What follows belongs to an exercise in optimizing a design on an open flow for small area and a short achievable clock period; a production flow would make more cautious choices. RTL that was checked went through simulation tests only; none was proved equivalent to the original. The series may have gaps, and a smaller design here may also do less where the tests do not look. No functional check of the RTL was part of runs 4 to 8, 10 and 11. In runs 8 to 11 the design's own scripts or RTL, not TritonCTS, make the clock network. The flow treats the clock pin as an ideal source. Dropping or thinning the clock tree relies on that and would not hold on a real chip.

<file path="constraint.sdc">
create_clock -name core_clock -period 5.0 [get_ports {clock}]
set_input_delay 1.0000 -clock core_clock [delete_from_list [all_inputs] [get_ports {clock}]]
set_output_delay 1.0000 -clock core_clock [all_outputs]
set_load 0.01 [all_outputs]
</file>
<file path="run.sh">
#!/bin/bash
# synth_recipe.tcl (not shown) runs the flow's synth.tcl, then flattens the netlist and writes it again
# the make line also repeats each setting of config.mk as NAME=value (left out here)
make -C /OpenROAD-flow-scripts/flow DESIGN_CONFIG=/design/flow/config.mk WORK_HOME=/design/flow/orfs CLKGATE_MAP_FILE= SYNTH_SCRIPT=/design/flow/synth_recipe.tcl finish
</file>
<file path="config.mk">
export PLATFORM = sky130hd
export DESIGN_NAME = Router_Top_Level_1x3
export DESIGN_NICKNAME = Router_Top_Level_1x3
export VERILOG_FILES = /design/flow/design.v
export SDC_FILE = /design/flow/constraint.sdc
export NUM_CORES = 4
export LEC_CHECK = 0
export CAP_MARGIN = 20
export CORE_MARGIN = 2
export CORE_UTILIZATION = 40
export SLEW_MARGIN = 20
</file>
<file path="design.v">
`timescale 1ns / 1ps
module FIFO_Project(clk,resetnfi,soft_reset,read_enb,write_enb,data_infi,lfd_statefi,data_out,empty,full);
input clk,resetnfi,soft_reset,read_enb,write_enb,lfd_statefi;
input [7:0] data_infi;
output reg [7:0]data_out;
output empty, full;
integer i;
reg [4:0]write_ptr; 
reg [4:0]read_ptr; 
reg [5:0] counter;
reg [8:0] fifo [15:0];
always@(posedge clk)
begin
    if (!resetnfi)
    begin
       write_ptr <= 0;
       for(i=0;i<16;i=i+1) 
       begin 
           fifo[i] <= 9'd0;
       end
    end
    else if (soft_reset)
    begin
        write_ptr <= 0;
        for(i=0;i<16;i=i+1) 
        begin 
           fifo[i] <= 9'd0;
       end   
    end
    else if (write_enb == 1'b1 && full == 1'b0)
    begin
        fifo[write_ptr[3:0]] <= {lfd_statefi,data_infi};
        write_ptr <= write_ptr + 1;
    end   
end
always@(posedge clk)
begin
    if (!resetnfi)
    begin
       data_out <= 0;
       read_ptr <= 0;
    end
    else if (soft_reset)
    begin
        data_out <= 0;
        read_ptr <= 0;
    end
    else if(read_enb == 1'b1 && empty == 0)
    begin
        data_out <= fifo[read_ptr[3:0]];
        read_ptr <= read_ptr + 1;
    end
end
always@(posedge clk)
begin
    if (!resetnfi)
    begin
       counter <= 0;
    end
    else if (soft_reset)
    begin
        counter <= 0;
    end
    else if (read_enb && !empty)
    begin
        if (fifo[read_ptr[3:0]][8] == 1'b1)
        begin
            counter <= fifo[read_ptr[3:0]][7:2] + 1'b1;
        end
        else if (counter != 0)
        begin
            counter <= counter -1;
        end
    end
end
assign full = (write_ptr == {~read_ptr[4],read_ptr[3:0]}) ? 1'b1 : 1'b0;
assign empty = (write_ptr == read_ptr ) ? 1'b1 : 1'b0;
endmodule
`timescale 1ns / 1ps
module Synchronizer_Project(detect_adds,data_ins,write_enb_reg,clocks,resetns,valid_out_0s,valid_out_1s,valid_out_2s,read_enb_0s,read_enb_1s,read_enb_2s,write_enb,fifo_full,empty_0,empty_1,empty_2,soft_reset_0,soft_reset_1,soft_reset_2,full_0,full_1,full_2);
input detect_adds,write_enb_reg,clocks,resetns;
input read_enb_0s,read_enb_1s,read_enb_2s;
input [1:0] data_ins;
input empty_0,empty_1,empty_2,full_0,full_1,full_2;
output valid_out_0s,valid_out_1s,valid_out_2s;
output reg soft_reset_0,soft_reset_1,soft_reset_2 , fifo_full;
output reg [2:0] write_enb;
reg [1:0]din;
reg [4:0] cnt0, cnt1,cnt2;
assign valid_out_0s = !empty_0;
assign valid_out_1s = !empty_1;
assign valid_out_2s = !empty_2;
always@(posedge clocks)
begin
    if (~resetns)
        din <= 2'b0;
    else if (detect_adds)
        din <= data_ins;
end
always@(*)
begin
    case(din)
    2'b00: begin
           fifo_full <= full_0;
           if (write_enb_reg)
               write_enb <=3'b001;
           else
               write_enb <= 0;
           end
    2'b01: begin
           fifo_full<=full_1;
           if(write_enb_reg)
               write_enb<=3'b010;
           else
               write_enb<=0;
           end
    2'b10: begin
           fifo_full<=full_2;
           if(write_enb_reg)
               write_enb<=3'b100;
           else
               write_enb<=0;
           end
    default: begin
            fifo_full<=0;
            write_enb<=0;
            end
    endcase 
end
always@(posedge clocks)
begin
	if(~resetns)
	begin
		cnt0<=0;
		soft_reset_0<=0;
	end
	else if(~valid_out_0s || read_enb_0s)
	begin
		cnt0<=0;
		soft_reset_0<=1'b0;
	end
	else
	begin
		if(1'b1)
		begin
			if(cnt0==29)
			begin
				soft_reset_0<=1'b1;
				cnt0<=0;
			end
			else
			begin
				soft_reset_0<=1'b0;
				cnt0<=cnt0+1'b1;
			end
		end
		else
			cnt0<=0;
	end
end
always@(posedge clocks)
begin
	if(~resetns)
	begin
		cnt1<=0;
		soft_reset_1<=0;
	end
	else if(~valid_out_1s || read_enb_1s)
	begin
		cnt1<=0;
		soft_reset_1<=1'b0;
	end
	else
	begin
		if(1'b1)
		begin
			if(cnt1==29)
			begin
				soft_reset_1<=1'b1;
				cnt1<=0;
			end
			else
			begin
				soft_reset_1<=1'b0;
				cnt1<=cnt1+1'b1;
			end
		end
		else
			cnt1<=0;
	end
end
always@(posedge clocks)
begin
	if(~resetns)
	begin
		cnt2<=0;
		soft_reset_2<=0;
	end
	else if(~valid_out_2s || read_enb_2s)
	begin
		cnt2<=0;
		soft_reset_2<=1'b0;
	end
	else
	begin
		if(1'b1)
		begin
			if(cnt2==29)
			begin
				soft_reset_2<=1'b1;
				cnt2<=0;
			end
			else
			begin
				soft_reset_2<=1'b0;
				cnt2<=cnt2+1'b1;
			end
		end
		else
			cnt2<=0;
	end
end
endmodule
`timescale 1ns / 1ps
module FSM_Project(clockf,resetnf,pkt_validf,busyf,parity_done,data_inf,soft_reset_0,soft_reset_1,soft_reset_2,fifo_fullf,low_pkt_valid,fifo_empty_0,fifo_empty_1,fifo_empty_2,detect_add,ld_state,laf_state,full_state,write_enb_regf,rst_int_reg,lfd_state);
input clockf,resetnf,pkt_validf,soft_reset_0,soft_reset_1,soft_reset_2,fifo_fullf,parity_done;
input [1:0] data_inf;
input low_pkt_valid,fifo_empty_0,fifo_empty_1,fifo_empty_2;
output busyf,detect_add,ld_state,laf_state,full_state,write_enb_regf,rst_int_reg,lfd_state;
parameter decode_address = 3'b000,
          load_first_data = 3'b001,
          load_data = 3'b010,
          load_parity = 3'b011,
          check_parity_error = 3'b100,
          fifo_full_state = 3'b101,
          load_after_full = 3'b110,
          wait_till_empty = 3'b111;
reg [2:0] present_state,next_state;
reg [1:0] addr;
always@(posedge clockf)
begin
    if(!resetnf || soft_reset_0 || soft_reset_1 || soft_reset_2)
        present_state <= decode_address;
    else
        present_state <= next_state;
    if (present_state == decode_address)
        addr <= data_inf;
end
always@(*)
begin
    next_state = decode_address;
    case(present_state)
    decode_address : begin
                     if ((pkt_validf & (data_inf[1:0] == 0) & fifo_empty_0) | 
                         (pkt_validf & (data_inf[1:0] == 1) & fifo_empty_1) | 
                         (pkt_validf & (data_inf[1:0] == 2) & fifo_empty_2))
                        next_state = load_first_data;
                     else if ((pkt_validf & (data_inf[1:0] == 0) & !fifo_empty_0) | 
                              (pkt_validf & (data_inf[1:0] == 1) & !fifo_empty_1) | 
                              (pkt_validf & (data_inf[1:0] == 2) & !fifo_empty_2))
                        next_state = wait_till_empty;
                     else 
                        next_state = decode_address;
                     end
    load_first_data : begin next_state = load_data; end
    load_data       : begin
                      if (!fifo_fullf && !pkt_validf)
                          next_state = load_parity;
                      else if (fifo_fullf)
                          next_state = fifo_full_state;
                      else
                          next_state = load_data;
                      end
    load_parity     : begin next_state = check_parity_error; end
    fifo_full_state : begin
                      if (!fifo_fullf)
                          next_state = load_after_full;
                      else
                          next_state = fifo_full_state;
                      end
    check_parity_error : begin
                         if (!fifo_fullf)
                            next_state = decode_address;
                         else next_state = fifo_full_state; end
    load_after_full : begin 
                      if (parity_done)
                          next_state = decode_address;
                      else if (!parity_done && low_pkt_valid)
                          next_state = load_parity;
                      else if (!parity_done && !low_pkt_valid)
                          next_state = load_data;
                      else
                          next_state = load_after_full;
                      end
    wait_till_empty : begin 
                      if ((fifo_empty_0 && (addr == 0)) ||
                          (fifo_empty_1 && (addr == 1)) ||
                          (fifo_empty_2 && (addr == 2)))
                         next_state = load_first_data; 
                      else next_state = wait_till_empty;
                      end
    default: next_state = decode_address;
    endcase
end
assign detect_add = (present_state == decode_address);
assign ld_state = (present_state == load_data);
assign laf_state = (present_state == load_after_full);
assign full_state = (present_state ==  fifo_full_state);
assign write_enb_regf = ((present_state == load_data) || (present_state == load_parity) || (present_state == load_after_full));
assign rst_int_reg = (present_state == check_parity_error);
assign lfd_state = (present_state == load_first_data);
assign busyf = !((present_state == decode_address) || (present_state == load_data));
endmodule
`timescale 1ns / 1ps
module Register_Project(input clockr,resetnr,pkt_validr,
input [7:0] data_inr,
input fifo_fullr,detect_addr,ld_stater,laf_stater,full_stater,lfd_state,rst_int_regr,
output reg err,parity_doner,low_pkt_validr,
output reg [7:0] data_out);
reg [7:0] hold_header_byte,fifo_full_state_byte,internal_parity,packet_parity_byte;
always@(posedge clockr)
begin
	if(!resetnr)
	begin
		parity_doner<=1'b0;
	end
	else
	begin
		if(ld_stater && !fifo_fullr && !pkt_validr)
			parity_doner<=1'b1;
		else if(laf_stater && low_pkt_validr && !parity_doner)
			parity_doner<=1'b1;
		else
		begin
			if(detect_addr)
				parity_doner<=1'b0;
		end
	end
end
always@(posedge clockr)
begin
	if(!resetnr)
		low_pkt_validr<=1'b0;
	else
	begin
		if(rst_int_regr)
			low_pkt_validr<=1'b0;
		if(ld_stater==1'b1 && pkt_validr==1'b0)
			low_pkt_validr<=1'b1;
	end
end
always@(posedge clockr)
begin
	if(!resetnr)
		data_out<=8'b0;
	else
	begin
		if(detect_addr && pkt_validr)
			hold_header_byte<=data_inr;
		else if(lfd_state)
			data_out<=hold_header_byte;
		else if(ld_stater && !fifo_fullr)
			data_out<=data_inr;
		else if(ld_stater && fifo_fullr)
			fifo_full_state_byte<=data_inr;
		else
		begin
		if(laf_stater)
			data_out<=fifo_full_state_byte;
		end
	end
end
always@(posedge clockr)
	begin
		if(!resetnr)
			internal_parity<=8'b0;
		else if(lfd_state)
			internal_parity<=internal_parity ^ hold_header_byte;
		else if(ld_stater && pkt_validr && !full_stater)
			internal_parity<=internal_parity ^ data_inr;
		else
		begin
			if (detect_addr)
				internal_parity<=8'b0;
		end
end
always@(posedge clockr)
begin
	if(!resetnr)
		packet_parity_byte<=8'b0;
	else
	begin
		if(!pkt_validr && ld_stater)
			packet_parity_byte<=data_inr;
	end
end
always@(posedge clockr)
begin
	if(!resetnr)
		err<=1'b0;
	else
	begin
		if(parity_doner)
		begin
			if(internal_parity!=packet_parity_byte)
				err<=1'b1;
			else
				err<=1'b0;
		end
	end
end
endmodule
`timescale 1ns / 1ps
module Router_Top_Level_1x3(clock,resetn,read_enb_0,read_enb_1,read_enb_2,data_in,pkt_valid,data_out_0,data_out_1,data_out_2,valid_out_0,valid_out_1,valid_out_2,error,busy);
input clock,resetn,read_enb_0,read_enb_1,read_enb_2,pkt_valid;
input [7:0] data_in;
output valid_out_0,valid_out_1,valid_out_2,error,busy;
output [7:0] data_out_0,data_out_1,data_out_2;
wire [2:0] soft_reset,write_enable,empty,full_f,valid_out;
wire [7:0] reg_out;
assign valid_out_0 = valid_out[0];
assign valid_out_1 = valid_out[1];
assign valid_out_2 = valid_out[2];
FIFO_Project fifo_0
            (.clk(clock)
            ,.resetnfi(resetn)
            ,.soft_reset(soft_reset[0])
            ,.read_enb(read_enb_0)
            ,.write_enb(write_enable[0])
            ,.data_infi(reg_out)
            ,.lfd_statefi(lfdstate)
            ,.data_out(data_out_0),
            .empty(empty[0])
            ,.full(full_f[0]));
FIFO_Project fifo_1
            (.clk(clock)
            ,.resetnfi(resetn)
            ,.soft_reset(soft_reset[1])
            ,.read_enb(read_enb_1)
            ,.write_enb(write_enable[1])
            ,.data_infi(reg_out)
            ,.lfd_statefi(lfdstate)
            ,.data_out(data_out_1),
            .empty(empty[1])
            ,.full(full_f[1]));
FIFO_Project fifo_2
            (.clk(clock)
            ,.resetnfi(resetn)
            ,.soft_reset(soft_reset[2])
            ,.read_enb(read_enb_2)
            ,.write_enb(write_enable[2])
            ,.data_infi(reg_out)
            ,.lfd_statefi(lfdstate)
            ,.data_out(data_out_2),
            .empty(empty[2])
            ,.full(full_f[2]));
Synchronizer_Project sync(.detect_adds(detect_address)
                    ,.data_ins(data_in[1:0])
                    ,.write_enb_reg(write_en_reg)
                    ,.clocks(clock)
                    ,.resetns(resetn)
                    ,.valid_out_0s(valid_out[0])
                    ,.valid_out_1s(valid_out[1])
                    ,.valid_out_2s(valid_out[2])
                    ,.read_enb_0s(read_enb_0)
                    ,.read_enb_1s(read_enb_1)
                    ,.read_enb_2s(read_enb_2)
                    ,.write_enb(write_enable)
                    ,.fifo_full(fifofull)
                    ,.empty_0(empty[0])
                    ,.empty_1(empty[1])
                    ,.empty_2(empty[2])
                    ,.soft_reset_0(soft_reset[0])
                    ,.soft_reset_1(soft_reset[1])
                    ,.soft_reset_2(soft_reset[2])
                    ,.full_0(full_f[0])
                    ,.full_1(full_f[1])
                    ,.full_2(full_f[2]));
FSM_Project fsm0(.clockf(clock)
                ,.resetnf(resetn)
                ,.pkt_validf(pkt_valid)
                ,.busyf(busy)
                ,.parity_done(paritydone)
                ,.data_inf(data_in[1:0])
                ,.soft_reset_0(soft_reset[0])
                ,.soft_reset_1(soft_reset[1])
                ,.soft_reset_2(soft_reset[2])
                ,.fifo_fullf(fifofull)
                ,.low_pkt_valid(lowpktvalid)
                ,.fifo_empty_0(empty[0])
                ,.fifo_empty_1(empty[1])
                ,.fifo_empty_2(empty[2])
                ,.detect_add(detect_address)
                ,.ld_state(ldstate)
                ,.laf_state(lafstate)
                ,.full_state(fullstate)
                ,.write_enb_regf(write_en_reg)
                ,.rst_int_reg(rstintreg)
                ,.lfd_state(lfdstate));
Register_Project register(.clockr(clock)
                   ,.resetnr(resetn)
                   ,.pkt_validr(pkt_valid)
                   ,.data_inr(data_in)
                   ,.fifo_fullr(fifofull)
                   ,.rst_int_regr(rstintreg)
                   ,.detect_addr(detect_address)
                   ,.ld_stater(ldstate)
                   ,.laf_stater(lafstate)
                   ,.full_stater(fullstate)
                   ,.lfd_state(lfdstate)
                   ,.parity_doner(paritydone)
                   ,.low_pkt_validr(lowpktvalid)
                   ,.err(error)
                   ,.data_out(reg_out));
endmodule
</file>
==> run_1/clock_map.png <==
Drawn at 3 px/um.
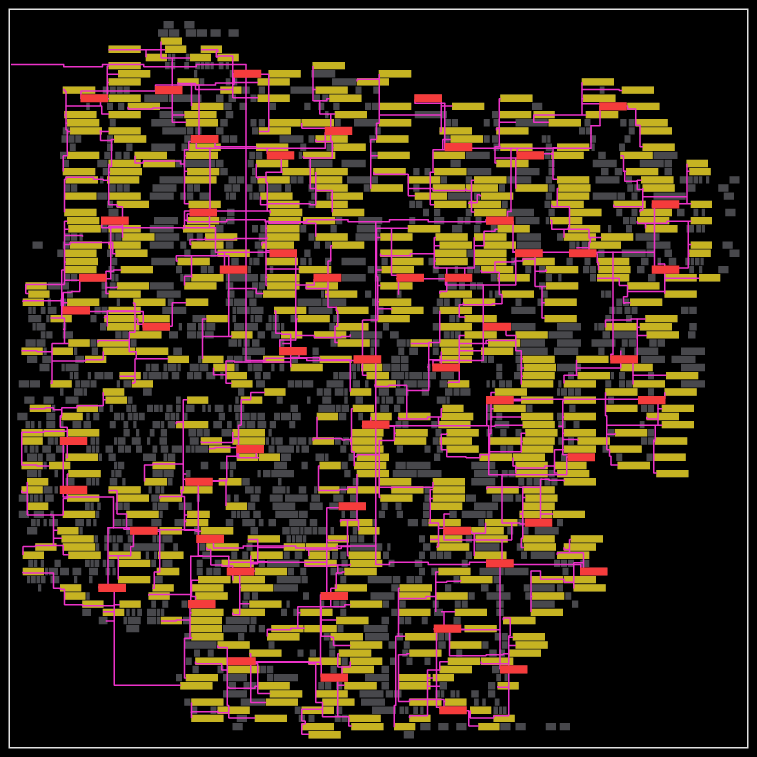
[cells driving clock nets] red | count: 54
[clock wires] magenta | length: 6,270 um
[flip-flops] yellow | count: 506
flops lie: widely spread
routed clock nets: 55

==> run_1/cts_layout.png <==
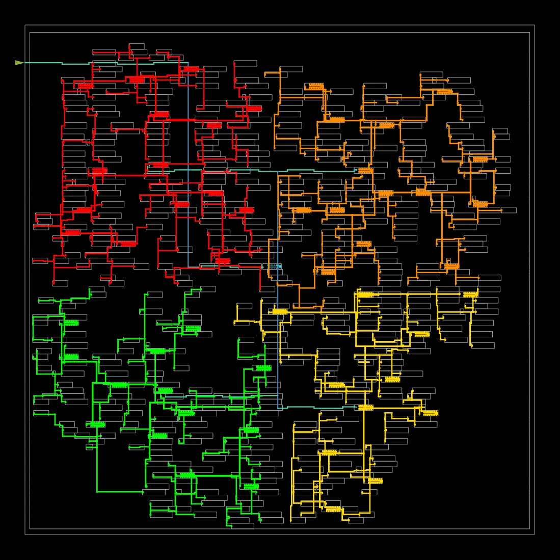
CTS Root Cell: clkbuf_16
htree depth: 2
FFs & Latches: 506

==> results.cfg, run 1 <==
[hold_path]
hp-class = flop to flop
hp-start = fifo_1.data_out[4]
min_to = fifo_1.data_out[4]

[grt]
grt_pass1_wl_um = 85200
grtUsageTotal_pct = 18.7
globalRouteMet3Util_pct = 2.95

[worst_setup_path]
critical_path.max_stage_delay_ps = 720
crit_family = flip-flops
cp-startpoint = fifo_0.write_ptr[2]
worstPathArrival_ps = 2710
crit_fanout = 17
crit_path_end_kind = output pin

[timing]
finClkSkew_ps = 20.1
finalSetupTns_ps = 0
layout_min_cycle_time_ps = 3710
setup_viol = 0
grt_setup_unrepaired = false
final-max-slew-violation-count = 0

[cells_and_area]
fin_area_um2 = 26400
layout.cells.non_filler = 2565
final_common_cell = edfxtp_1
multi_input_area_um2 = 8680
largestRegisters = fifo_0.fifo (128), fifo_1.fifo (128), fifo_2.fifo (128)
buffers = 66
fillCellCount = 5139
multi_input_area_share_pct = 32.8
fin_util_pct = 45.8
seqCellArea_um2 = 14200
diodes = 1
clkbuf_count = 62

[yosys]
yosysSeqAreaShare_pct = 60.6
synthFlopType = edfxtp_1
synthAdderAreaFrac_pct = 1.12
synth_top_area_cell = edfxtp_1
synth.area.top_cells = edfxtp_1 (52%), and2_1 (10%), mux4_2 (9.3%)

[route]
antenna_left = 0
viasPerCell = 5.32
dr_wl_met2_um = 26300
drtIter0Drc = 1106
drc = 0

[status]
outcome = finished clean

[placement]
pre_cts_slack_ps = 1150
io_buffers = 42
dp_hpwl_um = 36100

[clock_network]
cts.path.max_buffers = 3
cts.sinks = 506
clk_pin_slew_ps = 60
post_cts_buffers = 0

[job]
drv_cap = 0
==> run_1/registers.png <==
Drawn at 3 px/um.
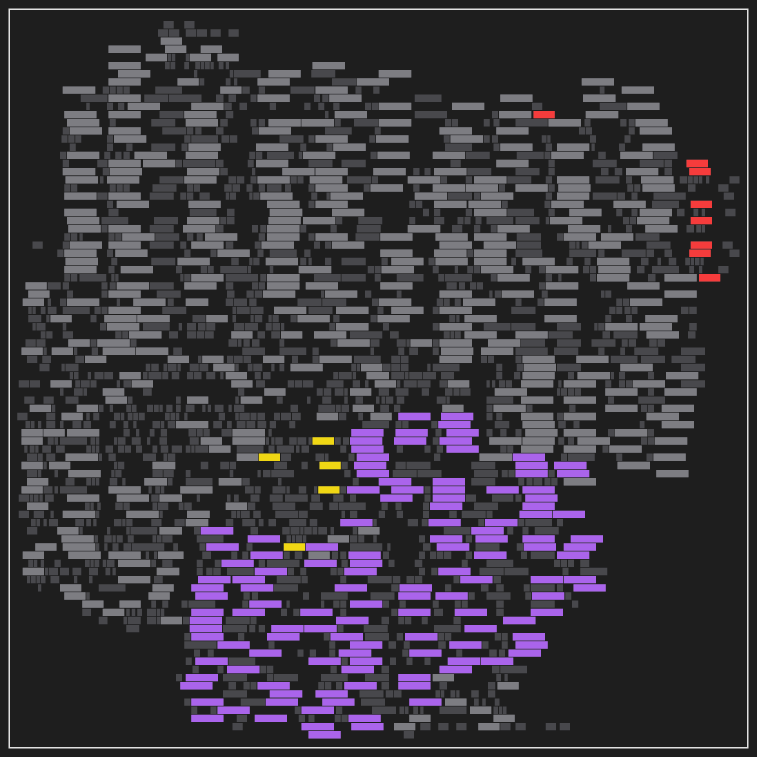
| signal | color | flops |
|---|---|---|
| fifo_2.data_out | red | 8 |
| fifo_1.fifo | purple | 128 |
| fifo_1.write_ptr | yellow | 5 |
not colored: 365

==> run_1/hierarchy.png <==
Drawn at 2 px/um.
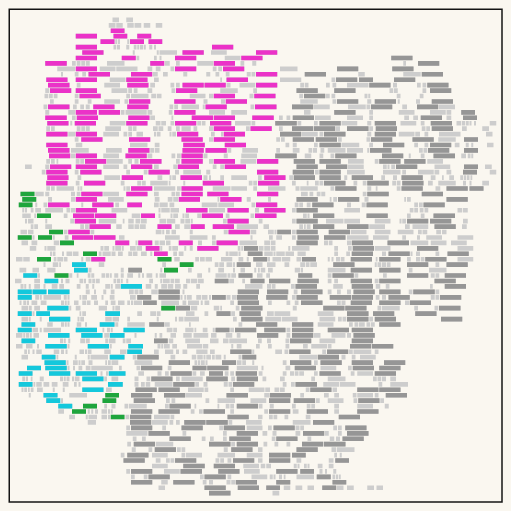

## Run 2: files that changed since run 1, shown whole
==> design.v <==
`timescale 1ns / 1ps
module FIFO_Project(clk, resetn, soft_reset, read_enb, write_enb, data_in,
                    data_out, valid, full);
input clk, resetn, soft_reset, read_enb, write_enb;
input [7:0] data_in;
output reg [7:0] data_out;
output reg valid;    
output reg full;
reg [3:0] write_ptr;
reg [3:0] read_ptr;
reg [7:0] fifo [0:15];
wire clr = !resetn || soft_reset;
wire wr  = write_enb && !full;
wire rd  = read_enb && valid;
always @(posedge clk)
    if (wr)
        fifo[write_ptr] <= data_in;
always @(posedge clk)
    if (clr)
        write_ptr <= 4'd0;
    else if (wr)
        write_ptr <= write_ptr + 4'd1;
always @(posedge clk)
    if (clr) begin
        data_out <= 8'd0;
        read_ptr <= 4'd0;
    end else if (rd) begin
        data_out <= fifo[read_ptr];
        read_ptr <= read_ptr + 4'd1;
    end
always @(posedge clk)
    if (clr) begin
        valid <= 1'b0;
        full  <= 1'b0;
    end else if (wr && !rd) begin
        valid <= 1'b1;
        full  <= (write_ptr + 4'd1) == read_ptr;
    end else if (rd && !wr) begin
        valid <= (read_ptr + 4'd1) != write_ptr;
        full  <= 1'b0;
    end
endmodule
`timescale 1ns / 1ps
module Synchronizer_Project(clk, resetn, valid, read_enb, soft_reset);
input clk, resetn, valid, read_enb;
output reg soft_reset;
reg [4:0] cnt;
always @(posedge clk)
    if (!resetn || !valid || read_enb) begin
        cnt <= 5'd0;
        soft_reset <= 1'b0;
    end else if (cnt == 5'd29) begin
        cnt <= 5'd0;
        soft_reset <= 1'b1;
    end else begin
        cnt <= cnt + 5'd1;
        soft_reset <= 1'b0;
    end
endmodule
`timescale 1ns / 1ps
module FSM_Project(clk, resetn, soft_reset, pkt_valid, addr_in, empty_in,
                   fifo_full, parity_done, low_pkt_valid, addr,
                   detect_add, lfd_state, ld_state, lp_state, cpe_state,
                   full_state, laf_state, busy);
input clk, resetn, soft_reset, pkt_valid;
input [1:0] addr_in;
input [2:0] empty_in;
input fifo_full, parity_done, low_pkt_valid;
output reg [1:0] addr;
output detect_add, lfd_state, ld_state, lp_state, cpe_state, full_state, laf_state;
output reg busy;
localparam decode_address     = 3'b000,
           load_first_data    = 3'b001,
           load_data          = 3'b010,
           load_parity        = 3'b011,
           check_parity_error = 3'b100,
           fifo_full_state    = 3'b101,
           load_after_full    = 3'b110,
           wait_till_empty    = 3'b111;
reg [2:0] state, next_state;
wire [3:0] empty4 = {1'b0, empty_in};
wire hdr_ok     = pkt_valid && (addr_in != 2'd3);
wire hdr_empty  = empty4[addr_in];
wire addr_empty = empty4[addr];
always @(*) begin
    case (state)
    decode_address:     next_state = !hdr_ok ? decode_address :
                                     hdr_empty ? load_first_data : wait_till_empty;
    load_first_data:    next_state = load_data;
    load_data:          next_state = fifo_full ? fifo_full_state :
                                     !pkt_valid ? load_parity : load_data;
    load_parity:        next_state = check_parity_error;
    check_parity_error: next_state = fifo_full ? fifo_full_state : decode_address;
    fifo_full_state:    next_state = fifo_full ? fifo_full_state : load_after_full;
    load_after_full:    next_state = parity_done ? decode_address :
                                     low_pkt_valid ? load_parity : load_data;
    default:            next_state = addr_empty ? load_first_data : wait_till_empty;
    endcase
end
always @(posedge clk)
    if (!resetn || soft_reset) begin
        state <= decode_address;
        busy  <= 1'b0;
    end else begin
        state <= next_state;
        busy  <= !(next_state == decode_address || next_state == load_data);
    end
always @(posedge clk)
    if (state == decode_address)
        addr <= addr_in;
assign detect_add = state == decode_address;
assign lfd_state  = state == load_first_data;
assign ld_state   = state == load_data;
assign lp_state   = state == load_parity;
assign cpe_state  = state == check_parity_error;
assign full_state = state == fifo_full_state;
assign laf_state  = state == load_after_full;
endmodule
`timescale 1ns / 1ps
module Register_Project(input clk, resetn, pkt_valid,
                        input [7:0] data_in,
                        input fifo_full, detect_add, ld_state, laf_state, lfd_state, cpe_state,
                        output reg err, parity_done, low_pkt_valid,
                        output reg [7:0] data_out);
reg [7:0] hold_header_byte, fifo_full_state_byte, internal_parity, packet_parity_byte;
always @(posedge clk)
    if (!resetn)
        parity_done <= 1'b0;
    else if (ld_state && !fifo_full && !pkt_valid)
        parity_done <= 1'b1;
    else if (laf_state && low_pkt_valid && !parity_done)
        parity_done <= 1'b1;
    else if (detect_add)
        parity_done <= 1'b0;
always @(posedge clk)
    if (!resetn)
        low_pkt_valid <= 1'b0;
    else if (ld_state && !pkt_valid)
        low_pkt_valid <= 1'b1;
    else if (cpe_state)
        low_pkt_valid <= 1'b0;
always @(posedge clk)
    if (resetn && detect_add && pkt_valid)
        hold_header_byte <= data_in;
always @(posedge clk)
    if (resetn && ld_state && fifo_full)
        fifo_full_state_byte <= data_in;
always @(posedge clk)
    if (!resetn)
        data_out <= 8'd0;
    else if (lfd_state)
        data_out <= hold_header_byte;
    else if (ld_state && !fifo_full)
        data_out <= data_in;
    else if (laf_state)
        data_out <= fifo_full_state_byte;
always @(posedge clk)
    if (!resetn)
        internal_parity <= 8'd0;
    else if (lfd_state)
        internal_parity <= internal_parity ^ hold_header_byte;
    else if (ld_state && pkt_valid)
        internal_parity <= internal_parity ^ data_in;
    else if (detect_add)
        internal_parity <= 8'd0;
always @(posedge clk)
    if (!resetn)
        packet_parity_byte <= 8'd0;
    else if (ld_state && !pkt_valid)
        packet_parity_byte <= data_in;
always @(posedge clk)
    if (!resetn)
        err <= 1'b0;
    else if (parity_done)
        err <= internal_parity != packet_parity_byte;
endmodule
`timescale 1ns / 1ps
module Router_Top_Level_1x3(clock,resetn,read_enb_0,read_enb_1,read_enb_2,data_in,pkt_valid,data_out_0,data_out_1,data_out_2,valid_out_0,valid_out_1,valid_out_2,error,busy);
input clock,resetn,read_enb_0,read_enb_1,read_enb_2,pkt_valid;
input [7:0] data_in;
output valid_out_0,valid_out_1,valid_out_2,error,busy;
output [7:0] data_out_0,data_out_1,data_out_2;
wire [2:0] soft_reset, valid, full, read_enb;
wire [7:0] reg_out;
wire [1:0] addr;
wire detect_add, lfd_state, ld_state, lp_state, cpe_state, full_state, laf_state;
wire parity_done, low_pkt_valid;
assign read_enb = {read_enb_2, read_enb_1, read_enb_0};
assign valid_out_0 = valid[0];
assign valid_out_1 = valid[1];
assign valid_out_2 = valid[2];
wire [3:0] full4 = {1'b0, full};
wire fifo_full = full4[addr];
wire write_enb_reg = ld_state || lp_state || laf_state;
wire [2:0] write_enb = {3{write_enb_reg}} & {addr == 2'd2, addr == 2'd1, addr == 2'd0};
FIFO_Project fifo_0(.clk(clock), .resetn(resetn), .soft_reset(soft_reset[0]),
                    .read_enb(read_enb_0), .write_enb(write_enb[0]), .data_in(reg_out),
                    .data_out(data_out_0), .valid(valid[0]), .full(full[0]));
FIFO_Project fifo_1(.clk(clock), .resetn(resetn), .soft_reset(soft_reset[1]),
                    .read_enb(read_enb_1), .write_enb(write_enb[1]), .data_in(reg_out),
                    .data_out(data_out_1), .valid(valid[1]), .full(full[1]));
FIFO_Project fifo_2(.clk(clock), .resetn(resetn), .soft_reset(soft_reset[2]),
                    .read_enb(read_enb_2), .write_enb(write_enb[2]), .data_in(reg_out),
                    .data_out(data_out_2), .valid(valid[2]), .full(full[2]));
Synchronizer_Project sync_0(.clk(clock), .resetn(resetn), .valid(valid[0]),
                            .read_enb(read_enb_0), .soft_reset(soft_reset[0]));
Synchronizer_Project sync_1(.clk(clock), .resetn(resetn), .valid(valid[1]),
                            .read_enb(read_enb_1), .soft_reset(soft_reset[1]));
Synchronizer_Project sync_2(.clk(clock), .resetn(resetn), .valid(valid[2]),
                            .read_enb(read_enb_2), .soft_reset(soft_reset[2]));
FSM_Project fsm0(.clk(clock), .resetn(resetn), .soft_reset(|soft_reset),
                 .pkt_valid(pkt_valid), .addr_in(data_in[1:0]), .empty_in(~valid),
                 .fifo_full(fifo_full), .parity_done(parity_done), .low_pkt_valid(low_pkt_valid),
                 .addr(addr), .detect_add(detect_add), .lfd_state(lfd_state), .ld_state(ld_state),
                 .lp_state(lp_state), .cpe_state(cpe_state), .full_state(full_state),
                 .laf_state(laf_state), .busy(busy));
Register_Project register(.clk(clock), .resetn(resetn), .pkt_valid(pkt_valid), .data_in(data_in),
                          .fifo_full(fifo_full), .detect_add(detect_add), .ld_state(ld_state),
                          .laf_state(laf_state), .lfd_state(lfd_state), .cpe_state(cpe_state),
                          .err(error), .parity_done(parity_done), .low_pkt_valid(low_pkt_valid),
                          .data_out(reg_out));
endmodule
==> run_2/hierarchy.png <==
Drawn at 2 px/um.
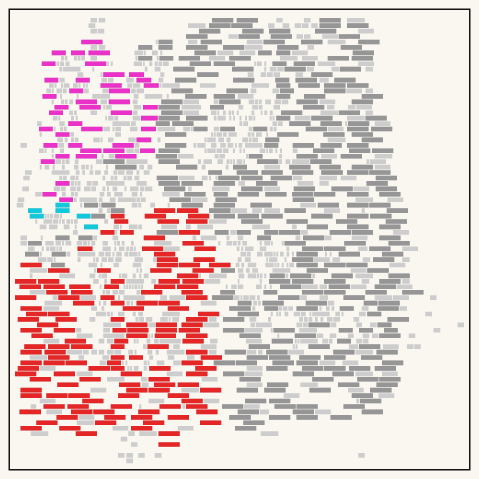
| scope | color | flops |
|---|---|---|
| register | magenta | 43 |
| fifo_0 | red | 146 |
| sync_1 | cyan | 6 |
not colored: 310
final core utilization: 46.4%
Final Non-Filler Cells: 1,994
Die Footprint: 52,700 um2

==> run_2/registers.png <==
Drawn at 3 px/um.
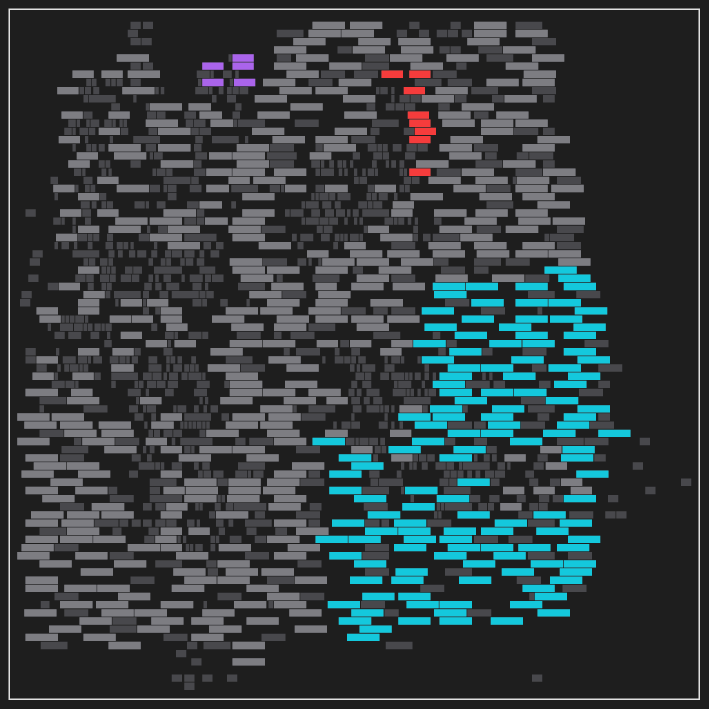
| signal | color | flops |
|---|---|---|
| sync_2.cnt | purple | 5 |
| fifo_2.data_out | red | 8 |
| fifo_1.fifo | cyan | 128 |

==> results.cfg, run 2 <==
[placement]
dpl-instance-area_um2 = 21500
pre_cts_slack_ps = 1480
globalplace.congestion = 0.791
io_buffers = 42
dp_hpwl_um = 26200

[worst_setup_path]
crit_family = simple AND/OR/NAND/NOR gates
crit_chain = a21boi_0 > buf_4 > and2_1 > nand2_1 > nor2_1
cp-startpoint = fsm0.state[1]
worstReg2RegStart = fsm0.state[1]
critical_path.max_stage_delay_ps = 680
crit_path_end_kind = flop
worstPathArrival_ps = 3360
crit_fanout = 18
critPathKind = flop to flop
r2r_cells = 5

[cells_and_area]
clkbuf_count = 72
buffers = 63
seqCellArea_um2 = 14200
multi_input_area_um2 = 5840
fin_area_um2 = 23300
sequential_cell_total = 505
syn_to_final_growth_pct = 14.3
clk_share_pct = 7.60
nMultiInputCombCells = 641
largestRegisters = fifo_0.fifo (128), fifo_1.fifo (128), fifo_2.fifo (128)
diodes = 0
fillCellCount = 4283

[hold_path]
hp-class = flop to flop
hp-start = sync_0.cnt[0]
hold-path-cell-count = 1
min_to = sync_0.cnt[0]

[yosys]
synth_commonest_cells = edfxtp_1 (402), dfxtp_1 (103), nor2_1 (91), mux4_2 (87), nand2_1 (47)
ys_ff_latch = 505
synth_cells = 1224
synth.area.top_cells = edfxtp_1 (59%), dfxtp_1 (10%), mux4_2 (9.6%)
yosysSeqAreaShare_pct = 69.5
syn_area_per_cell_um2 = 16.6
synth_top_area_cell = edfxtp_1
synthArstFlopShare_pct = 0
synthAdderAreaFrac_pct = 1.48
syn-cell-area_um2 = 20300
ys_types = 61
synthFlopType = edfxtp_1
synth.top_cell.area_share_pct = 59.3

[grt]
grtUsageMet1_pct = 21.7
grtUsageTotal_pct = 16.1
grt_max_degree = 50
grt_pass1_vias = 10900
grt-busiest-layer = met2
met2_usage_pct = 26.8
grt_pass1_wl_um = 65100
antenna_found_initial = 0
globalRouteMet3Util_pct = 2.39

[clock_network]
cts.sinks = 505
insertion_delay_ps = 600
post_cts_buffers = 0
h-tree-depth = 2
cts_tree = built
cts_buffers = 52
cts.path.max_buffers = 3
cts_resized = 0
root_buffer = clkbuf_16
clk_pin_slew_ps = 60

[timing]
setup_viol = 0
finClkSkew_ps = 24.6
final-max-slew-violation-count = 0
finalSetupTns_ps = 0
max_slew_margin_pct = 27.2
grt_setup_unrepaired = false
layout_min_cycle_time_ps = 3150

[status]
outcome = finished clean

[route]
vias = 10600
drc = 0
routed_wl_um = 42000
drtIter0Drc = 730
antenna_left = 0
wl_met3_um = 1480
post_drt_wl_per_cell_um = 21.1
viasPerCell = 5.31
dr_wl_met2_um = 20700
drtPass1Iterations = 5
wl_met1_um = 18800

[floorplan]
start_util_pct = 40.5
core-area_um2 = 50200
die_x_um = 230

[job]
drv_cap = 0
==> run_2/gate_families.png <==
Drawn at 2 px/um.
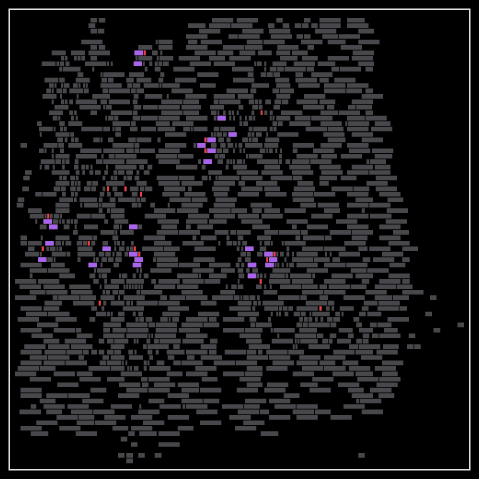
| family | color | cells | most used |
|---|---|---|---|
| inverters | red | 17 | inv_1 |
| adder and majority cells | purple | 24 | ha_1 |
most common cell after layout, fill and taps aside: edfxtp_1
multi-input gate share of total cell area: 25.1%

==> run_2/clock_map.png <==
Drawn at 3 px/um.
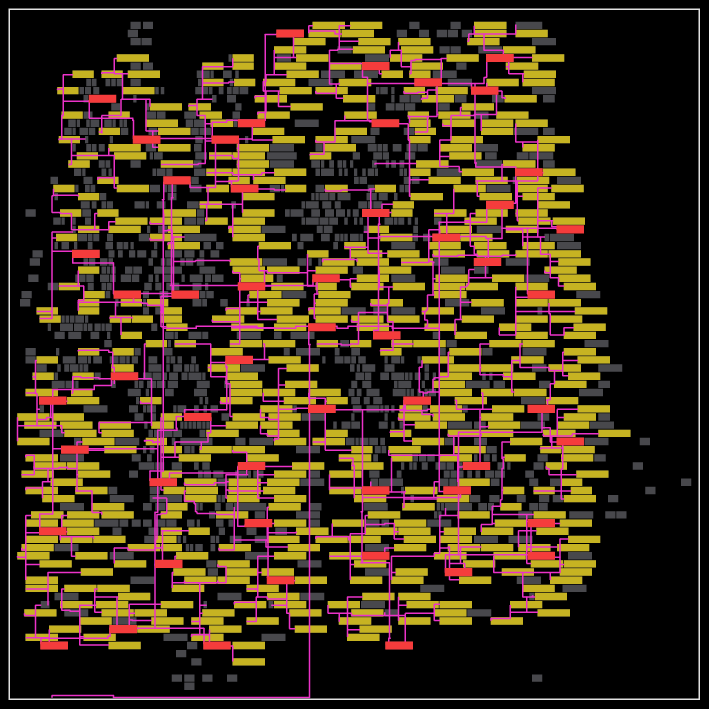
[cells driving clock nets] red | count: 52
[flip-flops] yellow | count: 505
[clock wires] magenta | length: 5,790 um
flops lie: widely spread

==> run_2/cts_layout.png <==
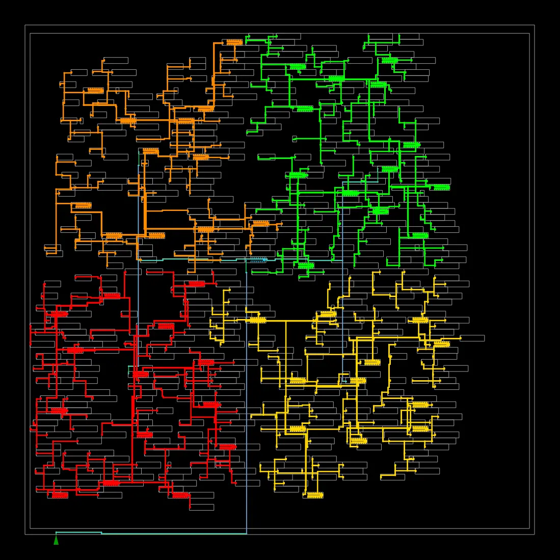

## Run 3: what changed since run 2
--- a/config.mk
+++ b/config.mk
@@ -9,3 +9,5 @@
 export CORE_MARGIN = 2
-export CORE_UTILIZATION = 40
+export CORE_UTILIZATION = 55
+export PLACE_DENSITY = 0.65
+export SETUP_SLACK_MARGIN = 3.0
 export SLEW_MARGIN = 20
==> run_3/cts_layout.png <==
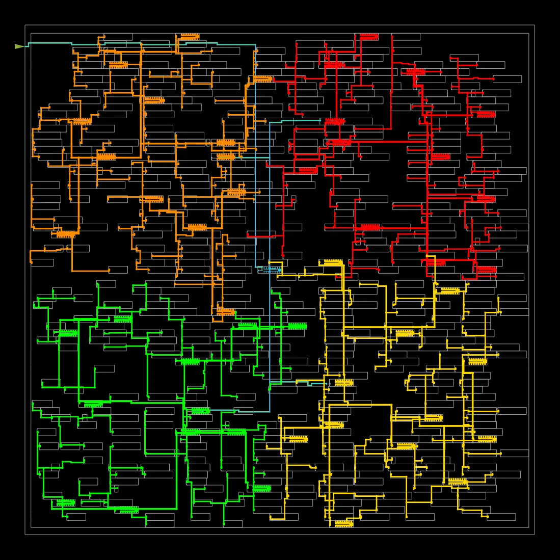
FFs & Latches: 505
TritonCTS buffer count: 50
TritonCTS sink count: 505

==> run_3/clock_map.png <==
Drawn at 4 px/um.
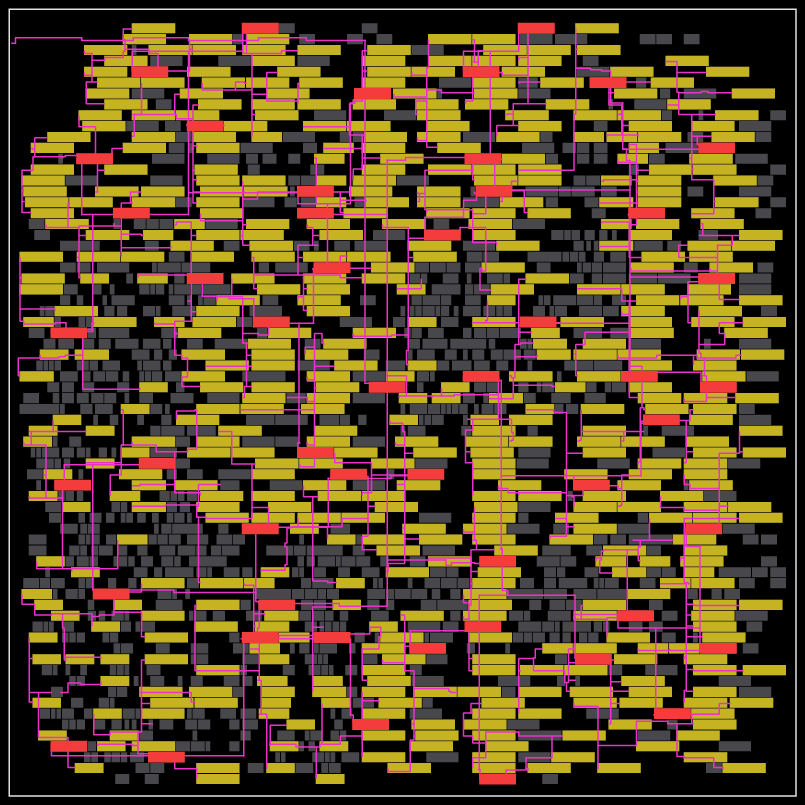
[flip-flops] yellow | count: 505
[clock wires] magenta | length: 5,650 um
[cells driving clock nets] red | count: 50
flops lie: widely spread

==> run_3/gate_families.png <==
Drawn at 2 px/um.
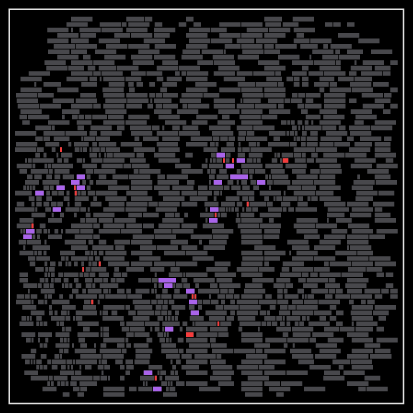
| family | color | cells | most used |
|---|---|---|---|
| adder and majority cells | purple | 24 | ha_1 |
| inverters | red | 17 | inv_1 |

==> run_3/registers.png <==
Drawn at 3 px/um.
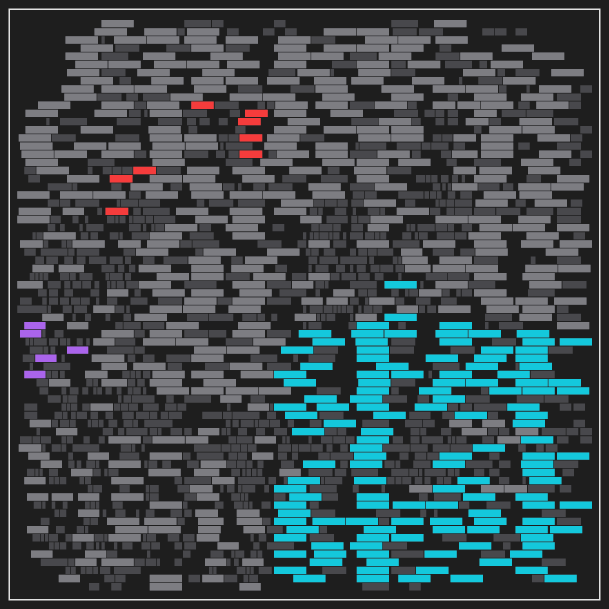
| signal | color | flops |
|---|---|---|
| sync_2.cnt | purple | 5 |
| fifo_1.fifo | cyan | 128 |
| fifo_2.data_out | red | 8 |

==> results.cfg, run 3 <==
[route]
wl_met1_um = 18900
drc = 0
post_drt_wl_per_cell_um = 23.2
dr_wl_met2_um = 20700

[yosys]
ys_ff_latch = 505
yosysSeqAreaShare_pct = 69.5
synth.area.top_cells = edfxtp_1 (59%), dfxtp_1 (10%), mux4_2 (9.6%)
synth_top_area_cell = edfxtp_1
synthAdderAreaFrac_pct = 1.48
synth_cells = 1224
synth.top_cell.area_share_pct = 59.3
ys_types = 61

[worst_setup_path]
critical_path.max_stage_delay_ps = 390
crit_family = flip-flops
worstPathArrival_ps = 1060
r2r_cells = 7
crit_chain = buf_6

[grt]
grt-busiest-layer = met2
antenna_found_initial = 0
grtUsageTotal_pct = 22.5
grtUsageMet1_pct = 32.0
met2_usage_pct = 36.7
globalRouteMet3Util_pct = 3.21

[cells_and_area]
final_common_cell = edfxtp_1
buffers = 107
fin_util_pct = 66.5
multi_input_area_um2 = 6550
fin_area_um2 = 24300
largestRegisters = fifo_0.fifo (128), fifo_1.fifo (128), fifo_2.fifo (128)

[hold_path]
hp-start = sync_2.cnt[0]
min_to = sync_2.cnt[0]
hp-class = flop to flop

[status]
outcome = finished clean

[floorplan]
core-area_um2 = 36500
start_util_pct = 55.7

[timing]
layout_min_cycle_time_ps = 2060
setup_viol = 0
finClkSkew_ps = 14.4
max_slew_margin_pct = 26.4

[placement]
dp_hpwl_um = 25500
globalplace.congestion = 0.791

[job]
drv_cap = 0

[clock_network]
cts_resized = 270
==> run_3/hierarchy.png <==
Drawn at 2 px/um.
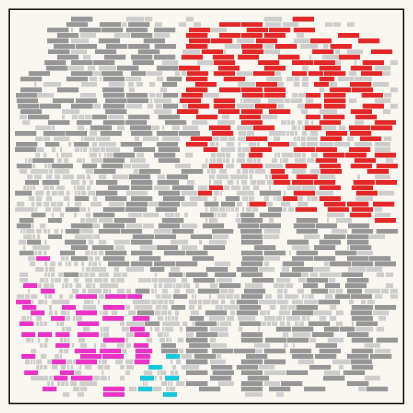

## Run 4: what changed since run 3
--- a/design.v
+++ b/design.v
@@ -22,2 +22,10 @@
         write_ptr <= write_ptr + 4'd1;
+wire [15:0] rsel = 16'd1 << read_ptr;
+reg [7:0] rdata;
+integer k;
+always @(*) begin
+    rdata = 8'd0;
+    for (k = 0; k < 16; k = k + 1)
+        rdata = rdata | (fifo[k] & {8{rsel[k]}});
+end
 always @(posedge clk)
@@ -27,3 +35,3 @@
     end else if (rd) begin
-        data_out <= fifo[read_ptr];
+        data_out <= rdata;
         read_ptr <= read_ptr + 4'd1;
@@ -51,3 +59,3 @@
         soft_reset <= 1'b0;
-    end else if (cnt == 5'd29) begin
+    end else if (cnt == 5'b11000) begin
         cnt <= 5'd0;
@@ -55,3 +63,3 @@
     end else begin
-        cnt <= cnt + 5'd1;
+        cnt <= {cnt[3:0], ~(cnt[4] ^ cnt[2])};
         soft_reset <= 1'b0;
@@ -124,3 +132,3 @@
                         output reg [7:0] data_out);
-reg [7:0] hold_header_byte, fifo_full_state_byte, internal_parity, packet_parity_byte;
+reg [7:0] fifo_full_state_byte, internal_parity, packet_parity_byte;
 always @(posedge clk)
@@ -142,5 +150,2 @@
 always @(posedge clk)
-    if (resetn && detect_add && pkt_valid)
-        hold_header_byte <= data_in;
-always @(posedge clk)
     if (resetn && ld_state && fifo_full)
@@ -148,7 +153,3 @@
 always @(posedge clk)
-    if (!resetn)
-        data_out <= 8'd0;
-    else if (lfd_state)
-        data_out <= hold_header_byte;
-    else if (ld_state && !fifo_full)
+    if ((detect_add && pkt_valid) || (ld_state && !fifo_full))
         data_out <= data_in;
@@ -157,6 +158,4 @@
 always @(posedge clk)
-    if (!resetn)
-        internal_parity <= 8'd0;
-    else if (lfd_state)
-        internal_parity <= internal_parity ^ hold_header_byte;
+    if (lfd_state)
+        internal_parity <= data_out;
     else if (ld_state && pkt_valid)
@@ -166,5 +165,3 @@
 always @(posedge clk)
-    if (!resetn)
-        packet_parity_byte <= 8'd0;
-    else if (ld_state && !pkt_valid)
+    if (ld_state && !pkt_valid)
         packet_parity_byte <= data_in;
--- a/config.mk
+++ b/config.mk
@@ -10,2 +10,4 @@
 export CORE_UTILIZATION = 55
+export CTS_CLUSTER_DIAMETER = 100
+export CTS_CLUSTER_SIZE = 30
 export PLACE_DENSITY = 0.65
==> run_4/hierarchy.png <==
Drawn at 2 px/um.
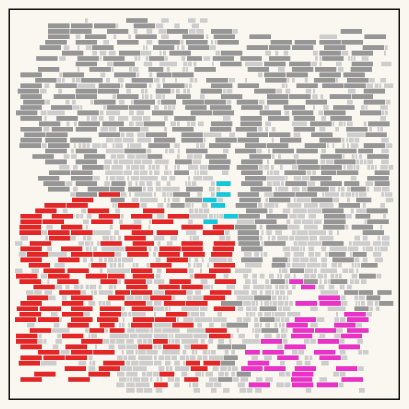
| scope | color | flops |
|---|---|---|
| sync_1 | cyan | 6 |
| fifo_0 | red | 146 |
| register | magenta | 35 |
not colored: 310
Final Non-Filler Cells: 1,976
final core utilization: 66.4%

==> run_4/clock_map.png <==
Drawn at 4 px/um.
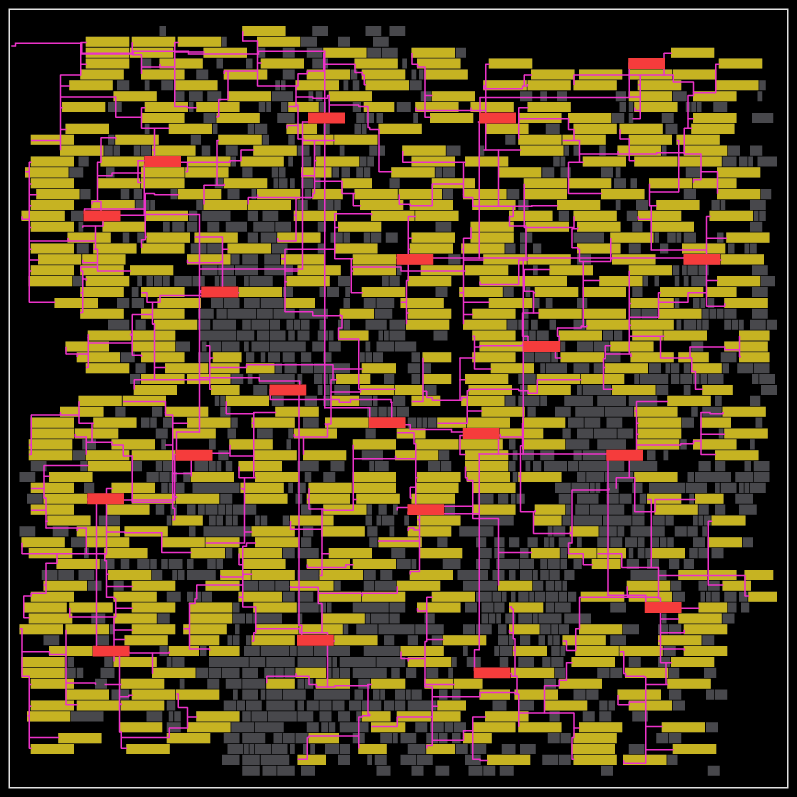
[flip-flops] yellow | count: 497
[clock wires] magenta | length: 4,700 um
[cells driving clock nets] red | count: 20
routed clock nets: 21
flops lie: widely spread
worst skew pair latency: 550 ps

==> run_4/gate_families.png <==
Drawn at 2 px/um.
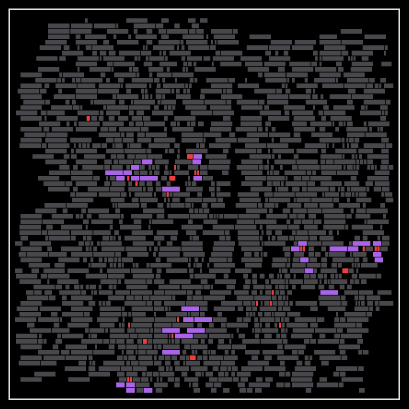
| family | color | cells | most used |
|---|---|---|---|
| inverters | red | 26 | inv_1 |
| adder and majority cells | purple | 33 | ha_1 |

==> run_4/registers.png <==
Drawn at 3 px/um.
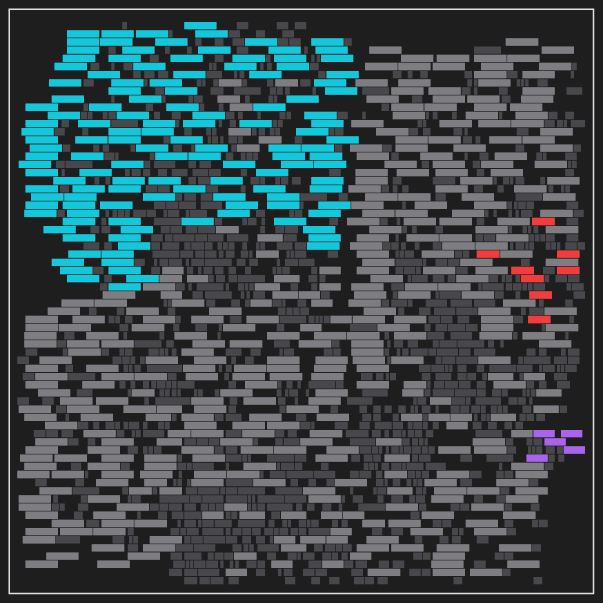
| signal | color | flops |
|---|---|---|
| fifo_2.data_out | red | 8 |
| sync_2.cnt | purple | 5 |
| fifo_1.fifo | cyan | 128 |

==> results.cfg, run 4 <==
[route]
drtPass1Iterations = 5
routed_wl_um = 50500
wl_met1_um = 21100
viasPerCell = 6.33
vias = 12500
post_drt_wl_per_cell_um = 25.6
drc = 0
drtIter0Drc = 1243

[floorplan]
die_area_um2 = 37700
core-area_um2 = 35600
start_util_pct = 56.0
die_x_um = 194

[grt]
globalRouteMet3Util_pct = 2.80
grt_pass1_wl_um = 75500
grt_max_degree = 50
grtUsageMet1_pct = 37.9
met2_usage_pct = 42.8
grtUsageTotal_pct = 26.3

[yosys]
synth_cells = 1406
synth_top_area_cell = edfxtp_1
synth.top_cell.area_share_pct = 63.0
synth.area.top_cells = edfxtp_1 (63%), dfxtp_1 (7.9%), ha_1 (2.1%)
synthAdderAreaFrac_pct = 2.07
synthArstFlopShare_pct = 0
yosysSeqAreaShare_pct = 71.0
syn_area_per_cell_um2 = 14.2
synthFlopType = edfxtp_1
synth_commonest_cells = edfxtp_1 (418), nand2_1 (105), nor2_1 (80), dfxtp_1 (79)

[clock_network]
cts_tree = built
clk_pin_slew_ps = 120
post_cts_buffers = 55
cts.path.max_buffers = 3
h-tree-depth = 1
root_buffer = clkbuf_16

[worst_setup_path]
worstPathArrival_ps = 1060
r2r_cells = 8
crit_path_end_kind = output pin
crit_fanout = 2
crit_family = flip-flops
critical_path.max_stage_delay_ps = 400

[cells_and_area]
fin_area_um2 = 23600
syn_to_final_growth_pct = 18.6
sequential_cell_total = 497
nMultiInputCombCells = 798
multi_input_area_um2 = 6290
clkbuf_count = 34
diodes = 0
clk_share_pct = 2.51
seqCellArea_um2 = 14200

[timing]
finClkSkew_ps = 19.5
finalSetupTns_ps = 0
max_slew_margin_pct = 26.4
grt_setup_unrepaired = true
layout_min_cycle_time_ps = 2060

[placement]
globalplace.congestion = 0.857
pre_cts_slack_ps = 1760
dp_hpwl_um = 29200

[hold_path]
min_to = sync_1.cnt[4]

[status]
outcome = finished clean
==> run_4/cts_layout.png <==
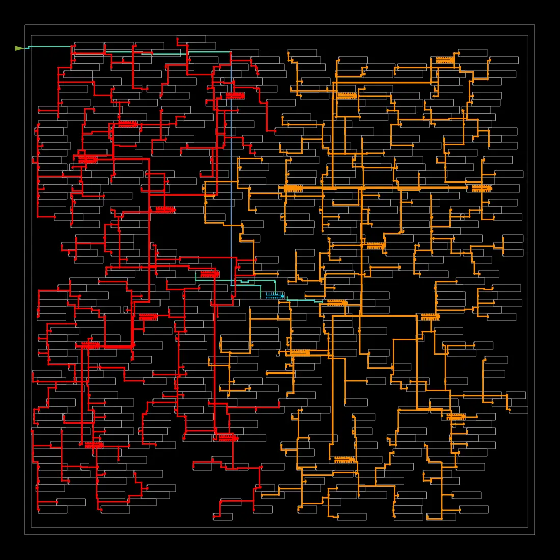

## Run 5: what changed since run 4
--- a/config.mk
+++ b/config.mk
@@ -9,6 +9,4 @@
 export CORE_MARGIN = 2
-export CORE_UTILIZATION = 55
-export CTS_CLUSTER_DIAMETER = 100
-export CTS_CLUSTER_SIZE = 30
-export PLACE_DENSITY = 0.65
+export CORE_UTILIZATION = 70
+export PLACE_DENSITY = 0.78
 export SETUP_SLACK_MARGIN = 3.0
==> run_5/cts_layout.png <==
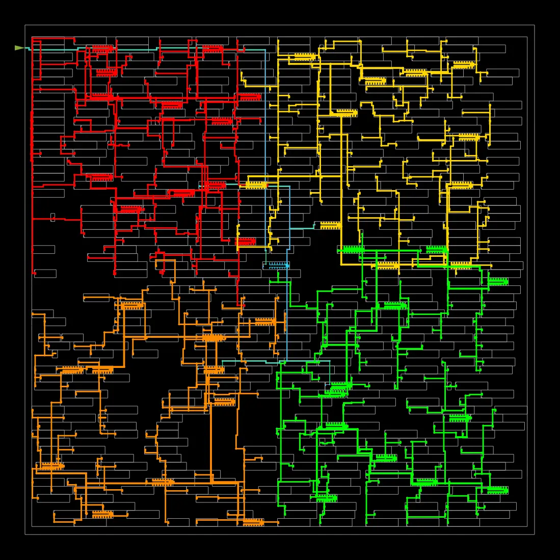
FFs & Latches: 497
TritonCTS buffer count: 47

==> run_5/registers.png <==
Drawn at 4 px/um.
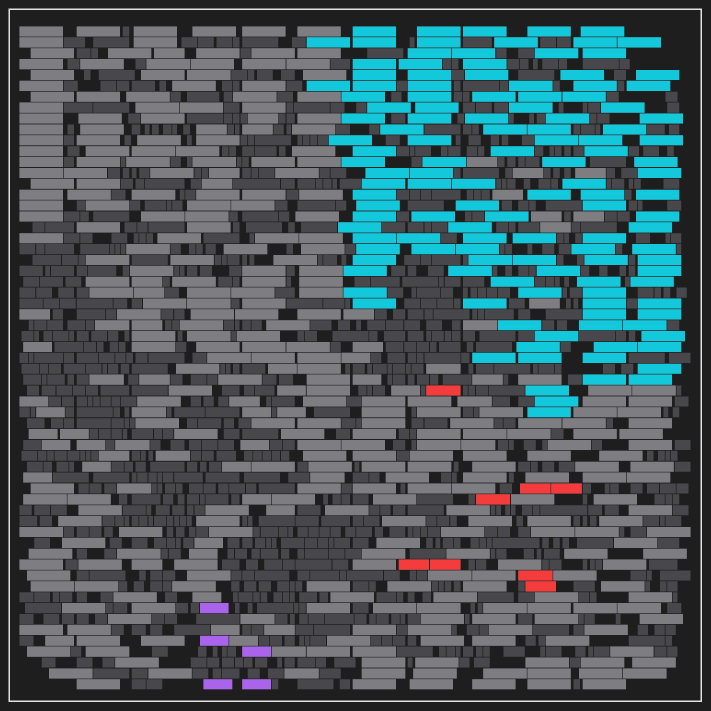
| signal | color | flops |
|---|---|---|
| fifo_1.fifo | cyan | 128 |
| fifo_2.data_out | red | 8 |
| sync_2.cnt | purple | 5 |
not colored: 356

==> run_5/gate_families.png <==
Drawn at 3 px/um.
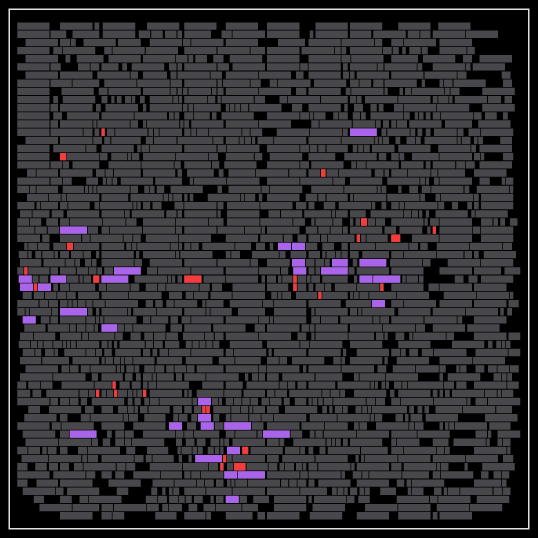
| family | color | cells | most used |
|---|---|---|---|
| inverters | red | 26 | inv_1 |
| adder and majority cells | purple | 33 | ha_1 |

==> run_5/clock_map.png <==
Drawn at 4 px/um.
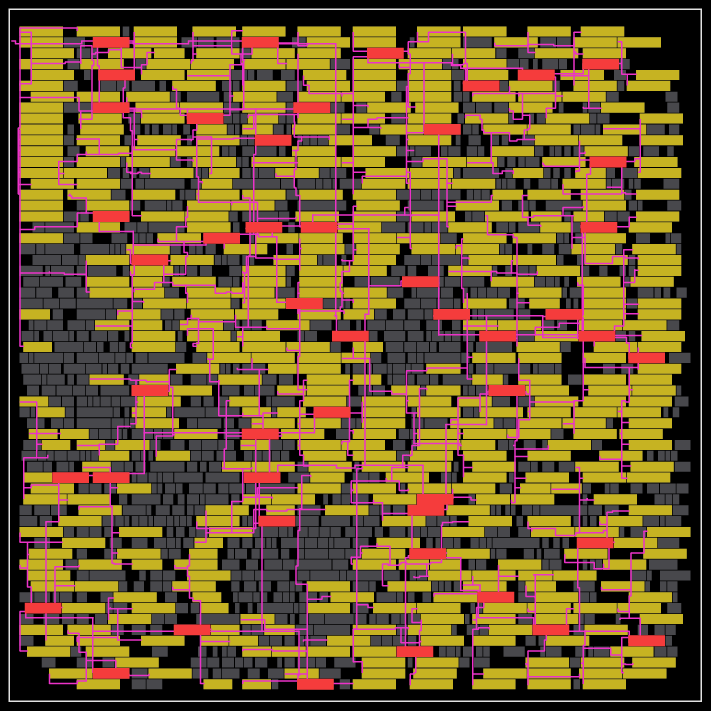
[flip-flops] yellow | count: 497
[clock wires] magenta | length: 5,210 um
[cells driving clock nets] red | count: 47
routed clock nets: 48
flops lie: widely spread

==> results.cfg, run 5 <==
[yosys]
ys_types = 66
yosysSeqAreaShare_pct = 71.0
ys_ff_latch = 497
synthFlopType = edfxtp_1
synth.area.top_cells = edfxtp_1 (63%), dfxtp_1 (7.9%), ha_1 (2.1%)
synth_cells = 1406
syn-cell-area_um2 = 19900

[cells_and_area]
clkbuf_count = 62
fin_util_pct = 87.6
layout.cells.non_filler = 1950
largestRegisters = fifo_0.fifo (128), fifo_1.fifo (128), fifo_2.fifo (128)
final_common_cell = edfxtp_1
syn_to_final_growth_pct = 22.6
buffers = 167

[floorplan]
core-area_um2 = 27900

[status]
outcome = finished clean

[timing]
finClkSkew_ps = 17.8
finalSetupTns_ps = 0
setup_viol = 0

[clock_network]
clk_pin_slew_ps = 60
h-tree-depth = 2
insertion_delay_ps = 550
cts.path.max_buffers = 3
cts.sinks = 497
cts_resized = 342
cts_tree = built

[worst_setup_path]
crit_family = flip-flops
r2r_cells = 7

[route]
dr_wl_met2_um = 27500
drtPass1Iterations = 8
wl_met3_um = 6970
post_drt_wl_per_cell_um = 29.6
viasPerCell = 7.21
antenna_left = 0

[placement]
pre_cts_slack_ps = 1660
globalplace.congestion = 0.887
dpl-instance-area_um2 = 20800

[grt]
met2_usage_pct = 57.8

[hold_path]
hold-path-cell-count = 2
==> run_5/hierarchy.png <==
Drawn at 3 px/um.
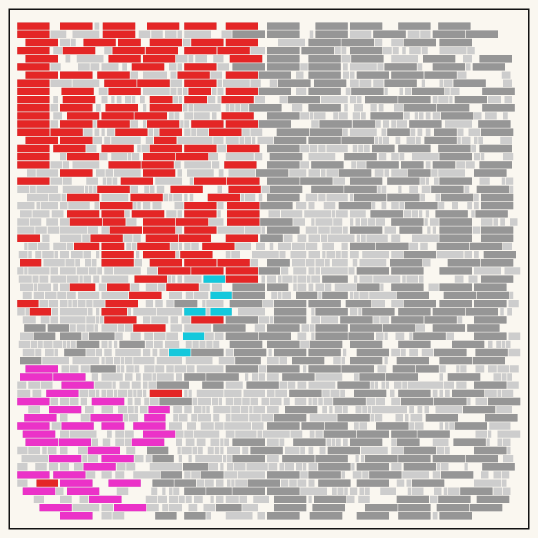

## Run 6: what changed since run 5
--- a/design.v
+++ b/design.v
@@ -38,13 +38,8 @@
     end
-always @(posedge clk)
-    if (clr) begin
-        valid <= 1'b0;
-        full  <= 1'b0;
-    end else if (wr && !rd) begin
-        valid <= 1'b1;
-        full  <= (write_ptr + 4'd1) == read_ptr;
-    end else if (rd && !wr) begin
-        valid <= (read_ptr + 4'd1) != write_ptr;
-        full  <= 1'b0;
-    end
+wire last_one = (read_ptr + 4'd1) == write_ptr;
+wire last_gap = (write_ptr + 4'd1) == read_ptr;
+always @(posedge clk) begin
+    valid <= !clr && (wr || (valid && !(read_enb && last_one)));
+    full  <= !clr && !(read_enb && valid) && (wr ? last_gap : full);
+end
 endmodule
--- a/config.mk
+++ b/config.mk
@@ -9,5 +9,7 @@
 export CORE_MARGIN = 2
-export CORE_UTILIZATION = 70
-export PLACE_DENSITY = 0.78
-export SETUP_SLACK_MARGIN = 3.0
+export CORE_UTILIZATION = 55
+export CTS_CLUSTER_DIAMETER = 100
+export CTS_CLUSTER_SIZE = 30
+export PLACE_DENSITY = 0.65
+export SETUP_SLACK_MARGIN = 2.9
 export SLEW_MARGIN = 20
==> run_6/hierarchy.png <==
Drawn at 2 px/um.
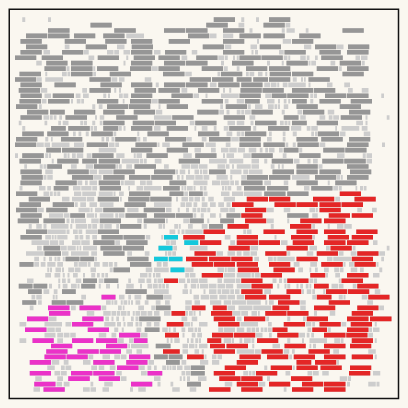
| scope | color | flops |
|---|---|---|
| sync_1 | cyan | 6 |
| fifo_0 | red | 146 |
| register | magenta | 35 |

==> run_6/registers.png <==
Drawn at 3 px/um.
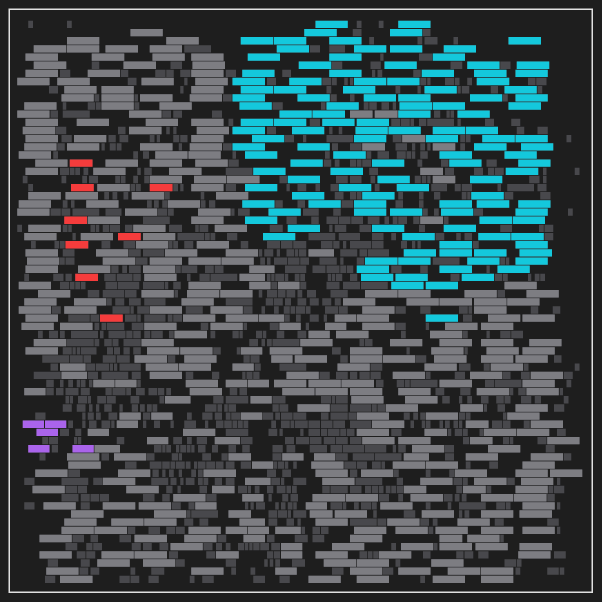
| signal | color | flops |
|---|---|---|
| sync_2.cnt | purple | 5 |
| fifo_1.fifo | cyan | 128 |
| fifo_2.data_out | red | 8 |
not colored: 356
fraction of area in registers: 63.2%
sequential cell area: 14,200 um2

==> run_6/clock_map.png <==
Drawn at 4 px/um.
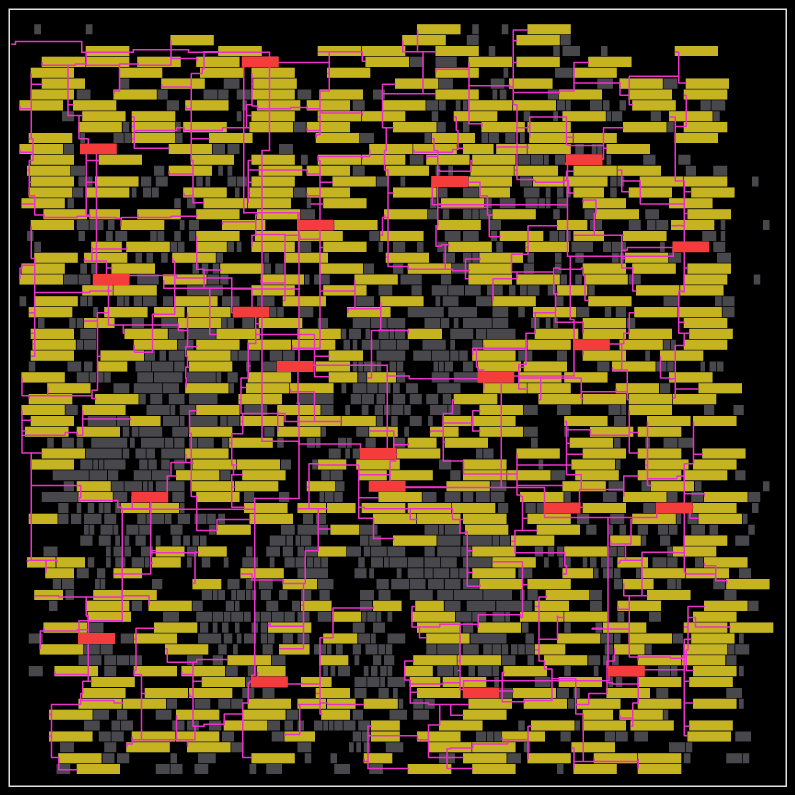
[flip-flops] yellow | count: 497
[cells driving clock nets] red | count: 20
[clock wires] magenta | length: 4,810 um
routed clock nets: 21

==> run_6/gate_families.png <==
Drawn at 2 px/um.
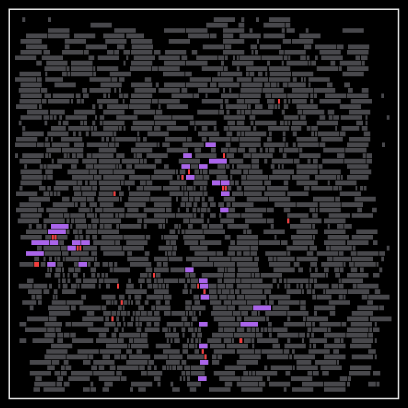
| family | color | cells | most used |
|---|---|---|---|
| adder and majority cells | purple | 30 | ha_1 |
| inverters | red | 22 | inv_1 |

==> results.cfg, run 6 <==
[yosys]
synth_top_area_cell = edfxtp_1
synthArstFlopShare_pct = 0
synth_commonest_cells = edfxtp_1 (418), nand2_1 (89), nor2_1 (85), dfxtp_1 (79), a21oi_1 (60)
syn-cell-area_um2 = 19800
ys_types = 62
synthFlopType = edfxtp_1
synth_cells = 1385
ys_ff_latch = 497
synth.area.top_cells = edfxtp_1 (63%), dfxtp_1 (8.0%), ha_1 (1.9%)
yosysSeqAreaShare_pct = 71.3
synth.top_cell.area_share_pct = 63.3

[worst_setup_path]
r2r_cells = 7
crit_fanout = 2
worstReg2RegStart = fifo_2.read_ptr[0]
crit_chain = buf_6
crit_family = flip-flops
critPathKind = flop to output pin
cp-startpoint = fifo_1.valid
worstPathArrival_ps = 1060
critical_path.max_stage_delay_ps = 390

[route]
viasPerCell = 6.37
wl_met3_um = 3500
antenna_left = 0
drtIter0Drc = 1248
vias = 12200
drc = 0
drtPass1Iterations = 5

[clock_network]
clk_pin_slew_ps = 110
insertion_delay_ps = 550
cts.sinks = 497
cts_buffers = 20
cts_tree = built
h-tree-depth = 1
root_buffer = clkbuf_16

[cells_and_area]
diodes = 0
fillCellCount = 2629
largestRegisters = fifo_0.fifo (128), fifo_1.fifo (128), fifo_2.fifo (128)
nMultiInputCombCells = 779
final_common_cell = edfxtp_1
clkbuf_count = 35
multi_input_area_um2 = 5860
syn_to_final_growth_pct = 13.4
buffers = 121
fin_util_pct = 63.2

[floorplan]
core-area_um2 = 35600
die_x_um = 194

[hold_path]
min_to = sync_0.cnt[4]
hp-class = flop to flop

[placement]
io_buffers = 42
pre_cts_slack_ps = 1770
dp_hpwl_um = 28700
dpl-instance-area_um2 = 20700
globalplace.congestion = 0.819

[grt]
grt_pass1_vias = 11700
grtUsageTotal_pct = 25.4
grt_pass1_wl_um = 73000
antenna_found_initial = 0

[status]
outcome = finished clean

[timing]
finalSetupTns_ps = 0
grt_setup_unrepaired = true
layout_min_cycle_time_ps = 2060
finClkSkew_ps = 21.9
==> run_6/cts_layout.png <==
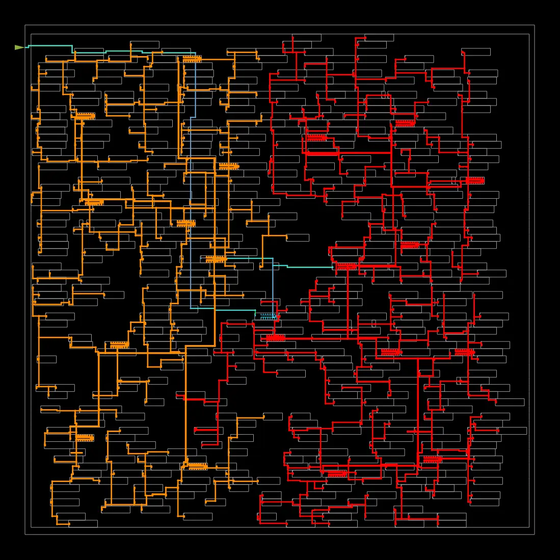

## Run 7: what changed since run 6
--- a/config.mk
+++ b/config.mk
@@ -13,3 +13,3 @@
 export PLACE_DENSITY = 0.65
-export SETUP_SLACK_MARGIN = 2.9
+export SETUP_SLACK_MARGIN = 2.7
 export SLEW_MARGIN = 20
==> run_7/cts_layout.png <==
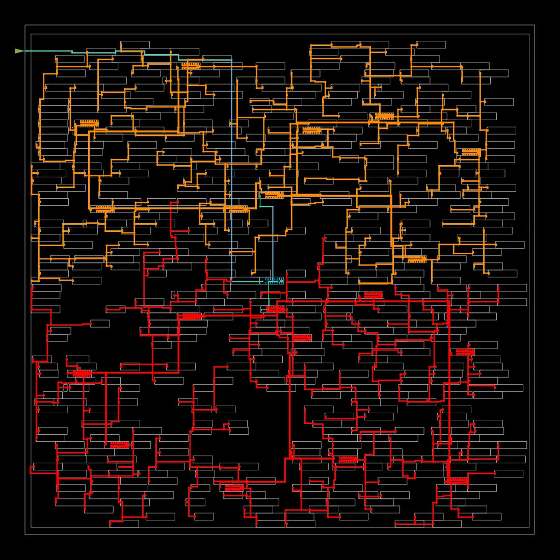
TritonCTS sink count: 497
TritonCTS buffer count: 20

==> run_7/clock_map.png <==
Drawn at 4 px/um.
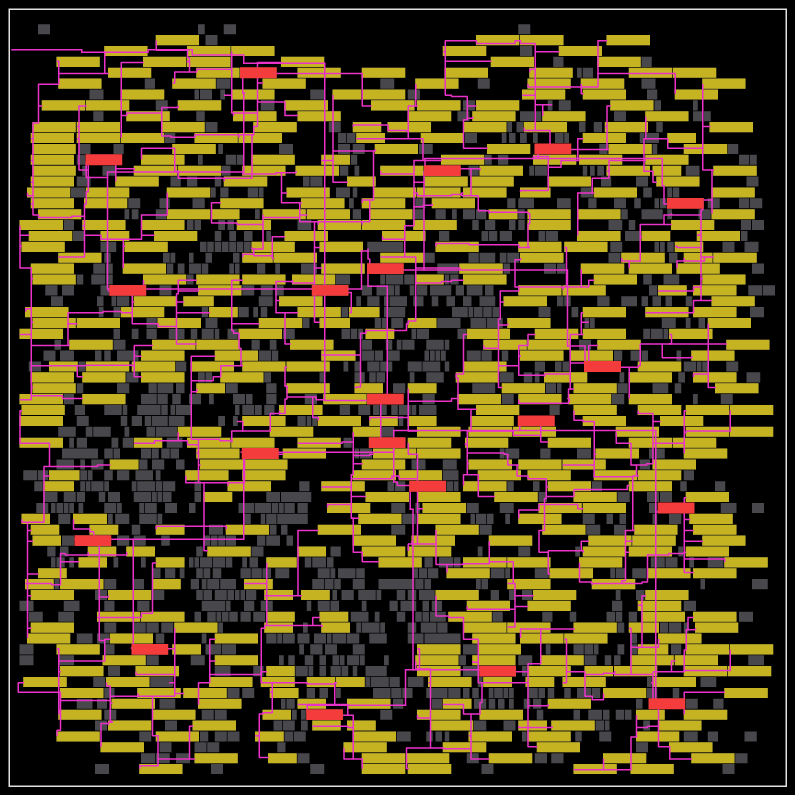
[cells driving clock nets] red | count: 20
[flip-flops] yellow | count: 497
[clock wires] magenta | length: 4,900 um
routed clock nets: 21

==> results.cfg, run 7 <==
[status]
outcome = finished clean

[worst_setup_path]
endpoint = fifo_1.fifo[7][0]
worstPathArrival_ps = 2510
critPathKind = flop to flop
r2r_cells = 5
crit_family = simple AND/OR/NAND/NOR gates
crit_fanout = 8
cp-startpoint = fsm0.addr[1]
crit_path_end_kind = flop
worstReg2RegStart = fsm0.addr[1]
critical_path.max_stage_delay_ps = 530

[yosys]
yosysSeqAreaShare_pct = 71.3
syn_area_per_cell_um2 = 14.3
synth_top_area_cell = edfxtp_1
synthesis.nets = 1429
synthAdderAreaFrac_pct = 1.89
synthArstFlopShare_pct = 0
ys_types = 62
synthFlopType = edfxtp_1
synth.area.top_cells = edfxtp_1 (63%), dfxtp_1 (8.0%), ha_1 (1.9%)
synth.top_cell.area_share_pct = 63.3
synth_cells = 1385
ys_warn_count = 4
synth_commonest_cells = edfxtp_1 (418), nand2_1 (89), nor2_1 (85), dfxtp_1 (79), a21oi_1 (60)

[grt]
grtUsageTotal_pct = 25.2
grt_pass1_vias = 11800
grtUsageMet1_pct = 36.7
grt-busiest-layer = met2
grt_max_degree = 50
globalRouteMet3Util_pct = 2.84
antenna_found_initial = 2
met2_usage_pct = 41.3
grt_pass1_wl_um = 73000

[cells_and_area]
syn_to_final_growth_pct = 9.23
diodes = 0
largestRegisters = fifo_0.fifo (128), fifo_1.fifo (128), fifo_2.fifo (128)
multi_input_area_um2 = 5530
fillCellCount = 2783
clkbuf_count = 34
nMultiInputCombCells = 779
clk_share_pct = 2.73
final_common_cell = edfxtp_1
buffers = 84
fin_area_um2 = 21700
sequential_cell_total = 497

[floorplan]
die_x_um = 194
start_util_pct = 55.7
die_area_um2 = 37600

[route]
drtIter0Drc = 1370
vias = 12000
drtPass1Iterations = 5
antenna_left = 0
wl_met1_um = 20400
viasPerCell = 6.41
dr_wl_met2_um = 23100
drc = 0
post_drt_wl_per_cell_um = 25.4
wl_met3_um = 3260

[clock_network]
post_cts_buffers = 5
insertion_delay_ps = 550
clk_pin_slew_ps = 110
root_buffer = clkbuf_16
cts_resized = 111
cts_tree = built
postCtsHoldBufs = 0
cts.path.max_buffers = 3
h-tree-depth = 1

[job]
drv_cap = 0

[timing]
finalSetupTns_ps = 0
setup_viol = 0
grt_setup_unrepaired = true
max_slew_margin_pct = 44.7
final-max-slew-violation-count = 0
layout_min_cycle_time_ps = 2310

[hold_path]
min_to = sync_0.cnt[4]
hp-start = sync_0.cnt[3]
hold-path-cell-count = 2
hp-class = flop to flop

[placement]
io_buffers = 42
globalplace.congestion = 0.841
dpl-instance-area_um2 = 20700
dp_hpwl_um = 29300
pre_cts_slack_ps = 2100
==> run_7/gate_families.png <==
Drawn at 2 px/um.
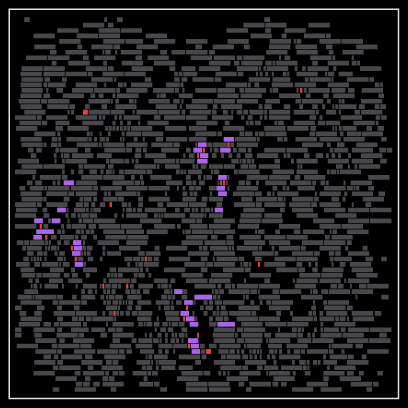
| family | color | cells | most used |
|---|---|---|---|
| inverters | red | 22 | inv_1 |
| adder and majority cells | purple | 30 | ha_1 |
Final Non-Filler Cells: 1,878
multi-input gate share of total cell area: 25.5%

==> run_7/registers.png <==
Drawn at 3 px/um.
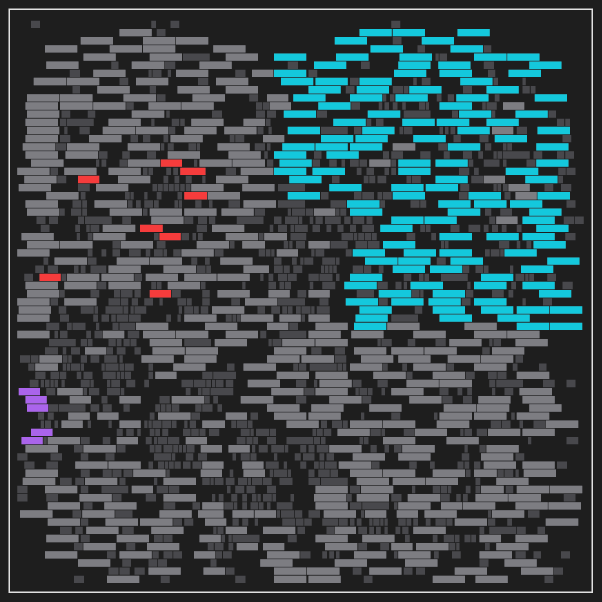
| signal | color | flops |
|---|---|---|
| fifo_1.fifo | cyan | 128 |
| fifo_2.data_out | red | 8 |
| sync_2.cnt | purple | 5 |
not colored: 356
final core utilization: 60.9%
sequential cell area: 14,200 um2
fraction of area in registers: 65.4%

==> run_7/hierarchy.png <==
Drawn at 2 px/um.
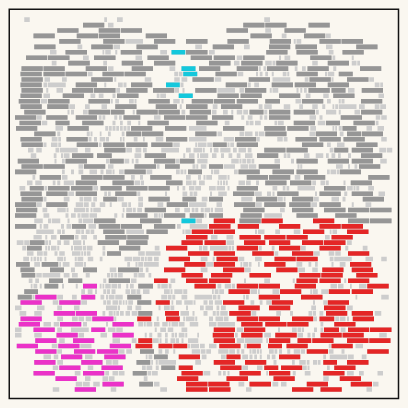

## Run 8: what changed since run 7
==> flow/run.sh (new file) <==
#!/bin/bash
# Standard ORFS layout, except that the clock tree is a hand-built two-level
# inverter tree (flow/cts_hook.tcl) instead of TritonCTS's buffer H-tree.
set -euo pipefail
work=$(pwd)
bash standard.sh PRE_CTS_TCL="$work/flow/cts_hook.tcl" finish > "$work/standard.log" 2>&1
==> flow/cts_hook.tcl (new file) <==
proc cell_out { master } {
  foreach mt [$master getMTerms] {
    if {[$mt getIoType] eq "OUTPUT"} { return [$mt getName] }
  }
}
proc build_clock_tree { rows cols leaf_master root_master } {
  set db [ord::get_db]
  set block [ord::get_db_block]
  set clk [$block findNet clock]
  set sinks {}
  foreach it [$clk getITerms] {
    set bb [[$it getInst] getBBox]
    lappend sinks [list $it [expr {([$bb xMin] + [$bb xMax]) / 2}] [expr {([$bb yMin] + [$bb yMax]) / 2}]]
  }
  set n [llength $sinks]
  set lm [$db findMaster $leaf_master]
  set rm [$db findMaster $root_master]
  set lo [cell_out $lm]
  set ro [cell_out $rm]
  set nroot [expr {($rows > 1 ? 2 : 1) * ($cols > 1 ? 2 : 1)}]
  for {set q 0} {$q < $nroot} {incr q} {
    set rootnet($q) [odb::dbNet_create $block clknet_root_$q]
    $rootnet($q) setSigType CLOCK
    set qx($q) 0; set qy($q) 0; set qn($q) 0
  }
  set sinks [lsort -integer -index 2 $sinks]
  set i 0
  for {set r 0} {$r < $rows} {incr r} {
    set row [lsort -integer -index 1 [lrange $sinks [expr {$r * $n / $rows}] [expr {($r + 1) * $n / $rows - 1}]]]
    set m [llength $row]
    for {set c 0} {$c < $cols} {incr c} {
      set g [lrange $row [expr {$c * $m / $cols}] [expr {($c + 1) * $m / $cols - 1}]]
      set gx 0; set gy 0
      foreach s $g { incr gx [lindex $s 1]; incr gy [lindex $s 2] }
      set gx [expr {$gx / [llength $g]}]
      set gy [expr {$gy / [llength $g]}]
      set q [expr {($rows > 1 && $r >= $rows / 2 ? 2 : 0) + ($cols > 1 && $c >= $cols / 2 ? 1 : 0)}]
      if {$nroot == 2 && $rows == 1} { set q [expr {$c >= $cols / 2}] }
      incr qx($q) $gx; incr qy($q) $gy; incr qn($q)
      set buf [odb::dbInst_create $block $lm clkbuf_leaf_$i]
      set net [odb::dbNet_create $block clknet_leaf_$i]
      $net setSigType CLOCK
      $buf setLocation [expr {$gx - [$lm getWidth] / 2}] [expr {$gy - [$lm getHeight] / 2}]
      $buf setPlacementStatus PLACED
      [$buf findITerm A] connect $rootnet($q)
      [$buf findITerm $lo] connect $net
      foreach s $g {
        set it [lindex $s 0]
        $it disconnect
        $it connect $net
      }
      incr i
    }
  }
  for {set q 0} {$q < $nroot} {incr q} {
    set root [odb::dbInst_create $block $rm clkbuf_root_$q]
    set cx [expr {$qx($q) / $qn($q)}]; set cy [expr {$qy($q) / $qn($q)}]
    $root setLocation [expr {$cx - [$rm getWidth] / 2}] [expr {$cy - [$rm getHeight] / 2}]
    $root setPlacementStatus PLACED
    [$root findITerm A] connect $clk
    [$root findITerm $ro] connect $rootnet($q)
  }
  puts "clock tree: $n sinks, $i leaves, $nroot roots"
}

# Sourced by ORFS cts.tcl as PRE_CTS_TCL: the clock tree is built by
# build_clock_tree above in place of TritonCTS; the rest of cts.tcl (legalizing,
# timing repair) runs unchanged. The tree has no inverter that
# repair_clock_inverters should clone, so that step is skipped.
rename repair_clock_inverters orfs_repair_clock_inverters
proc repair_clock_inverters { args } {}
rename clock_tree_synthesis orfs_clock_tree_synthesis
proc clock_tree_synthesis { args } {
  build_clock_tree 4 6 sky130_fd_sc_hd__clkinv_8 sky130_fd_sc_hd__clkinv_16
  set_propagated_clock [all_clocks]
}
==> standard.sh (new file) <==
#!/bin/bash
# synth_recipe.tcl (not shown) runs the flow's synth.tcl, then flattens the netlist and writes it again
# the make line also repeats each setting of config.mk as NAME=value (left out here)
make -C /OpenROAD-flow-scripts/flow DESIGN_CONFIG=/design/flow/config.mk WORK_HOME=/design/flow/orfs CLKGATE_MAP_FILE= SYNTH_SCRIPT=/design/flow/synth_recipe.tcl "${@:-finish}"
--- a/config.mk
+++ b/config.mk
@@ -10,6 +10,4 @@
 export CORE_UTILIZATION = 55
-export CTS_CLUSTER_DIAMETER = 100
-export CTS_CLUSTER_SIZE = 30
 export PLACE_DENSITY = 0.65
-export SETUP_SLACK_MARGIN = 2.7
+export SETUP_SLACK_MARGIN = 3.2
 export SLEW_MARGIN = 20
removed: run.sh
==> run_8/hierarchy.png <==
Drawn at 2 px/um.
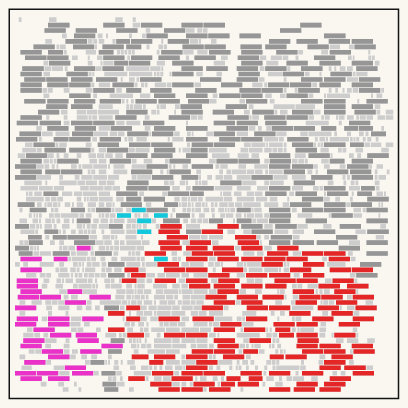
| scope | color | flops |
|---|---|---|
| register | magenta | 35 |
| sync_1 | cyan | 6 |
| fifo_0 | red | 146 |
not colored: 310

==> run_8/clock_map.png <==
Drawn at 4 px/um.
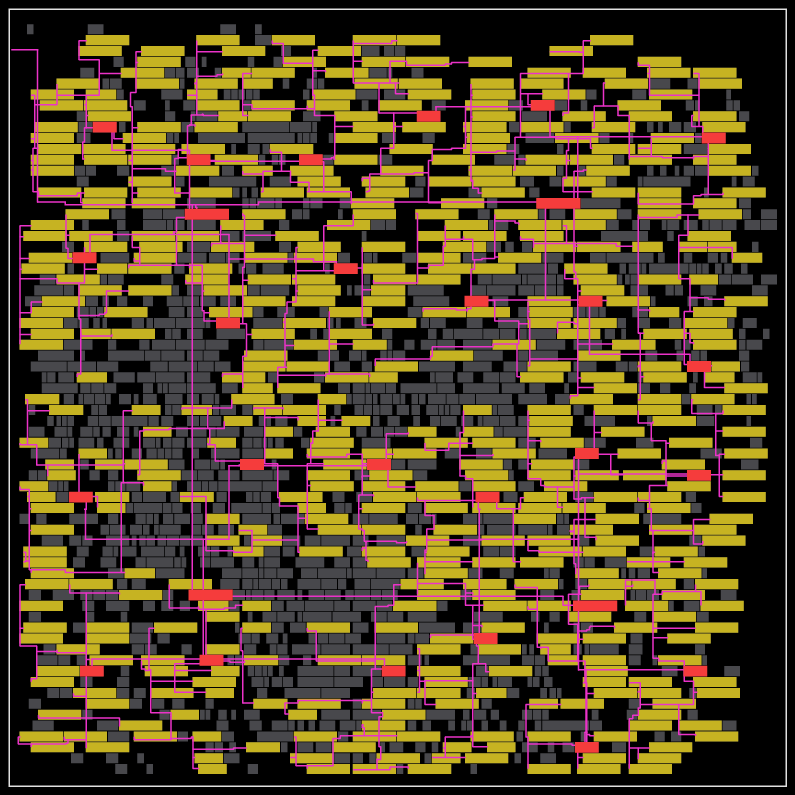
[clock wires] magenta | length: 4,860 um
[flip-flops] yellow | count: 497
[cells driving clock nets] red | count: 28
flops lie: widely spread
routed clock nets: 29

==> results.cfg, run 8 <==
[status]
outcome = finished clean

[timing]
grt_setup_unrepaired = true
layout_min_cycle_time_ps = 1950
max_slew_margin_pct = 51.1
finalSetupTns_ps = 0

[route]
dr_wl_met2_um = 25700
drtIter0Drc = 1375
routed_wl_um = 53400
antenna_left = 0
viasPerCell = 6.44
drtPass1Iterations = 5
wl_met1_um = 21900
vias = 13000

[worst_setup_path]
cp-startpoint = fsm0.addr[0]
worstPathArrival_ps = 1880
crit_path_end_kind = flop
critical_path.max_stage_delay_ps = 470
critPathKind = flop to flop
worstReg2RegStart = fsm0.addr[0]
r2r_cells = 6
crit_chain = buf_6 > nor4_4 > buf_6 > nand2_8 > nor3_4 > buf_12

[cells_and_area]
layout.cells.non_filler = 2017
sequential_cell_total = 497
multi_input_area_um2 = 6580
multi_input_area_share_pct = 26.5
seqCellArea_um2 = 14200
largestRegisters = fifo_0.fifo (128), fifo_1.fifo (128), fifo_2.fifo (128)
seq_area_share_pct = 57.3
diodes = 0
fillCellCount = 2322

[grt]
globalRouteMet3Util_pct = 3.74
grtUsageMet1_pct = 39.1
grt-busiest-layer = met2
met2_usage_pct = 44.1
grtUsageTotal_pct = 27.2
grt_pass1_vias = 12600

[clock_network]
insertion_delay_ps = 210
cts_resized = 371
clk_pin_slew_ps = 90
postCtsHoldBufs = 0
post_cts_buffers = 112

[yosys]
synth_top_area_cell = edfxtp_1
ys_types = 62
yosysSeqAreaShare_pct = 71.3
ys_warn_count = 4
synth_commonest_cells = edfxtp_1 (418), nand2_1 (89), nor2_1 (85), dfxtp_1 (79), a21oi_1 (60)
ys_ff_latch = 497
syn-cell-area_um2 = 19800
synth.top_cell.area_share_pct = 63.3
synthAdderAreaFrac_pct = 1.89

[placement]
pre_cts_slack_ps = 1910
dpl-instance-area_um2 = 20900
globalplace.congestion = 0.806
dp_hpwl_um = 28100

[floorplan]
core-area_um2 = 35600
die_area_um2 = 37600
die_x_um = 194
start_util_pct = 55.7

[job]
drv_cap = 0

[hold_path]
hp-class = flop to flop
hold-path-cell-count = 2
min_to = sync_0.cnt[4]
==> run_8/gate_families.png <==
Drawn at 2 px/um.
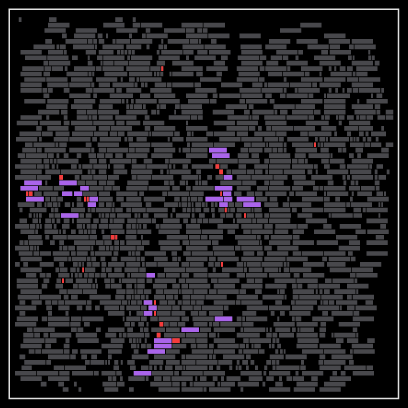
| family | color | cells | most used |
|---|---|---|---|
| inverters | red | 22 | inv_1 |
| adder and majority cells | purple | 30 | ha_4 |

==> run_8/registers.png <==
Drawn at 3 px/um.
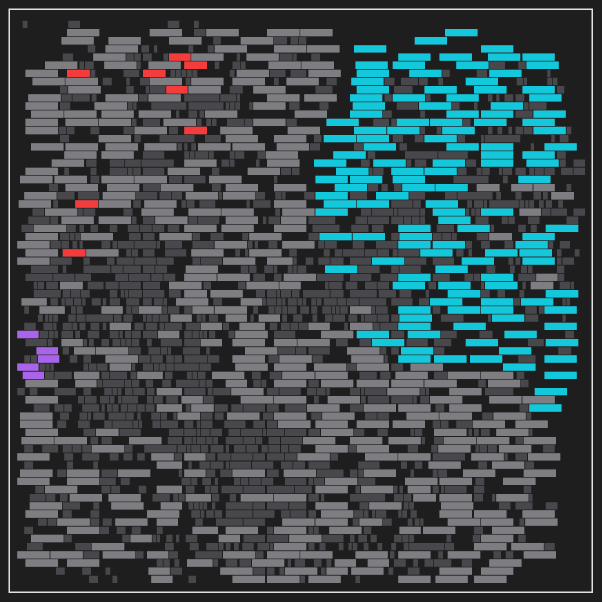
| signal | color | flops |
|---|---|---|
| fifo_2.data_out | red | 8 |
| fifo_1.fifo | cyan | 128 |
| sync_2.cnt | purple | 5 |
not colored: 356
final core utilization: 69.8%

## Run 9: what changed since run 8
--- a/design.v
+++ b/design.v
@@ -8,5 +8,4 @@
 output reg full;
-reg [3:0] write_ptr;
-reg [3:0] read_ptr;
 reg [7:0] fifo [0:15];
+reg [3:0] last;      
 wire clr = !resetn || soft_reset;
@@ -14,31 +13,24 @@
 wire rd  = read_enb && valid;
+integer k;
 always @(posedge clk)
-    if (wr)
-        fifo[write_ptr] <= data_in;
+    if (wr) begin
+        fifo[0] <= data_in;
+        for (k = 1; k < 16; k = k + 1)
+            fifo[k] <= fifo[k - 1];
+    end
 always @(posedge clk)
     if (clr)
-        write_ptr <= 4'd0;
-    else if (wr)
-        write_ptr <= write_ptr + 4'd1;
-wire [15:0] rsel = 16'd1 << read_ptr;
-reg [7:0] rdata;
-integer k;
-always @(*) begin
-    rdata = 8'd0;
-    for (k = 0; k < 16; k = k + 1)
-        rdata = rdata | (fifo[k] & {8{rsel[k]}});
-end
+        data_out <= 8'd0;
+    else if (rd)
+        data_out <= fifo[last];
 always @(posedge clk)
-    if (clr) begin
-        data_out <= 8'd0;
-        read_ptr <= 4'd0;
-    end else if (rd) begin
-        data_out <= rdata;
-        read_ptr <= read_ptr + 4'd1;
-    end
-wire last_one = (read_ptr + 4'd1) == write_ptr;
-wire last_gap = (write_ptr + 4'd1) == read_ptr;
+    if (clr)
+        last <= 4'd0;
+    else if (wr && !rd && valid)
+        last <= last + 4'd1;
+    else if (rd && !wr && last != 4'd0)
+        last <= last - 4'd1;
 always @(posedge clk) begin
-    valid <= !clr && (wr || (valid && !(read_enb && last_one)));
-    full  <= !clr && !(read_enb && valid) && (wr ? last_gap : full);
+    valid <= !clr && (wr || (valid && !(read_enb && last == 4'd0)));
+    full  <= !clr && !(read_enb && valid) && (wr ? (valid && last == 4'd14) : full);
 end
@@ -74,11 +66,3 @@
 output reg busy;
-localparam decode_address     = 3'b000,
-           load_first_data    = 3'b001,
-           load_data          = 3'b010,
-           load_parity        = 3'b011,
-           check_parity_error = 3'b100,
-           fifo_full_state    = 3'b101,
-           load_after_full    = 3'b110,
-           wait_till_empty    = 3'b111;
-reg [2:0] state, next_state;
+reg s_da, s_lfd, s_ld, s_lp, s_cpe, s_ffs, s_laf, s_wte;
 wire [3:0] empty4 = {1'b0, empty_in};
@@ -87,35 +71,28 @@
 wire addr_empty = empty4[addr];
-always @(*) begin
-    case (state)
-    decode_address:     next_state = !hdr_ok ? decode_address :
-                                     hdr_empty ? load_first_data : wait_till_empty;
-    load_first_data:    next_state = load_data;
-    load_data:          next_state = fifo_full ? fifo_full_state :
-                                     !pkt_valid ? load_parity : load_data;
-    load_parity:        next_state = check_parity_error;
-    check_parity_error: next_state = fifo_full ? fifo_full_state : decode_address;
-    fifo_full_state:    next_state = fifo_full ? fifo_full_state : load_after_full;
-    load_after_full:    next_state = parity_done ? decode_address :
-                                     low_pkt_valid ? load_parity : load_data;
-    default:            next_state = addr_empty ? load_first_data : wait_till_empty;
-    endcase
+wire clr = !resetn || soft_reset;
+always @(posedge clk) begin
+    s_da  <= clr || (s_da && !hdr_ok) || (s_cpe && !fifo_full) || (s_laf && parity_done);
+    s_lfd <= !clr && ((s_da && hdr_ok && hdr_empty) || (s_wte && addr_empty));
+    s_wte <= !clr && ((s_da && hdr_ok && !hdr_empty) || (s_wte && !addr_empty));
+    s_ld  <= !clr && (s_lfd || (s_ld && !fifo_full && pkt_valid) ||
+                      (s_laf && !parity_done && !low_pkt_valid));
+    s_lp  <= !clr && ((s_ld && !fifo_full && !pkt_valid) ||
+                      (s_laf && !parity_done && low_pkt_valid));
+    s_cpe <= !clr && s_lp;
+    s_ffs <= !clr && ((s_ld || s_cpe || s_ffs) && fifo_full);
+    s_laf <= !clr && s_ffs && !fifo_full;
+    busy  <= !clr && ((s_da && hdr_ok) || (s_ld && (fifo_full || !pkt_valid)) ||
+                      s_lp || s_ffs || s_wte || (s_cpe && fifo_full) ||
+                      (s_laf && !parity_done && low_pkt_valid));
 end
 always @(posedge clk)
-    if (!resetn || soft_reset) begin
-        state <= decode_address;
-        busy  <= 1'b0;
-    end else begin
-        state <= next_state;
-        busy  <= !(next_state == decode_address || next_state == load_data);
-    end
-always @(posedge clk)
-    if (state == decode_address)
+    if (s_da)
         addr <= addr_in;
-assign detect_add = state == decode_address;
-assign lfd_state  = state == load_first_data;
-assign ld_state   = state == load_data;
-assign lp_state   = state == load_parity;
-assign cpe_state  = state == check_parity_error;
-assign full_state = state == fifo_full_state;
-assign laf_state  = state == load_after_full;
+assign detect_add = s_da;
+assign lfd_state  = s_lfd;
+assign ld_state   = s_ld;
+assign lp_state   = s_lp;
+assign cpe_state  = s_cpe;
+assign full_state = s_ffs;
+assign laf_state  = s_laf;
 endmodule
@@ -145,6 +122,6 @@
 always @(posedge clk)
-    if (resetn && ld_state && fifo_full)
+    if (ld_state && fifo_full)
         fifo_full_state_byte <= data_in;
 always @(posedge clk)
-    if ((detect_add && pkt_valid) || (ld_state && !fifo_full))
+    if (detect_add || (ld_state && !fifo_full))
         data_out <= data_in;
--- a/config.mk
+++ b/config.mk
@@ -11,3 +11,3 @@
 export PLACE_DENSITY = 0.65
-export SETUP_SLACK_MARGIN = 3.2
+export SETUP_SLACK_MARGIN = 3.25
 export SLEW_MARGIN = 20
==> run_9/registers.png <==
Drawn at 4 px/um.
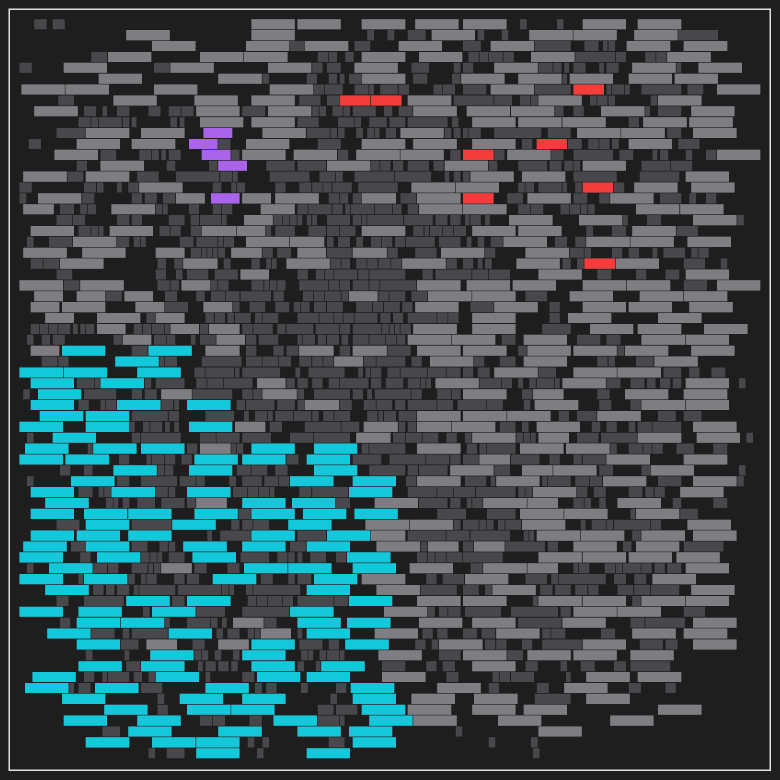
| signal | color | flops |
|---|---|---|
| sync_2.cnt | purple | 5 |
| fifo_1.fifo | cyan | 128 |
| fifo_2.data_out | red | 8 |

==> run_9/hierarchy.png <==
Drawn at 2 px/um.
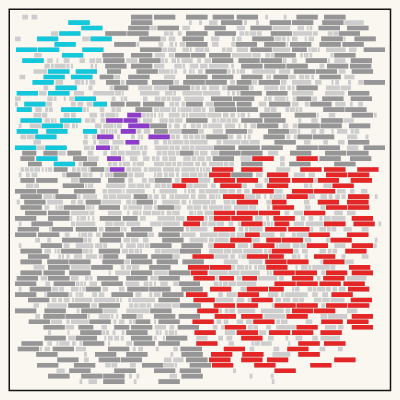
| scope | color | flops |
|---|---|---|
| register | cyan | 35 |
| fsm0 | purple | 11 |
| fifo_0 | red | 142 |

==> run_9/gate_families.png <==
Drawn at 2 px/um.
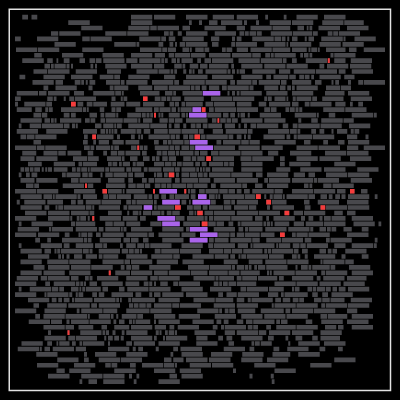
| family | color | cells | most used |
|---|---|---|---|
| adder and majority cells | purple | 15 | ha_4 |
| inverters | red | 27 | clkinvlp_4 |

==> run_9/clock_map.png <==
Drawn at 4 px/um.
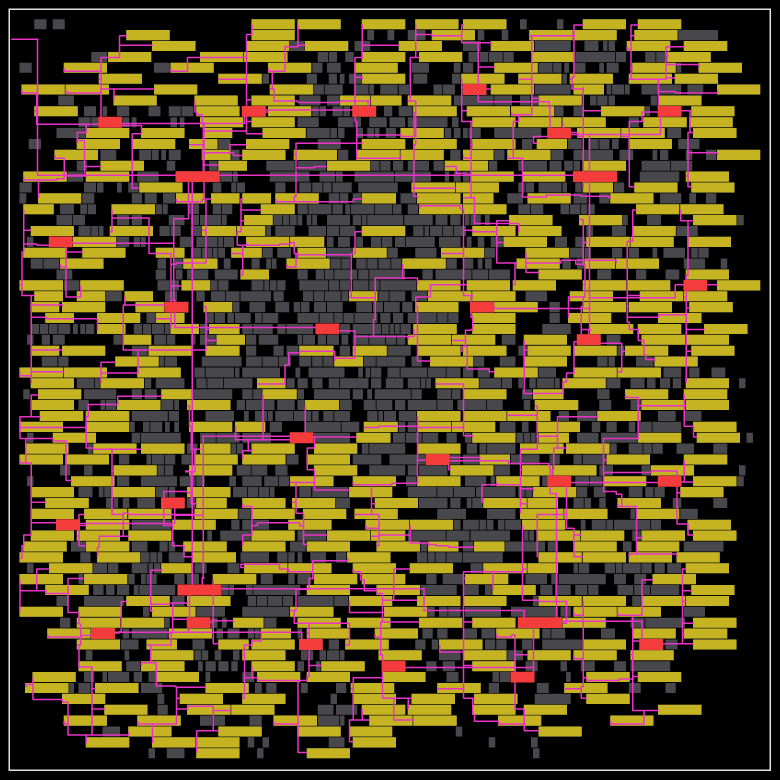
[clock wires] magenta | length: 4,750 um
[cells driving clock nets] red | count: 28
[flip-flops] yellow | count: 490
routed clock nets: 29

==> results.cfg, run 9 <==
[cells_and_area]
multi_input_area_share_pct = 23.0
nMultiInputCombCells = 678
fillCellCount = 2192
layout.cells.non_filler = 1927
multi_input_area_um2 = 5540
sequential_cell_total = 490

[route]
antenna_left = 0
post_drt_wl_per_cell_um = 24.4
drtPass1Iterations = 8
dr_wl_met2_um = 22600

[worst_setup_path]
critPathKind = flop to flop
critical_path.max_stage_delay_ps = 440
crit_family = simple AND/OR/NAND/NOR gates
r2r_cells = 6

[grt]
met2_usage_pct = 39.2
grt_pass1_vias = 11800
antenna_found_initial = 1
grt-busiest-layer = met2
grtUsageTotal_pct = 24.9

[clock_network]
cts_resized = 442
clk_pin_slew_ps = 90
postCtsHoldBufs = 0
post_cts_buffers = 112

[yosys]
synthArstFlopShare_pct = 0
synth.area.top_cells = edfxtp_1 (66%), dfxtp_1 (7.6%), a22oi_1 (2.3%)
synth_cells = 1262
synth_top_area_cell = edfxtp_1
synthFlopType = edfxtp_1

[timing]
finalSetupTns_ps = 0
layout_min_cycle_time_ps = 1960
final-max-slew-violation-count = 0
max_slew_margin_pct = 61.8

[floorplan]
die_area_um2 = 36100
core-area_um2 = 34300

[status]
outcome = finished clean

[hold_path]
min_to = sync_1.cnt[4]

[placement]
dpl-instance-area_um2 = 20000
pre_cts_slack_ps = 2030
## Run 10: what changed since run 9
--- a/design.v
+++ b/design.v
@@ -25,9 +25,6 @@
         data_out <= fifo[last];
+wire [3:0] last_rd   = wr ? last : (last == 4'd0 ? 4'd0 : last - 4'd1);
+wire [3:0] last_nord = (wr && valid) ? last + 4'd1 : last;
 always @(posedge clk)
-    if (clr)
-        last <= 4'd0;
-    else if (wr && !rd && valid)
-        last <= last + 4'd1;
-    else if (rd && !wr && last != 4'd0)
-        last <= last - 4'd1;
+    last <= clr ? 4'd0 : (read_enb && valid) ? last_rd : last_nord;
 always @(posedge clk) begin
@@ -58,3 +55,3 @@
                    detect_add, lfd_state, ld_state, lp_state, cpe_state,
-                   full_state, laf_state, busy);
+                   full_state, laf_state, busy, write_enb);
 input clk, resetn, soft_reset, pkt_valid;
@@ -66,2 +63,3 @@
 output reg busy;
+output reg [2:0] write_enb;    
 reg s_da, s_lfd, s_ld, s_lp, s_cpe, s_ffs, s_laf, s_wte;
@@ -72,20 +70,31 @@
 wire clr = !resetn || soft_reset;
+wire n_da  = clr || (s_da && !hdr_ok) || (s_cpe && !fifo_full) || (s_laf && parity_done);
+wire n_lfd = !clr && ((s_da && hdr_ok && hdr_empty) || (s_wte && addr_empty));
+wire n_wte = !clr && ((s_da && hdr_ok && !hdr_empty) || (s_wte && !addr_empty));
+wire n_ld  = !clr && (s_lfd || (s_ld && !fifo_full && pkt_valid) ||
+                      (s_laf && !parity_done && !low_pkt_valid));
+wire n_lp  = !clr && ((s_ld && !fifo_full && !pkt_valid) ||
+                      (s_laf && !parity_done && low_pkt_valid));
+wire n_cpe = !clr && s_lp;
+wire n_ffs = !clr && ((s_ld || s_cpe || s_ffs) && fifo_full);
+wire n_laf = !clr && s_ffs && !fifo_full;
+wire n_busy = !clr && ((s_da && hdr_ok) || (s_ld && (fifo_full || !pkt_valid)) ||
+                       s_lp || s_ffs || s_wte || (s_cpe && fifo_full) ||
+                       (s_laf && !parity_done && low_pkt_valid));
+wire [1:0] n_addr = s_da ? addr_in : addr;
+wire n_we = n_ld || n_lp || n_laf;
 always @(posedge clk) begin
-    s_da  <= clr || (s_da && !hdr_ok) || (s_cpe && !fifo_full) || (s_laf && parity_done);
-    s_lfd <= !clr && ((s_da && hdr_ok && hdr_empty) || (s_wte && addr_empty));
-    s_wte <= !clr && ((s_da && hdr_ok && !hdr_empty) || (s_wte && !addr_empty));
-    s_ld  <= !clr && (s_lfd || (s_ld && !fifo_full && pkt_valid) ||
-                      (s_laf && !parity_done && !low_pkt_valid));
-    s_lp  <= !clr && ((s_ld && !fifo_full && !pkt_valid) ||
-                      (s_laf && !parity_done && low_pkt_valid));
-    s_cpe <= !clr && s_lp;
-    s_ffs <= !clr && ((s_ld || s_cpe || s_ffs) && fifo_full);
-    s_laf <= !clr && s_ffs && !fifo_full;
-    busy  <= !clr && ((s_da && hdr_ok) || (s_ld && (fifo_full || !pkt_valid)) ||
-                      s_lp || s_ffs || s_wte || (s_cpe && fifo_full) ||
-                      (s_laf && !parity_done && low_pkt_valid));
+    s_da  <= n_da;
+    s_lfd <= n_lfd;
+    s_wte <= n_wte;
+    s_ld  <= n_ld;
+    s_lp  <= n_lp;
+    s_cpe <= n_cpe;
+    s_ffs <= n_ffs;
+    s_laf <= n_laf;
+    busy  <= n_busy;
+    write_enb <= {3{n_we}} & {n_addr == 2'd2, n_addr == 2'd1, n_addr == 2'd0};
 end
 always @(posedge clk)
-    if (s_da)
-        addr <= addr_in;
+    addr <= n_addr;
 assign detect_add = s_da;
@@ -162,4 +171,3 @@
 wire fifo_full = full4[addr];
-wire write_enb_reg = ld_state || lp_state || laf_state;
-wire [2:0] write_enb = {3{write_enb_reg}} & {addr == 2'd2, addr == 2'd1, addr == 2'd0};
+wire [2:0] write_enb;
 FIFO_Project fifo_0(.clk(clock), .resetn(resetn), .soft_reset(soft_reset[0]),
@@ -184,3 +192,3 @@
                  .lp_state(lp_state), .cpe_state(cpe_state), .full_state(full_state),
-                 .laf_state(laf_state), .busy(busy));
+                 .laf_state(laf_state), .busy(busy), .write_enb(write_enb));
 Register_Project register(.clk(clock), .resetn(resetn), .pkt_valid(pkt_valid), .data_in(data_in),
--- a/config.mk
+++ b/config.mk
@@ -11,3 +11,3 @@
 export PLACE_DENSITY = 0.65
-export SETUP_SLACK_MARGIN = 3.25
+export SETUP_SLACK_MARGIN = 3.15
 export SLEW_MARGIN = 20
==> run_10/registers.png <==
Drawn at 3 px/um.
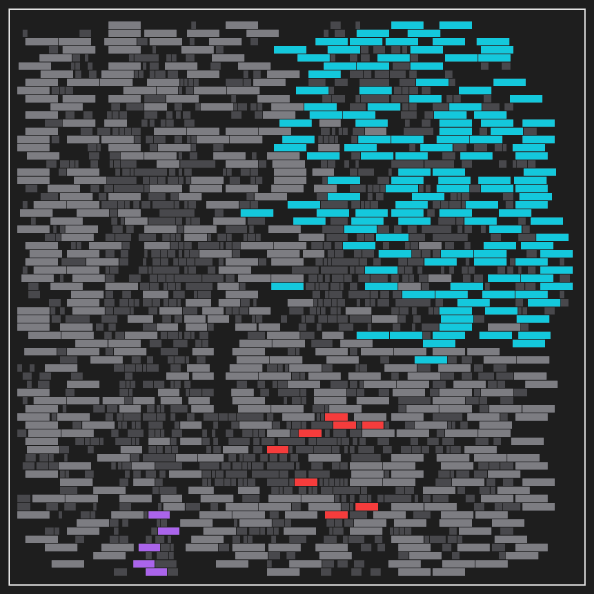
| signal | color | flops |
|---|---|---|
| fifo_2.data_out | red | 8 |
| sync_2.cnt | purple | 5 |
| fifo_1.fifo | cyan | 128 |
not colored: 352
final core utilization: 66.2%
fraction of area in registers: 61.7%
sequential cell area: 14,100 um2

==> run_10/clock_map.png <==
Drawn at 4 px/um.
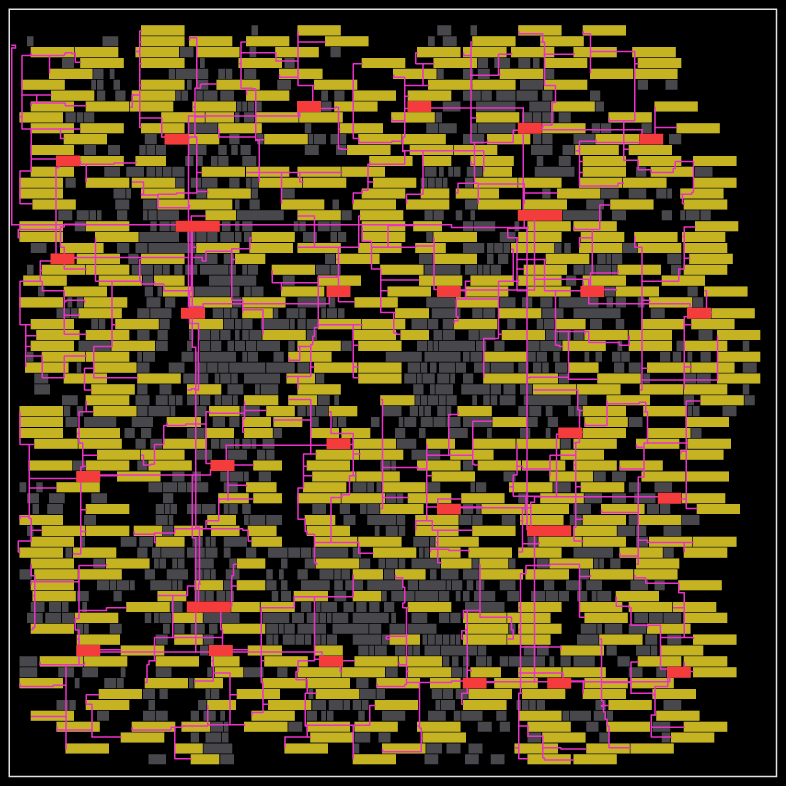
[cells driving clock nets] red | count: 28
[flip-flops] yellow | count: 493
[clock wires] magenta | length: 4,750 um
flops lie: widely spread
routed clock nets: 29
worst skew pair latency: 210 ps
Final Skew: 17.9 ps

==> run_10/gate_families.png <==
Drawn at 2 px/um.
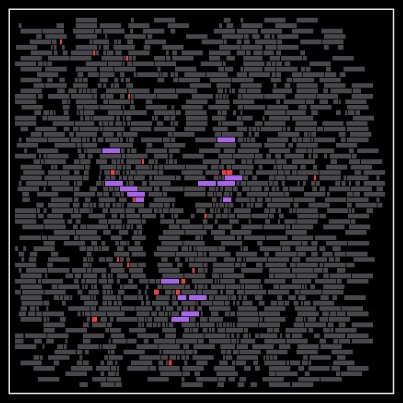
| family | color | cells | most used |
|---|---|---|---|
| adder and majority cells | purple | 15 | ha_4 |
| inverters | red | 19 | inv_1 |

==> run_10/hierarchy.png <==
Drawn at 2 px/um.
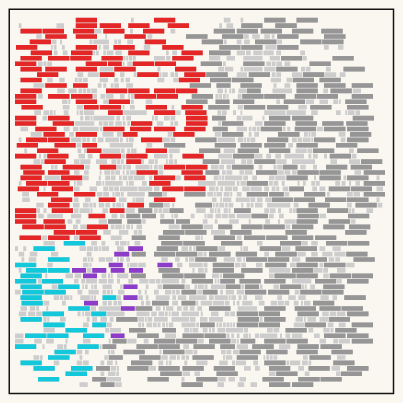
| scope | color | flops |
|---|---|---|
| register | cyan | 35 |
| fifo_0 | red | 142 |
| fsm0 | purple | 14 |
Die Footprint: 36,600 um2
Final Non-Filler Cells: 1,889

==> results.cfg, run 10 <==
[cells_and_area]
largestRegisters = fifo_0.fifo (128), fifo_1.fifo (128), fifo_2.fifo (128)
final_common_cell = edfxtp_1
multi_input_area_share_pct = 25.2
diodes = 0
fin_area_um2 = 22900

[floorplan]
core-area_um2 = 34500
die_x_um = 191

[route]
drtPass1Iterations = 7
dr_wl_met2_um = 20600
wl_met1_um = 19700
wl_met3_um = 3680
vias = 12100
drtIter0Drc = 1325
post_drt_wl_per_cell_um = 23.9
drc = 0
antenna_left = 0

[placement]
io_buffers = 42

[yosys]
synth_cells = 1309
synth_top_area_cell = edfxtp_1
syn-cell-area_um2 = 19300
syn_area_per_cell_um2 = 14.8
synthesis.nets = 1338
ys_types = 75

[clock_network]
cts_resized = 270
post_cts_buffers = 70

[worst_setup_path]
critical_path.max_stage_delay_ps = 380
worstPathArrival_ps = 2090
cp-startpoint = fifo_1.last[0]

[hold_path]
min_to = sync_0.cnt[4]
hold-path-cell-count = 2
hp-class = flop to flop
hp-start = sync_0.cnt[3]

[grt]
met2_usage_pct = 36.6
grt-busiest-layer = met1
grtUsageTotal_pct = 23.9
grt_max_degree = 131

[job]
drv_cap = 0

[timing]
setup_viol = 0

[status]
outcome = finished clean
## Run 11: what changed since run 10
--- a/config.mk
+++ b/config.mk
@@ -11,3 +11,3 @@
 export PLACE_DENSITY = 0.65
-export SETUP_SLACK_MARGIN = 3.15
+export SETUP_SLACK_MARGIN = 3.25
 export SLEW_MARGIN = 20
==> run_11/registers.png <==
Drawn at 3 px/um.
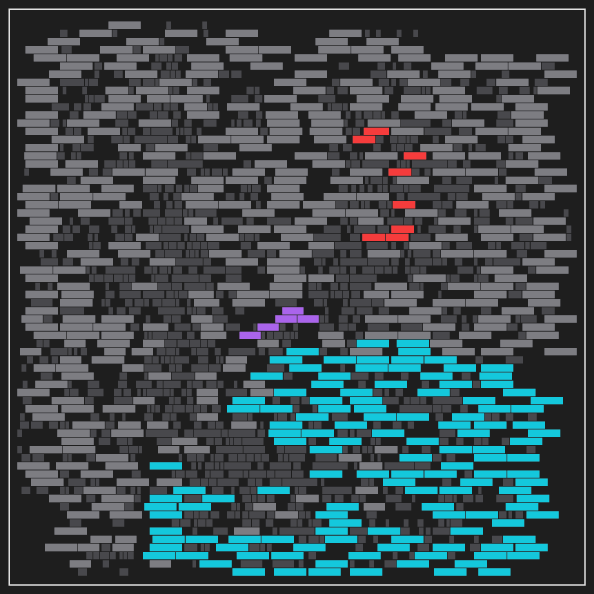
| signal | color | flops |
|---|---|---|
| fifo_2.data_out | red | 8 |
| fifo_1.fifo | cyan | 128 |
| sync_2.cnt | purple | 5 |

==> run_11/gate_families.png <==
Drawn at 2 px/um.
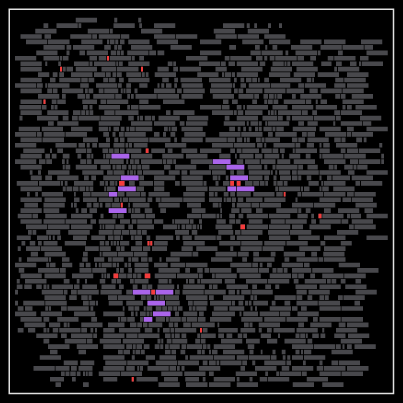
| family | color | cells | most used |
|---|---|---|---|
| adder and majority cells | purple | 15 | ha_4 |
| inverters | red | 19 | inv_1 |
multi-input gate share of total cell area: 25.0%
Final Non-Filler Cells: 1,897

==> run_11/hierarchy.png <==
Drawn at 2 px/um.
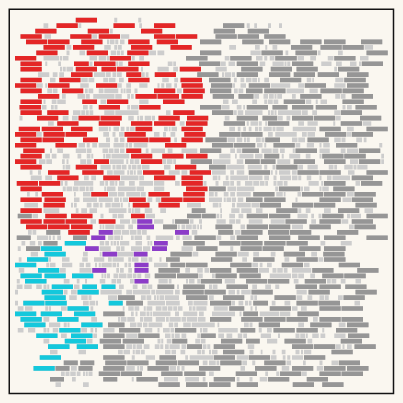
| scope | color | flops |
|---|---|---|
| register | cyan | 35 |
| fifo_0 | red | 142 |
| fsm0 | purple | 14 |
final core utilization: 66.6%

==> run_11/clock_map.png <==
Drawn at 4 px/um.
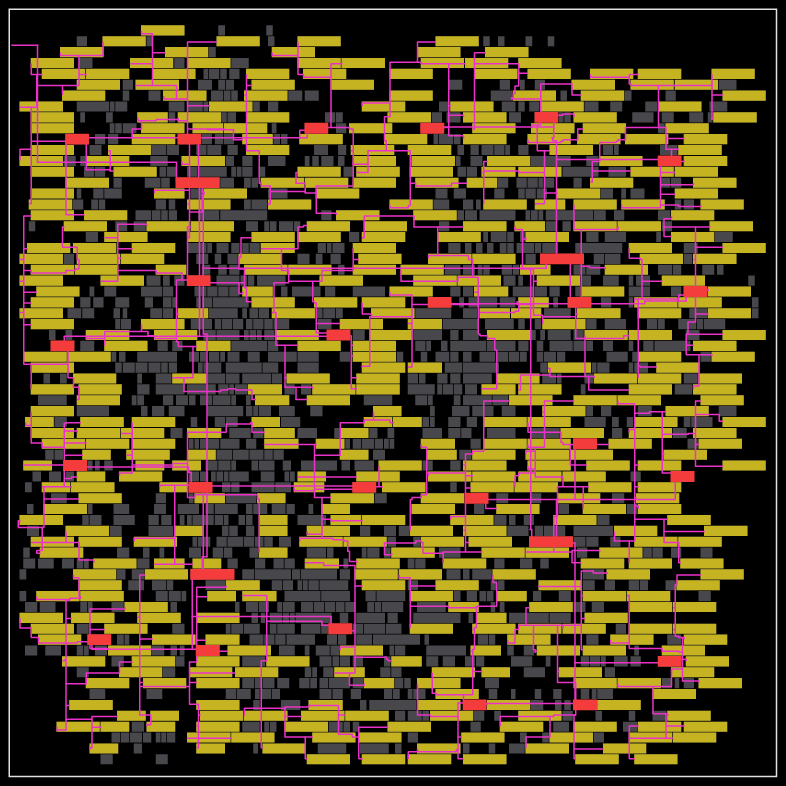
[flip-flops] yellow | count: 493
[clock wires] magenta | length: 4,790 um
[cells driving clock nets] red | count: 28
flops lie: widely spread
Final Skew: 15.5 ps

==> results.cfg, run 11 <==
[status]
outcome = finished clean

[timing]
finalSetupTns_ps = 0
max_slew_margin_pct = 47.9
layout_min_cycle_time_ps = 1950
final.period_utilization_pct = 39.1
setup_viol = 0
grt_setup_unrepaired = true
final-max-slew-violation-count = 0

[grt]
grtUsageTotal_pct = 24.3
grt_max_degree = 112
grt_pass1_wl_um = 69300
grtUsageMet1_pct = 36.8
met2_usage_pct = 38.7
antenna_found_initial = 0
globalRouteMet3Util_pct = 2.40
grt_pass1_vias = 11800
grt-busiest-layer = met2

[cells_and_area]
diodes = 2
fillCellCount = 2456
top_area_cell_class = flip-flops and latches
seq_area_share_pct = 61.4
sequential_cell_total = 493
seqCellArea_um2 = 14100
final_common_cell = edfxtp_1
fin_area_um2 = 23000
nMultiInputCombCells = 721
multi_input_area_um2 = 5750
largestRegisters = fifo_0.fifo (128), fifo_1.fifo (128), fifo_2.fifo (128)

[placement]
pre_cts_slack_ps = 1790
dp_hpwl_um = 24800
io_buffers = 42
globalplace.congestion = 0.838

[yosys]
synth.area.top_cells = edfxtp_1 (65%), dfxtp_1 (8.0%), a22oi_1 (2.6%)
syn-cell-area_um2 = 19300
ys_types = 75
synth_top_area_cell = edfxtp_1
synth_commonest_cells = edfxtp_1 (416), dfxtp_1 (77), nand2_1 (75), a22oi_1 (67)
ys_warn_count = 5
syn_area_per_cell_um2 = 14.8
synth_cells = 1309
synth.top_cell.area_share_pct = 64.7
yosysSeqAreaShare_pct = 72.6
ys_ff_latch = 493
synthArstFlopShare_pct = 0
synthesis.nets = 1338
synthFlopType = edfxtp_1

[route]
antenna_left = 0
vias = 12100
drc = 0
wl_met3_um = 2920
dr_wl_met2_um = 21500
drtIter0Drc = 1435
post_drt_wl_per_cell_um = 24.1
drtPass1Iterations = 7
wl_met1_um = 20400
viasPerCell = 6.39
routed_wl_um = 45800

[worst_setup_path]
endpoint = fifo_1.data_out[1]
crit_path_end_kind = flop
r2r_cells = 8
r2r_slack_ps = 3050
cp-startpoint = fifo_1.last[0]
critical_path.max_stage_delay_ps = 380
critPathKind = flop to flop
worstPathRequired_ps = 5100
critPathLaunchType = flop
crit_chain = buf_4 > ha_4 > buf_12 > nor2b_4 > a221oi_2 > a21oi_2 > a2111oi_4 > o21ai_1
worstReg2RegStart = fifo_1.last[0]
crit_fanout = 11
crit_family = compound AO/OA/AOI/OAI gates

[clock_network]
cts_resized = 375
post_cts_buffers = 79
insertion_delay_ps = 210
clk_pin_slew_ps = 80
postCtsHoldBufs = 0

[floorplan]
die_area_um2 = 36600
start_util_pct = 55.9
die_x_um = 191
taps = 455

[job]
drv_cap = 0

[hold_path]
min_to = sync_0.cnt[4]
hold-path-cell-count = 2

-- re-timing with driven ports --
How much do the figures lean on ideal ports? The routed layouts below were timed once more, with nothing changed but the port constraints. Step 1 sets driving cells, clkbuf_16 on the clock port and buf_2 on the other inputs (assumed; they add their load-dependent delay and slew). Step 2 moves the port delays by t, midway between the first and last clock arrival at a register: inputs arrive t later, outputs are due t later. That takes back most of the time a late clock gives input paths. a / b / c = ideal ports / drivers / drivers and shift; a / b = the first two.
run | shift t [ns] | setup slack, ns | hold WS [ns] | cell pins on the clock port's net
run 1 | 0.659 | 1.288 / 1.232 / 1.108 | 0.456 / 0.456 / 0.456 | 1
run 2 | 0.637 | 1.848 / 1.848 / 1.447 | 0.472 / 0.472 / 0.472 | 1
run 3 | 0.613 | 2.942 / 2.890 / 2.415 | 0.466 / 0.466 / 0.466 | 1
run 4 | 0.596 | 2.939 / 2.884 / 2.477 | 0.433 / 0.433 / 0.433 | 1
run 5 | 0.597 | 2.904 / 2.852 / 2.506 | 0.430 / 0.430 / 0.430 | 1
run 6 | 0.599 | 2.939 / 2.884 / 2.332 | 0.433 / 0.433 / 0.433 | 1
run 7 | 0.595 | 2.688 / 2.688 / 2.195 | 0.439 / 0.439 / 0.439 | 1
run 8 | 0.456 | 3.052 / 2.961 / 2.825 | 0.427 / 0.427 / 0.427 | 4
run 9 | 0.447 | 3.037 / 3.019 / 2.821 | 0.429 / 0.430 / 0.430 | 4
run 10 | 0.451 | 2.992 / 2.884 / 2.856 | 0.428 / 0.429 / 0.429 | 4
run 11 | 0.448 | 3.046 / 2.967 / 2.869 | 0.424 / 0.424 / 0.424 | 4
After both steps setup and hold are still met in every run listed. The setup slack of run 6, which loses most, moves by -0.055 ns with the drivers and by -0.607 ns with both steps.
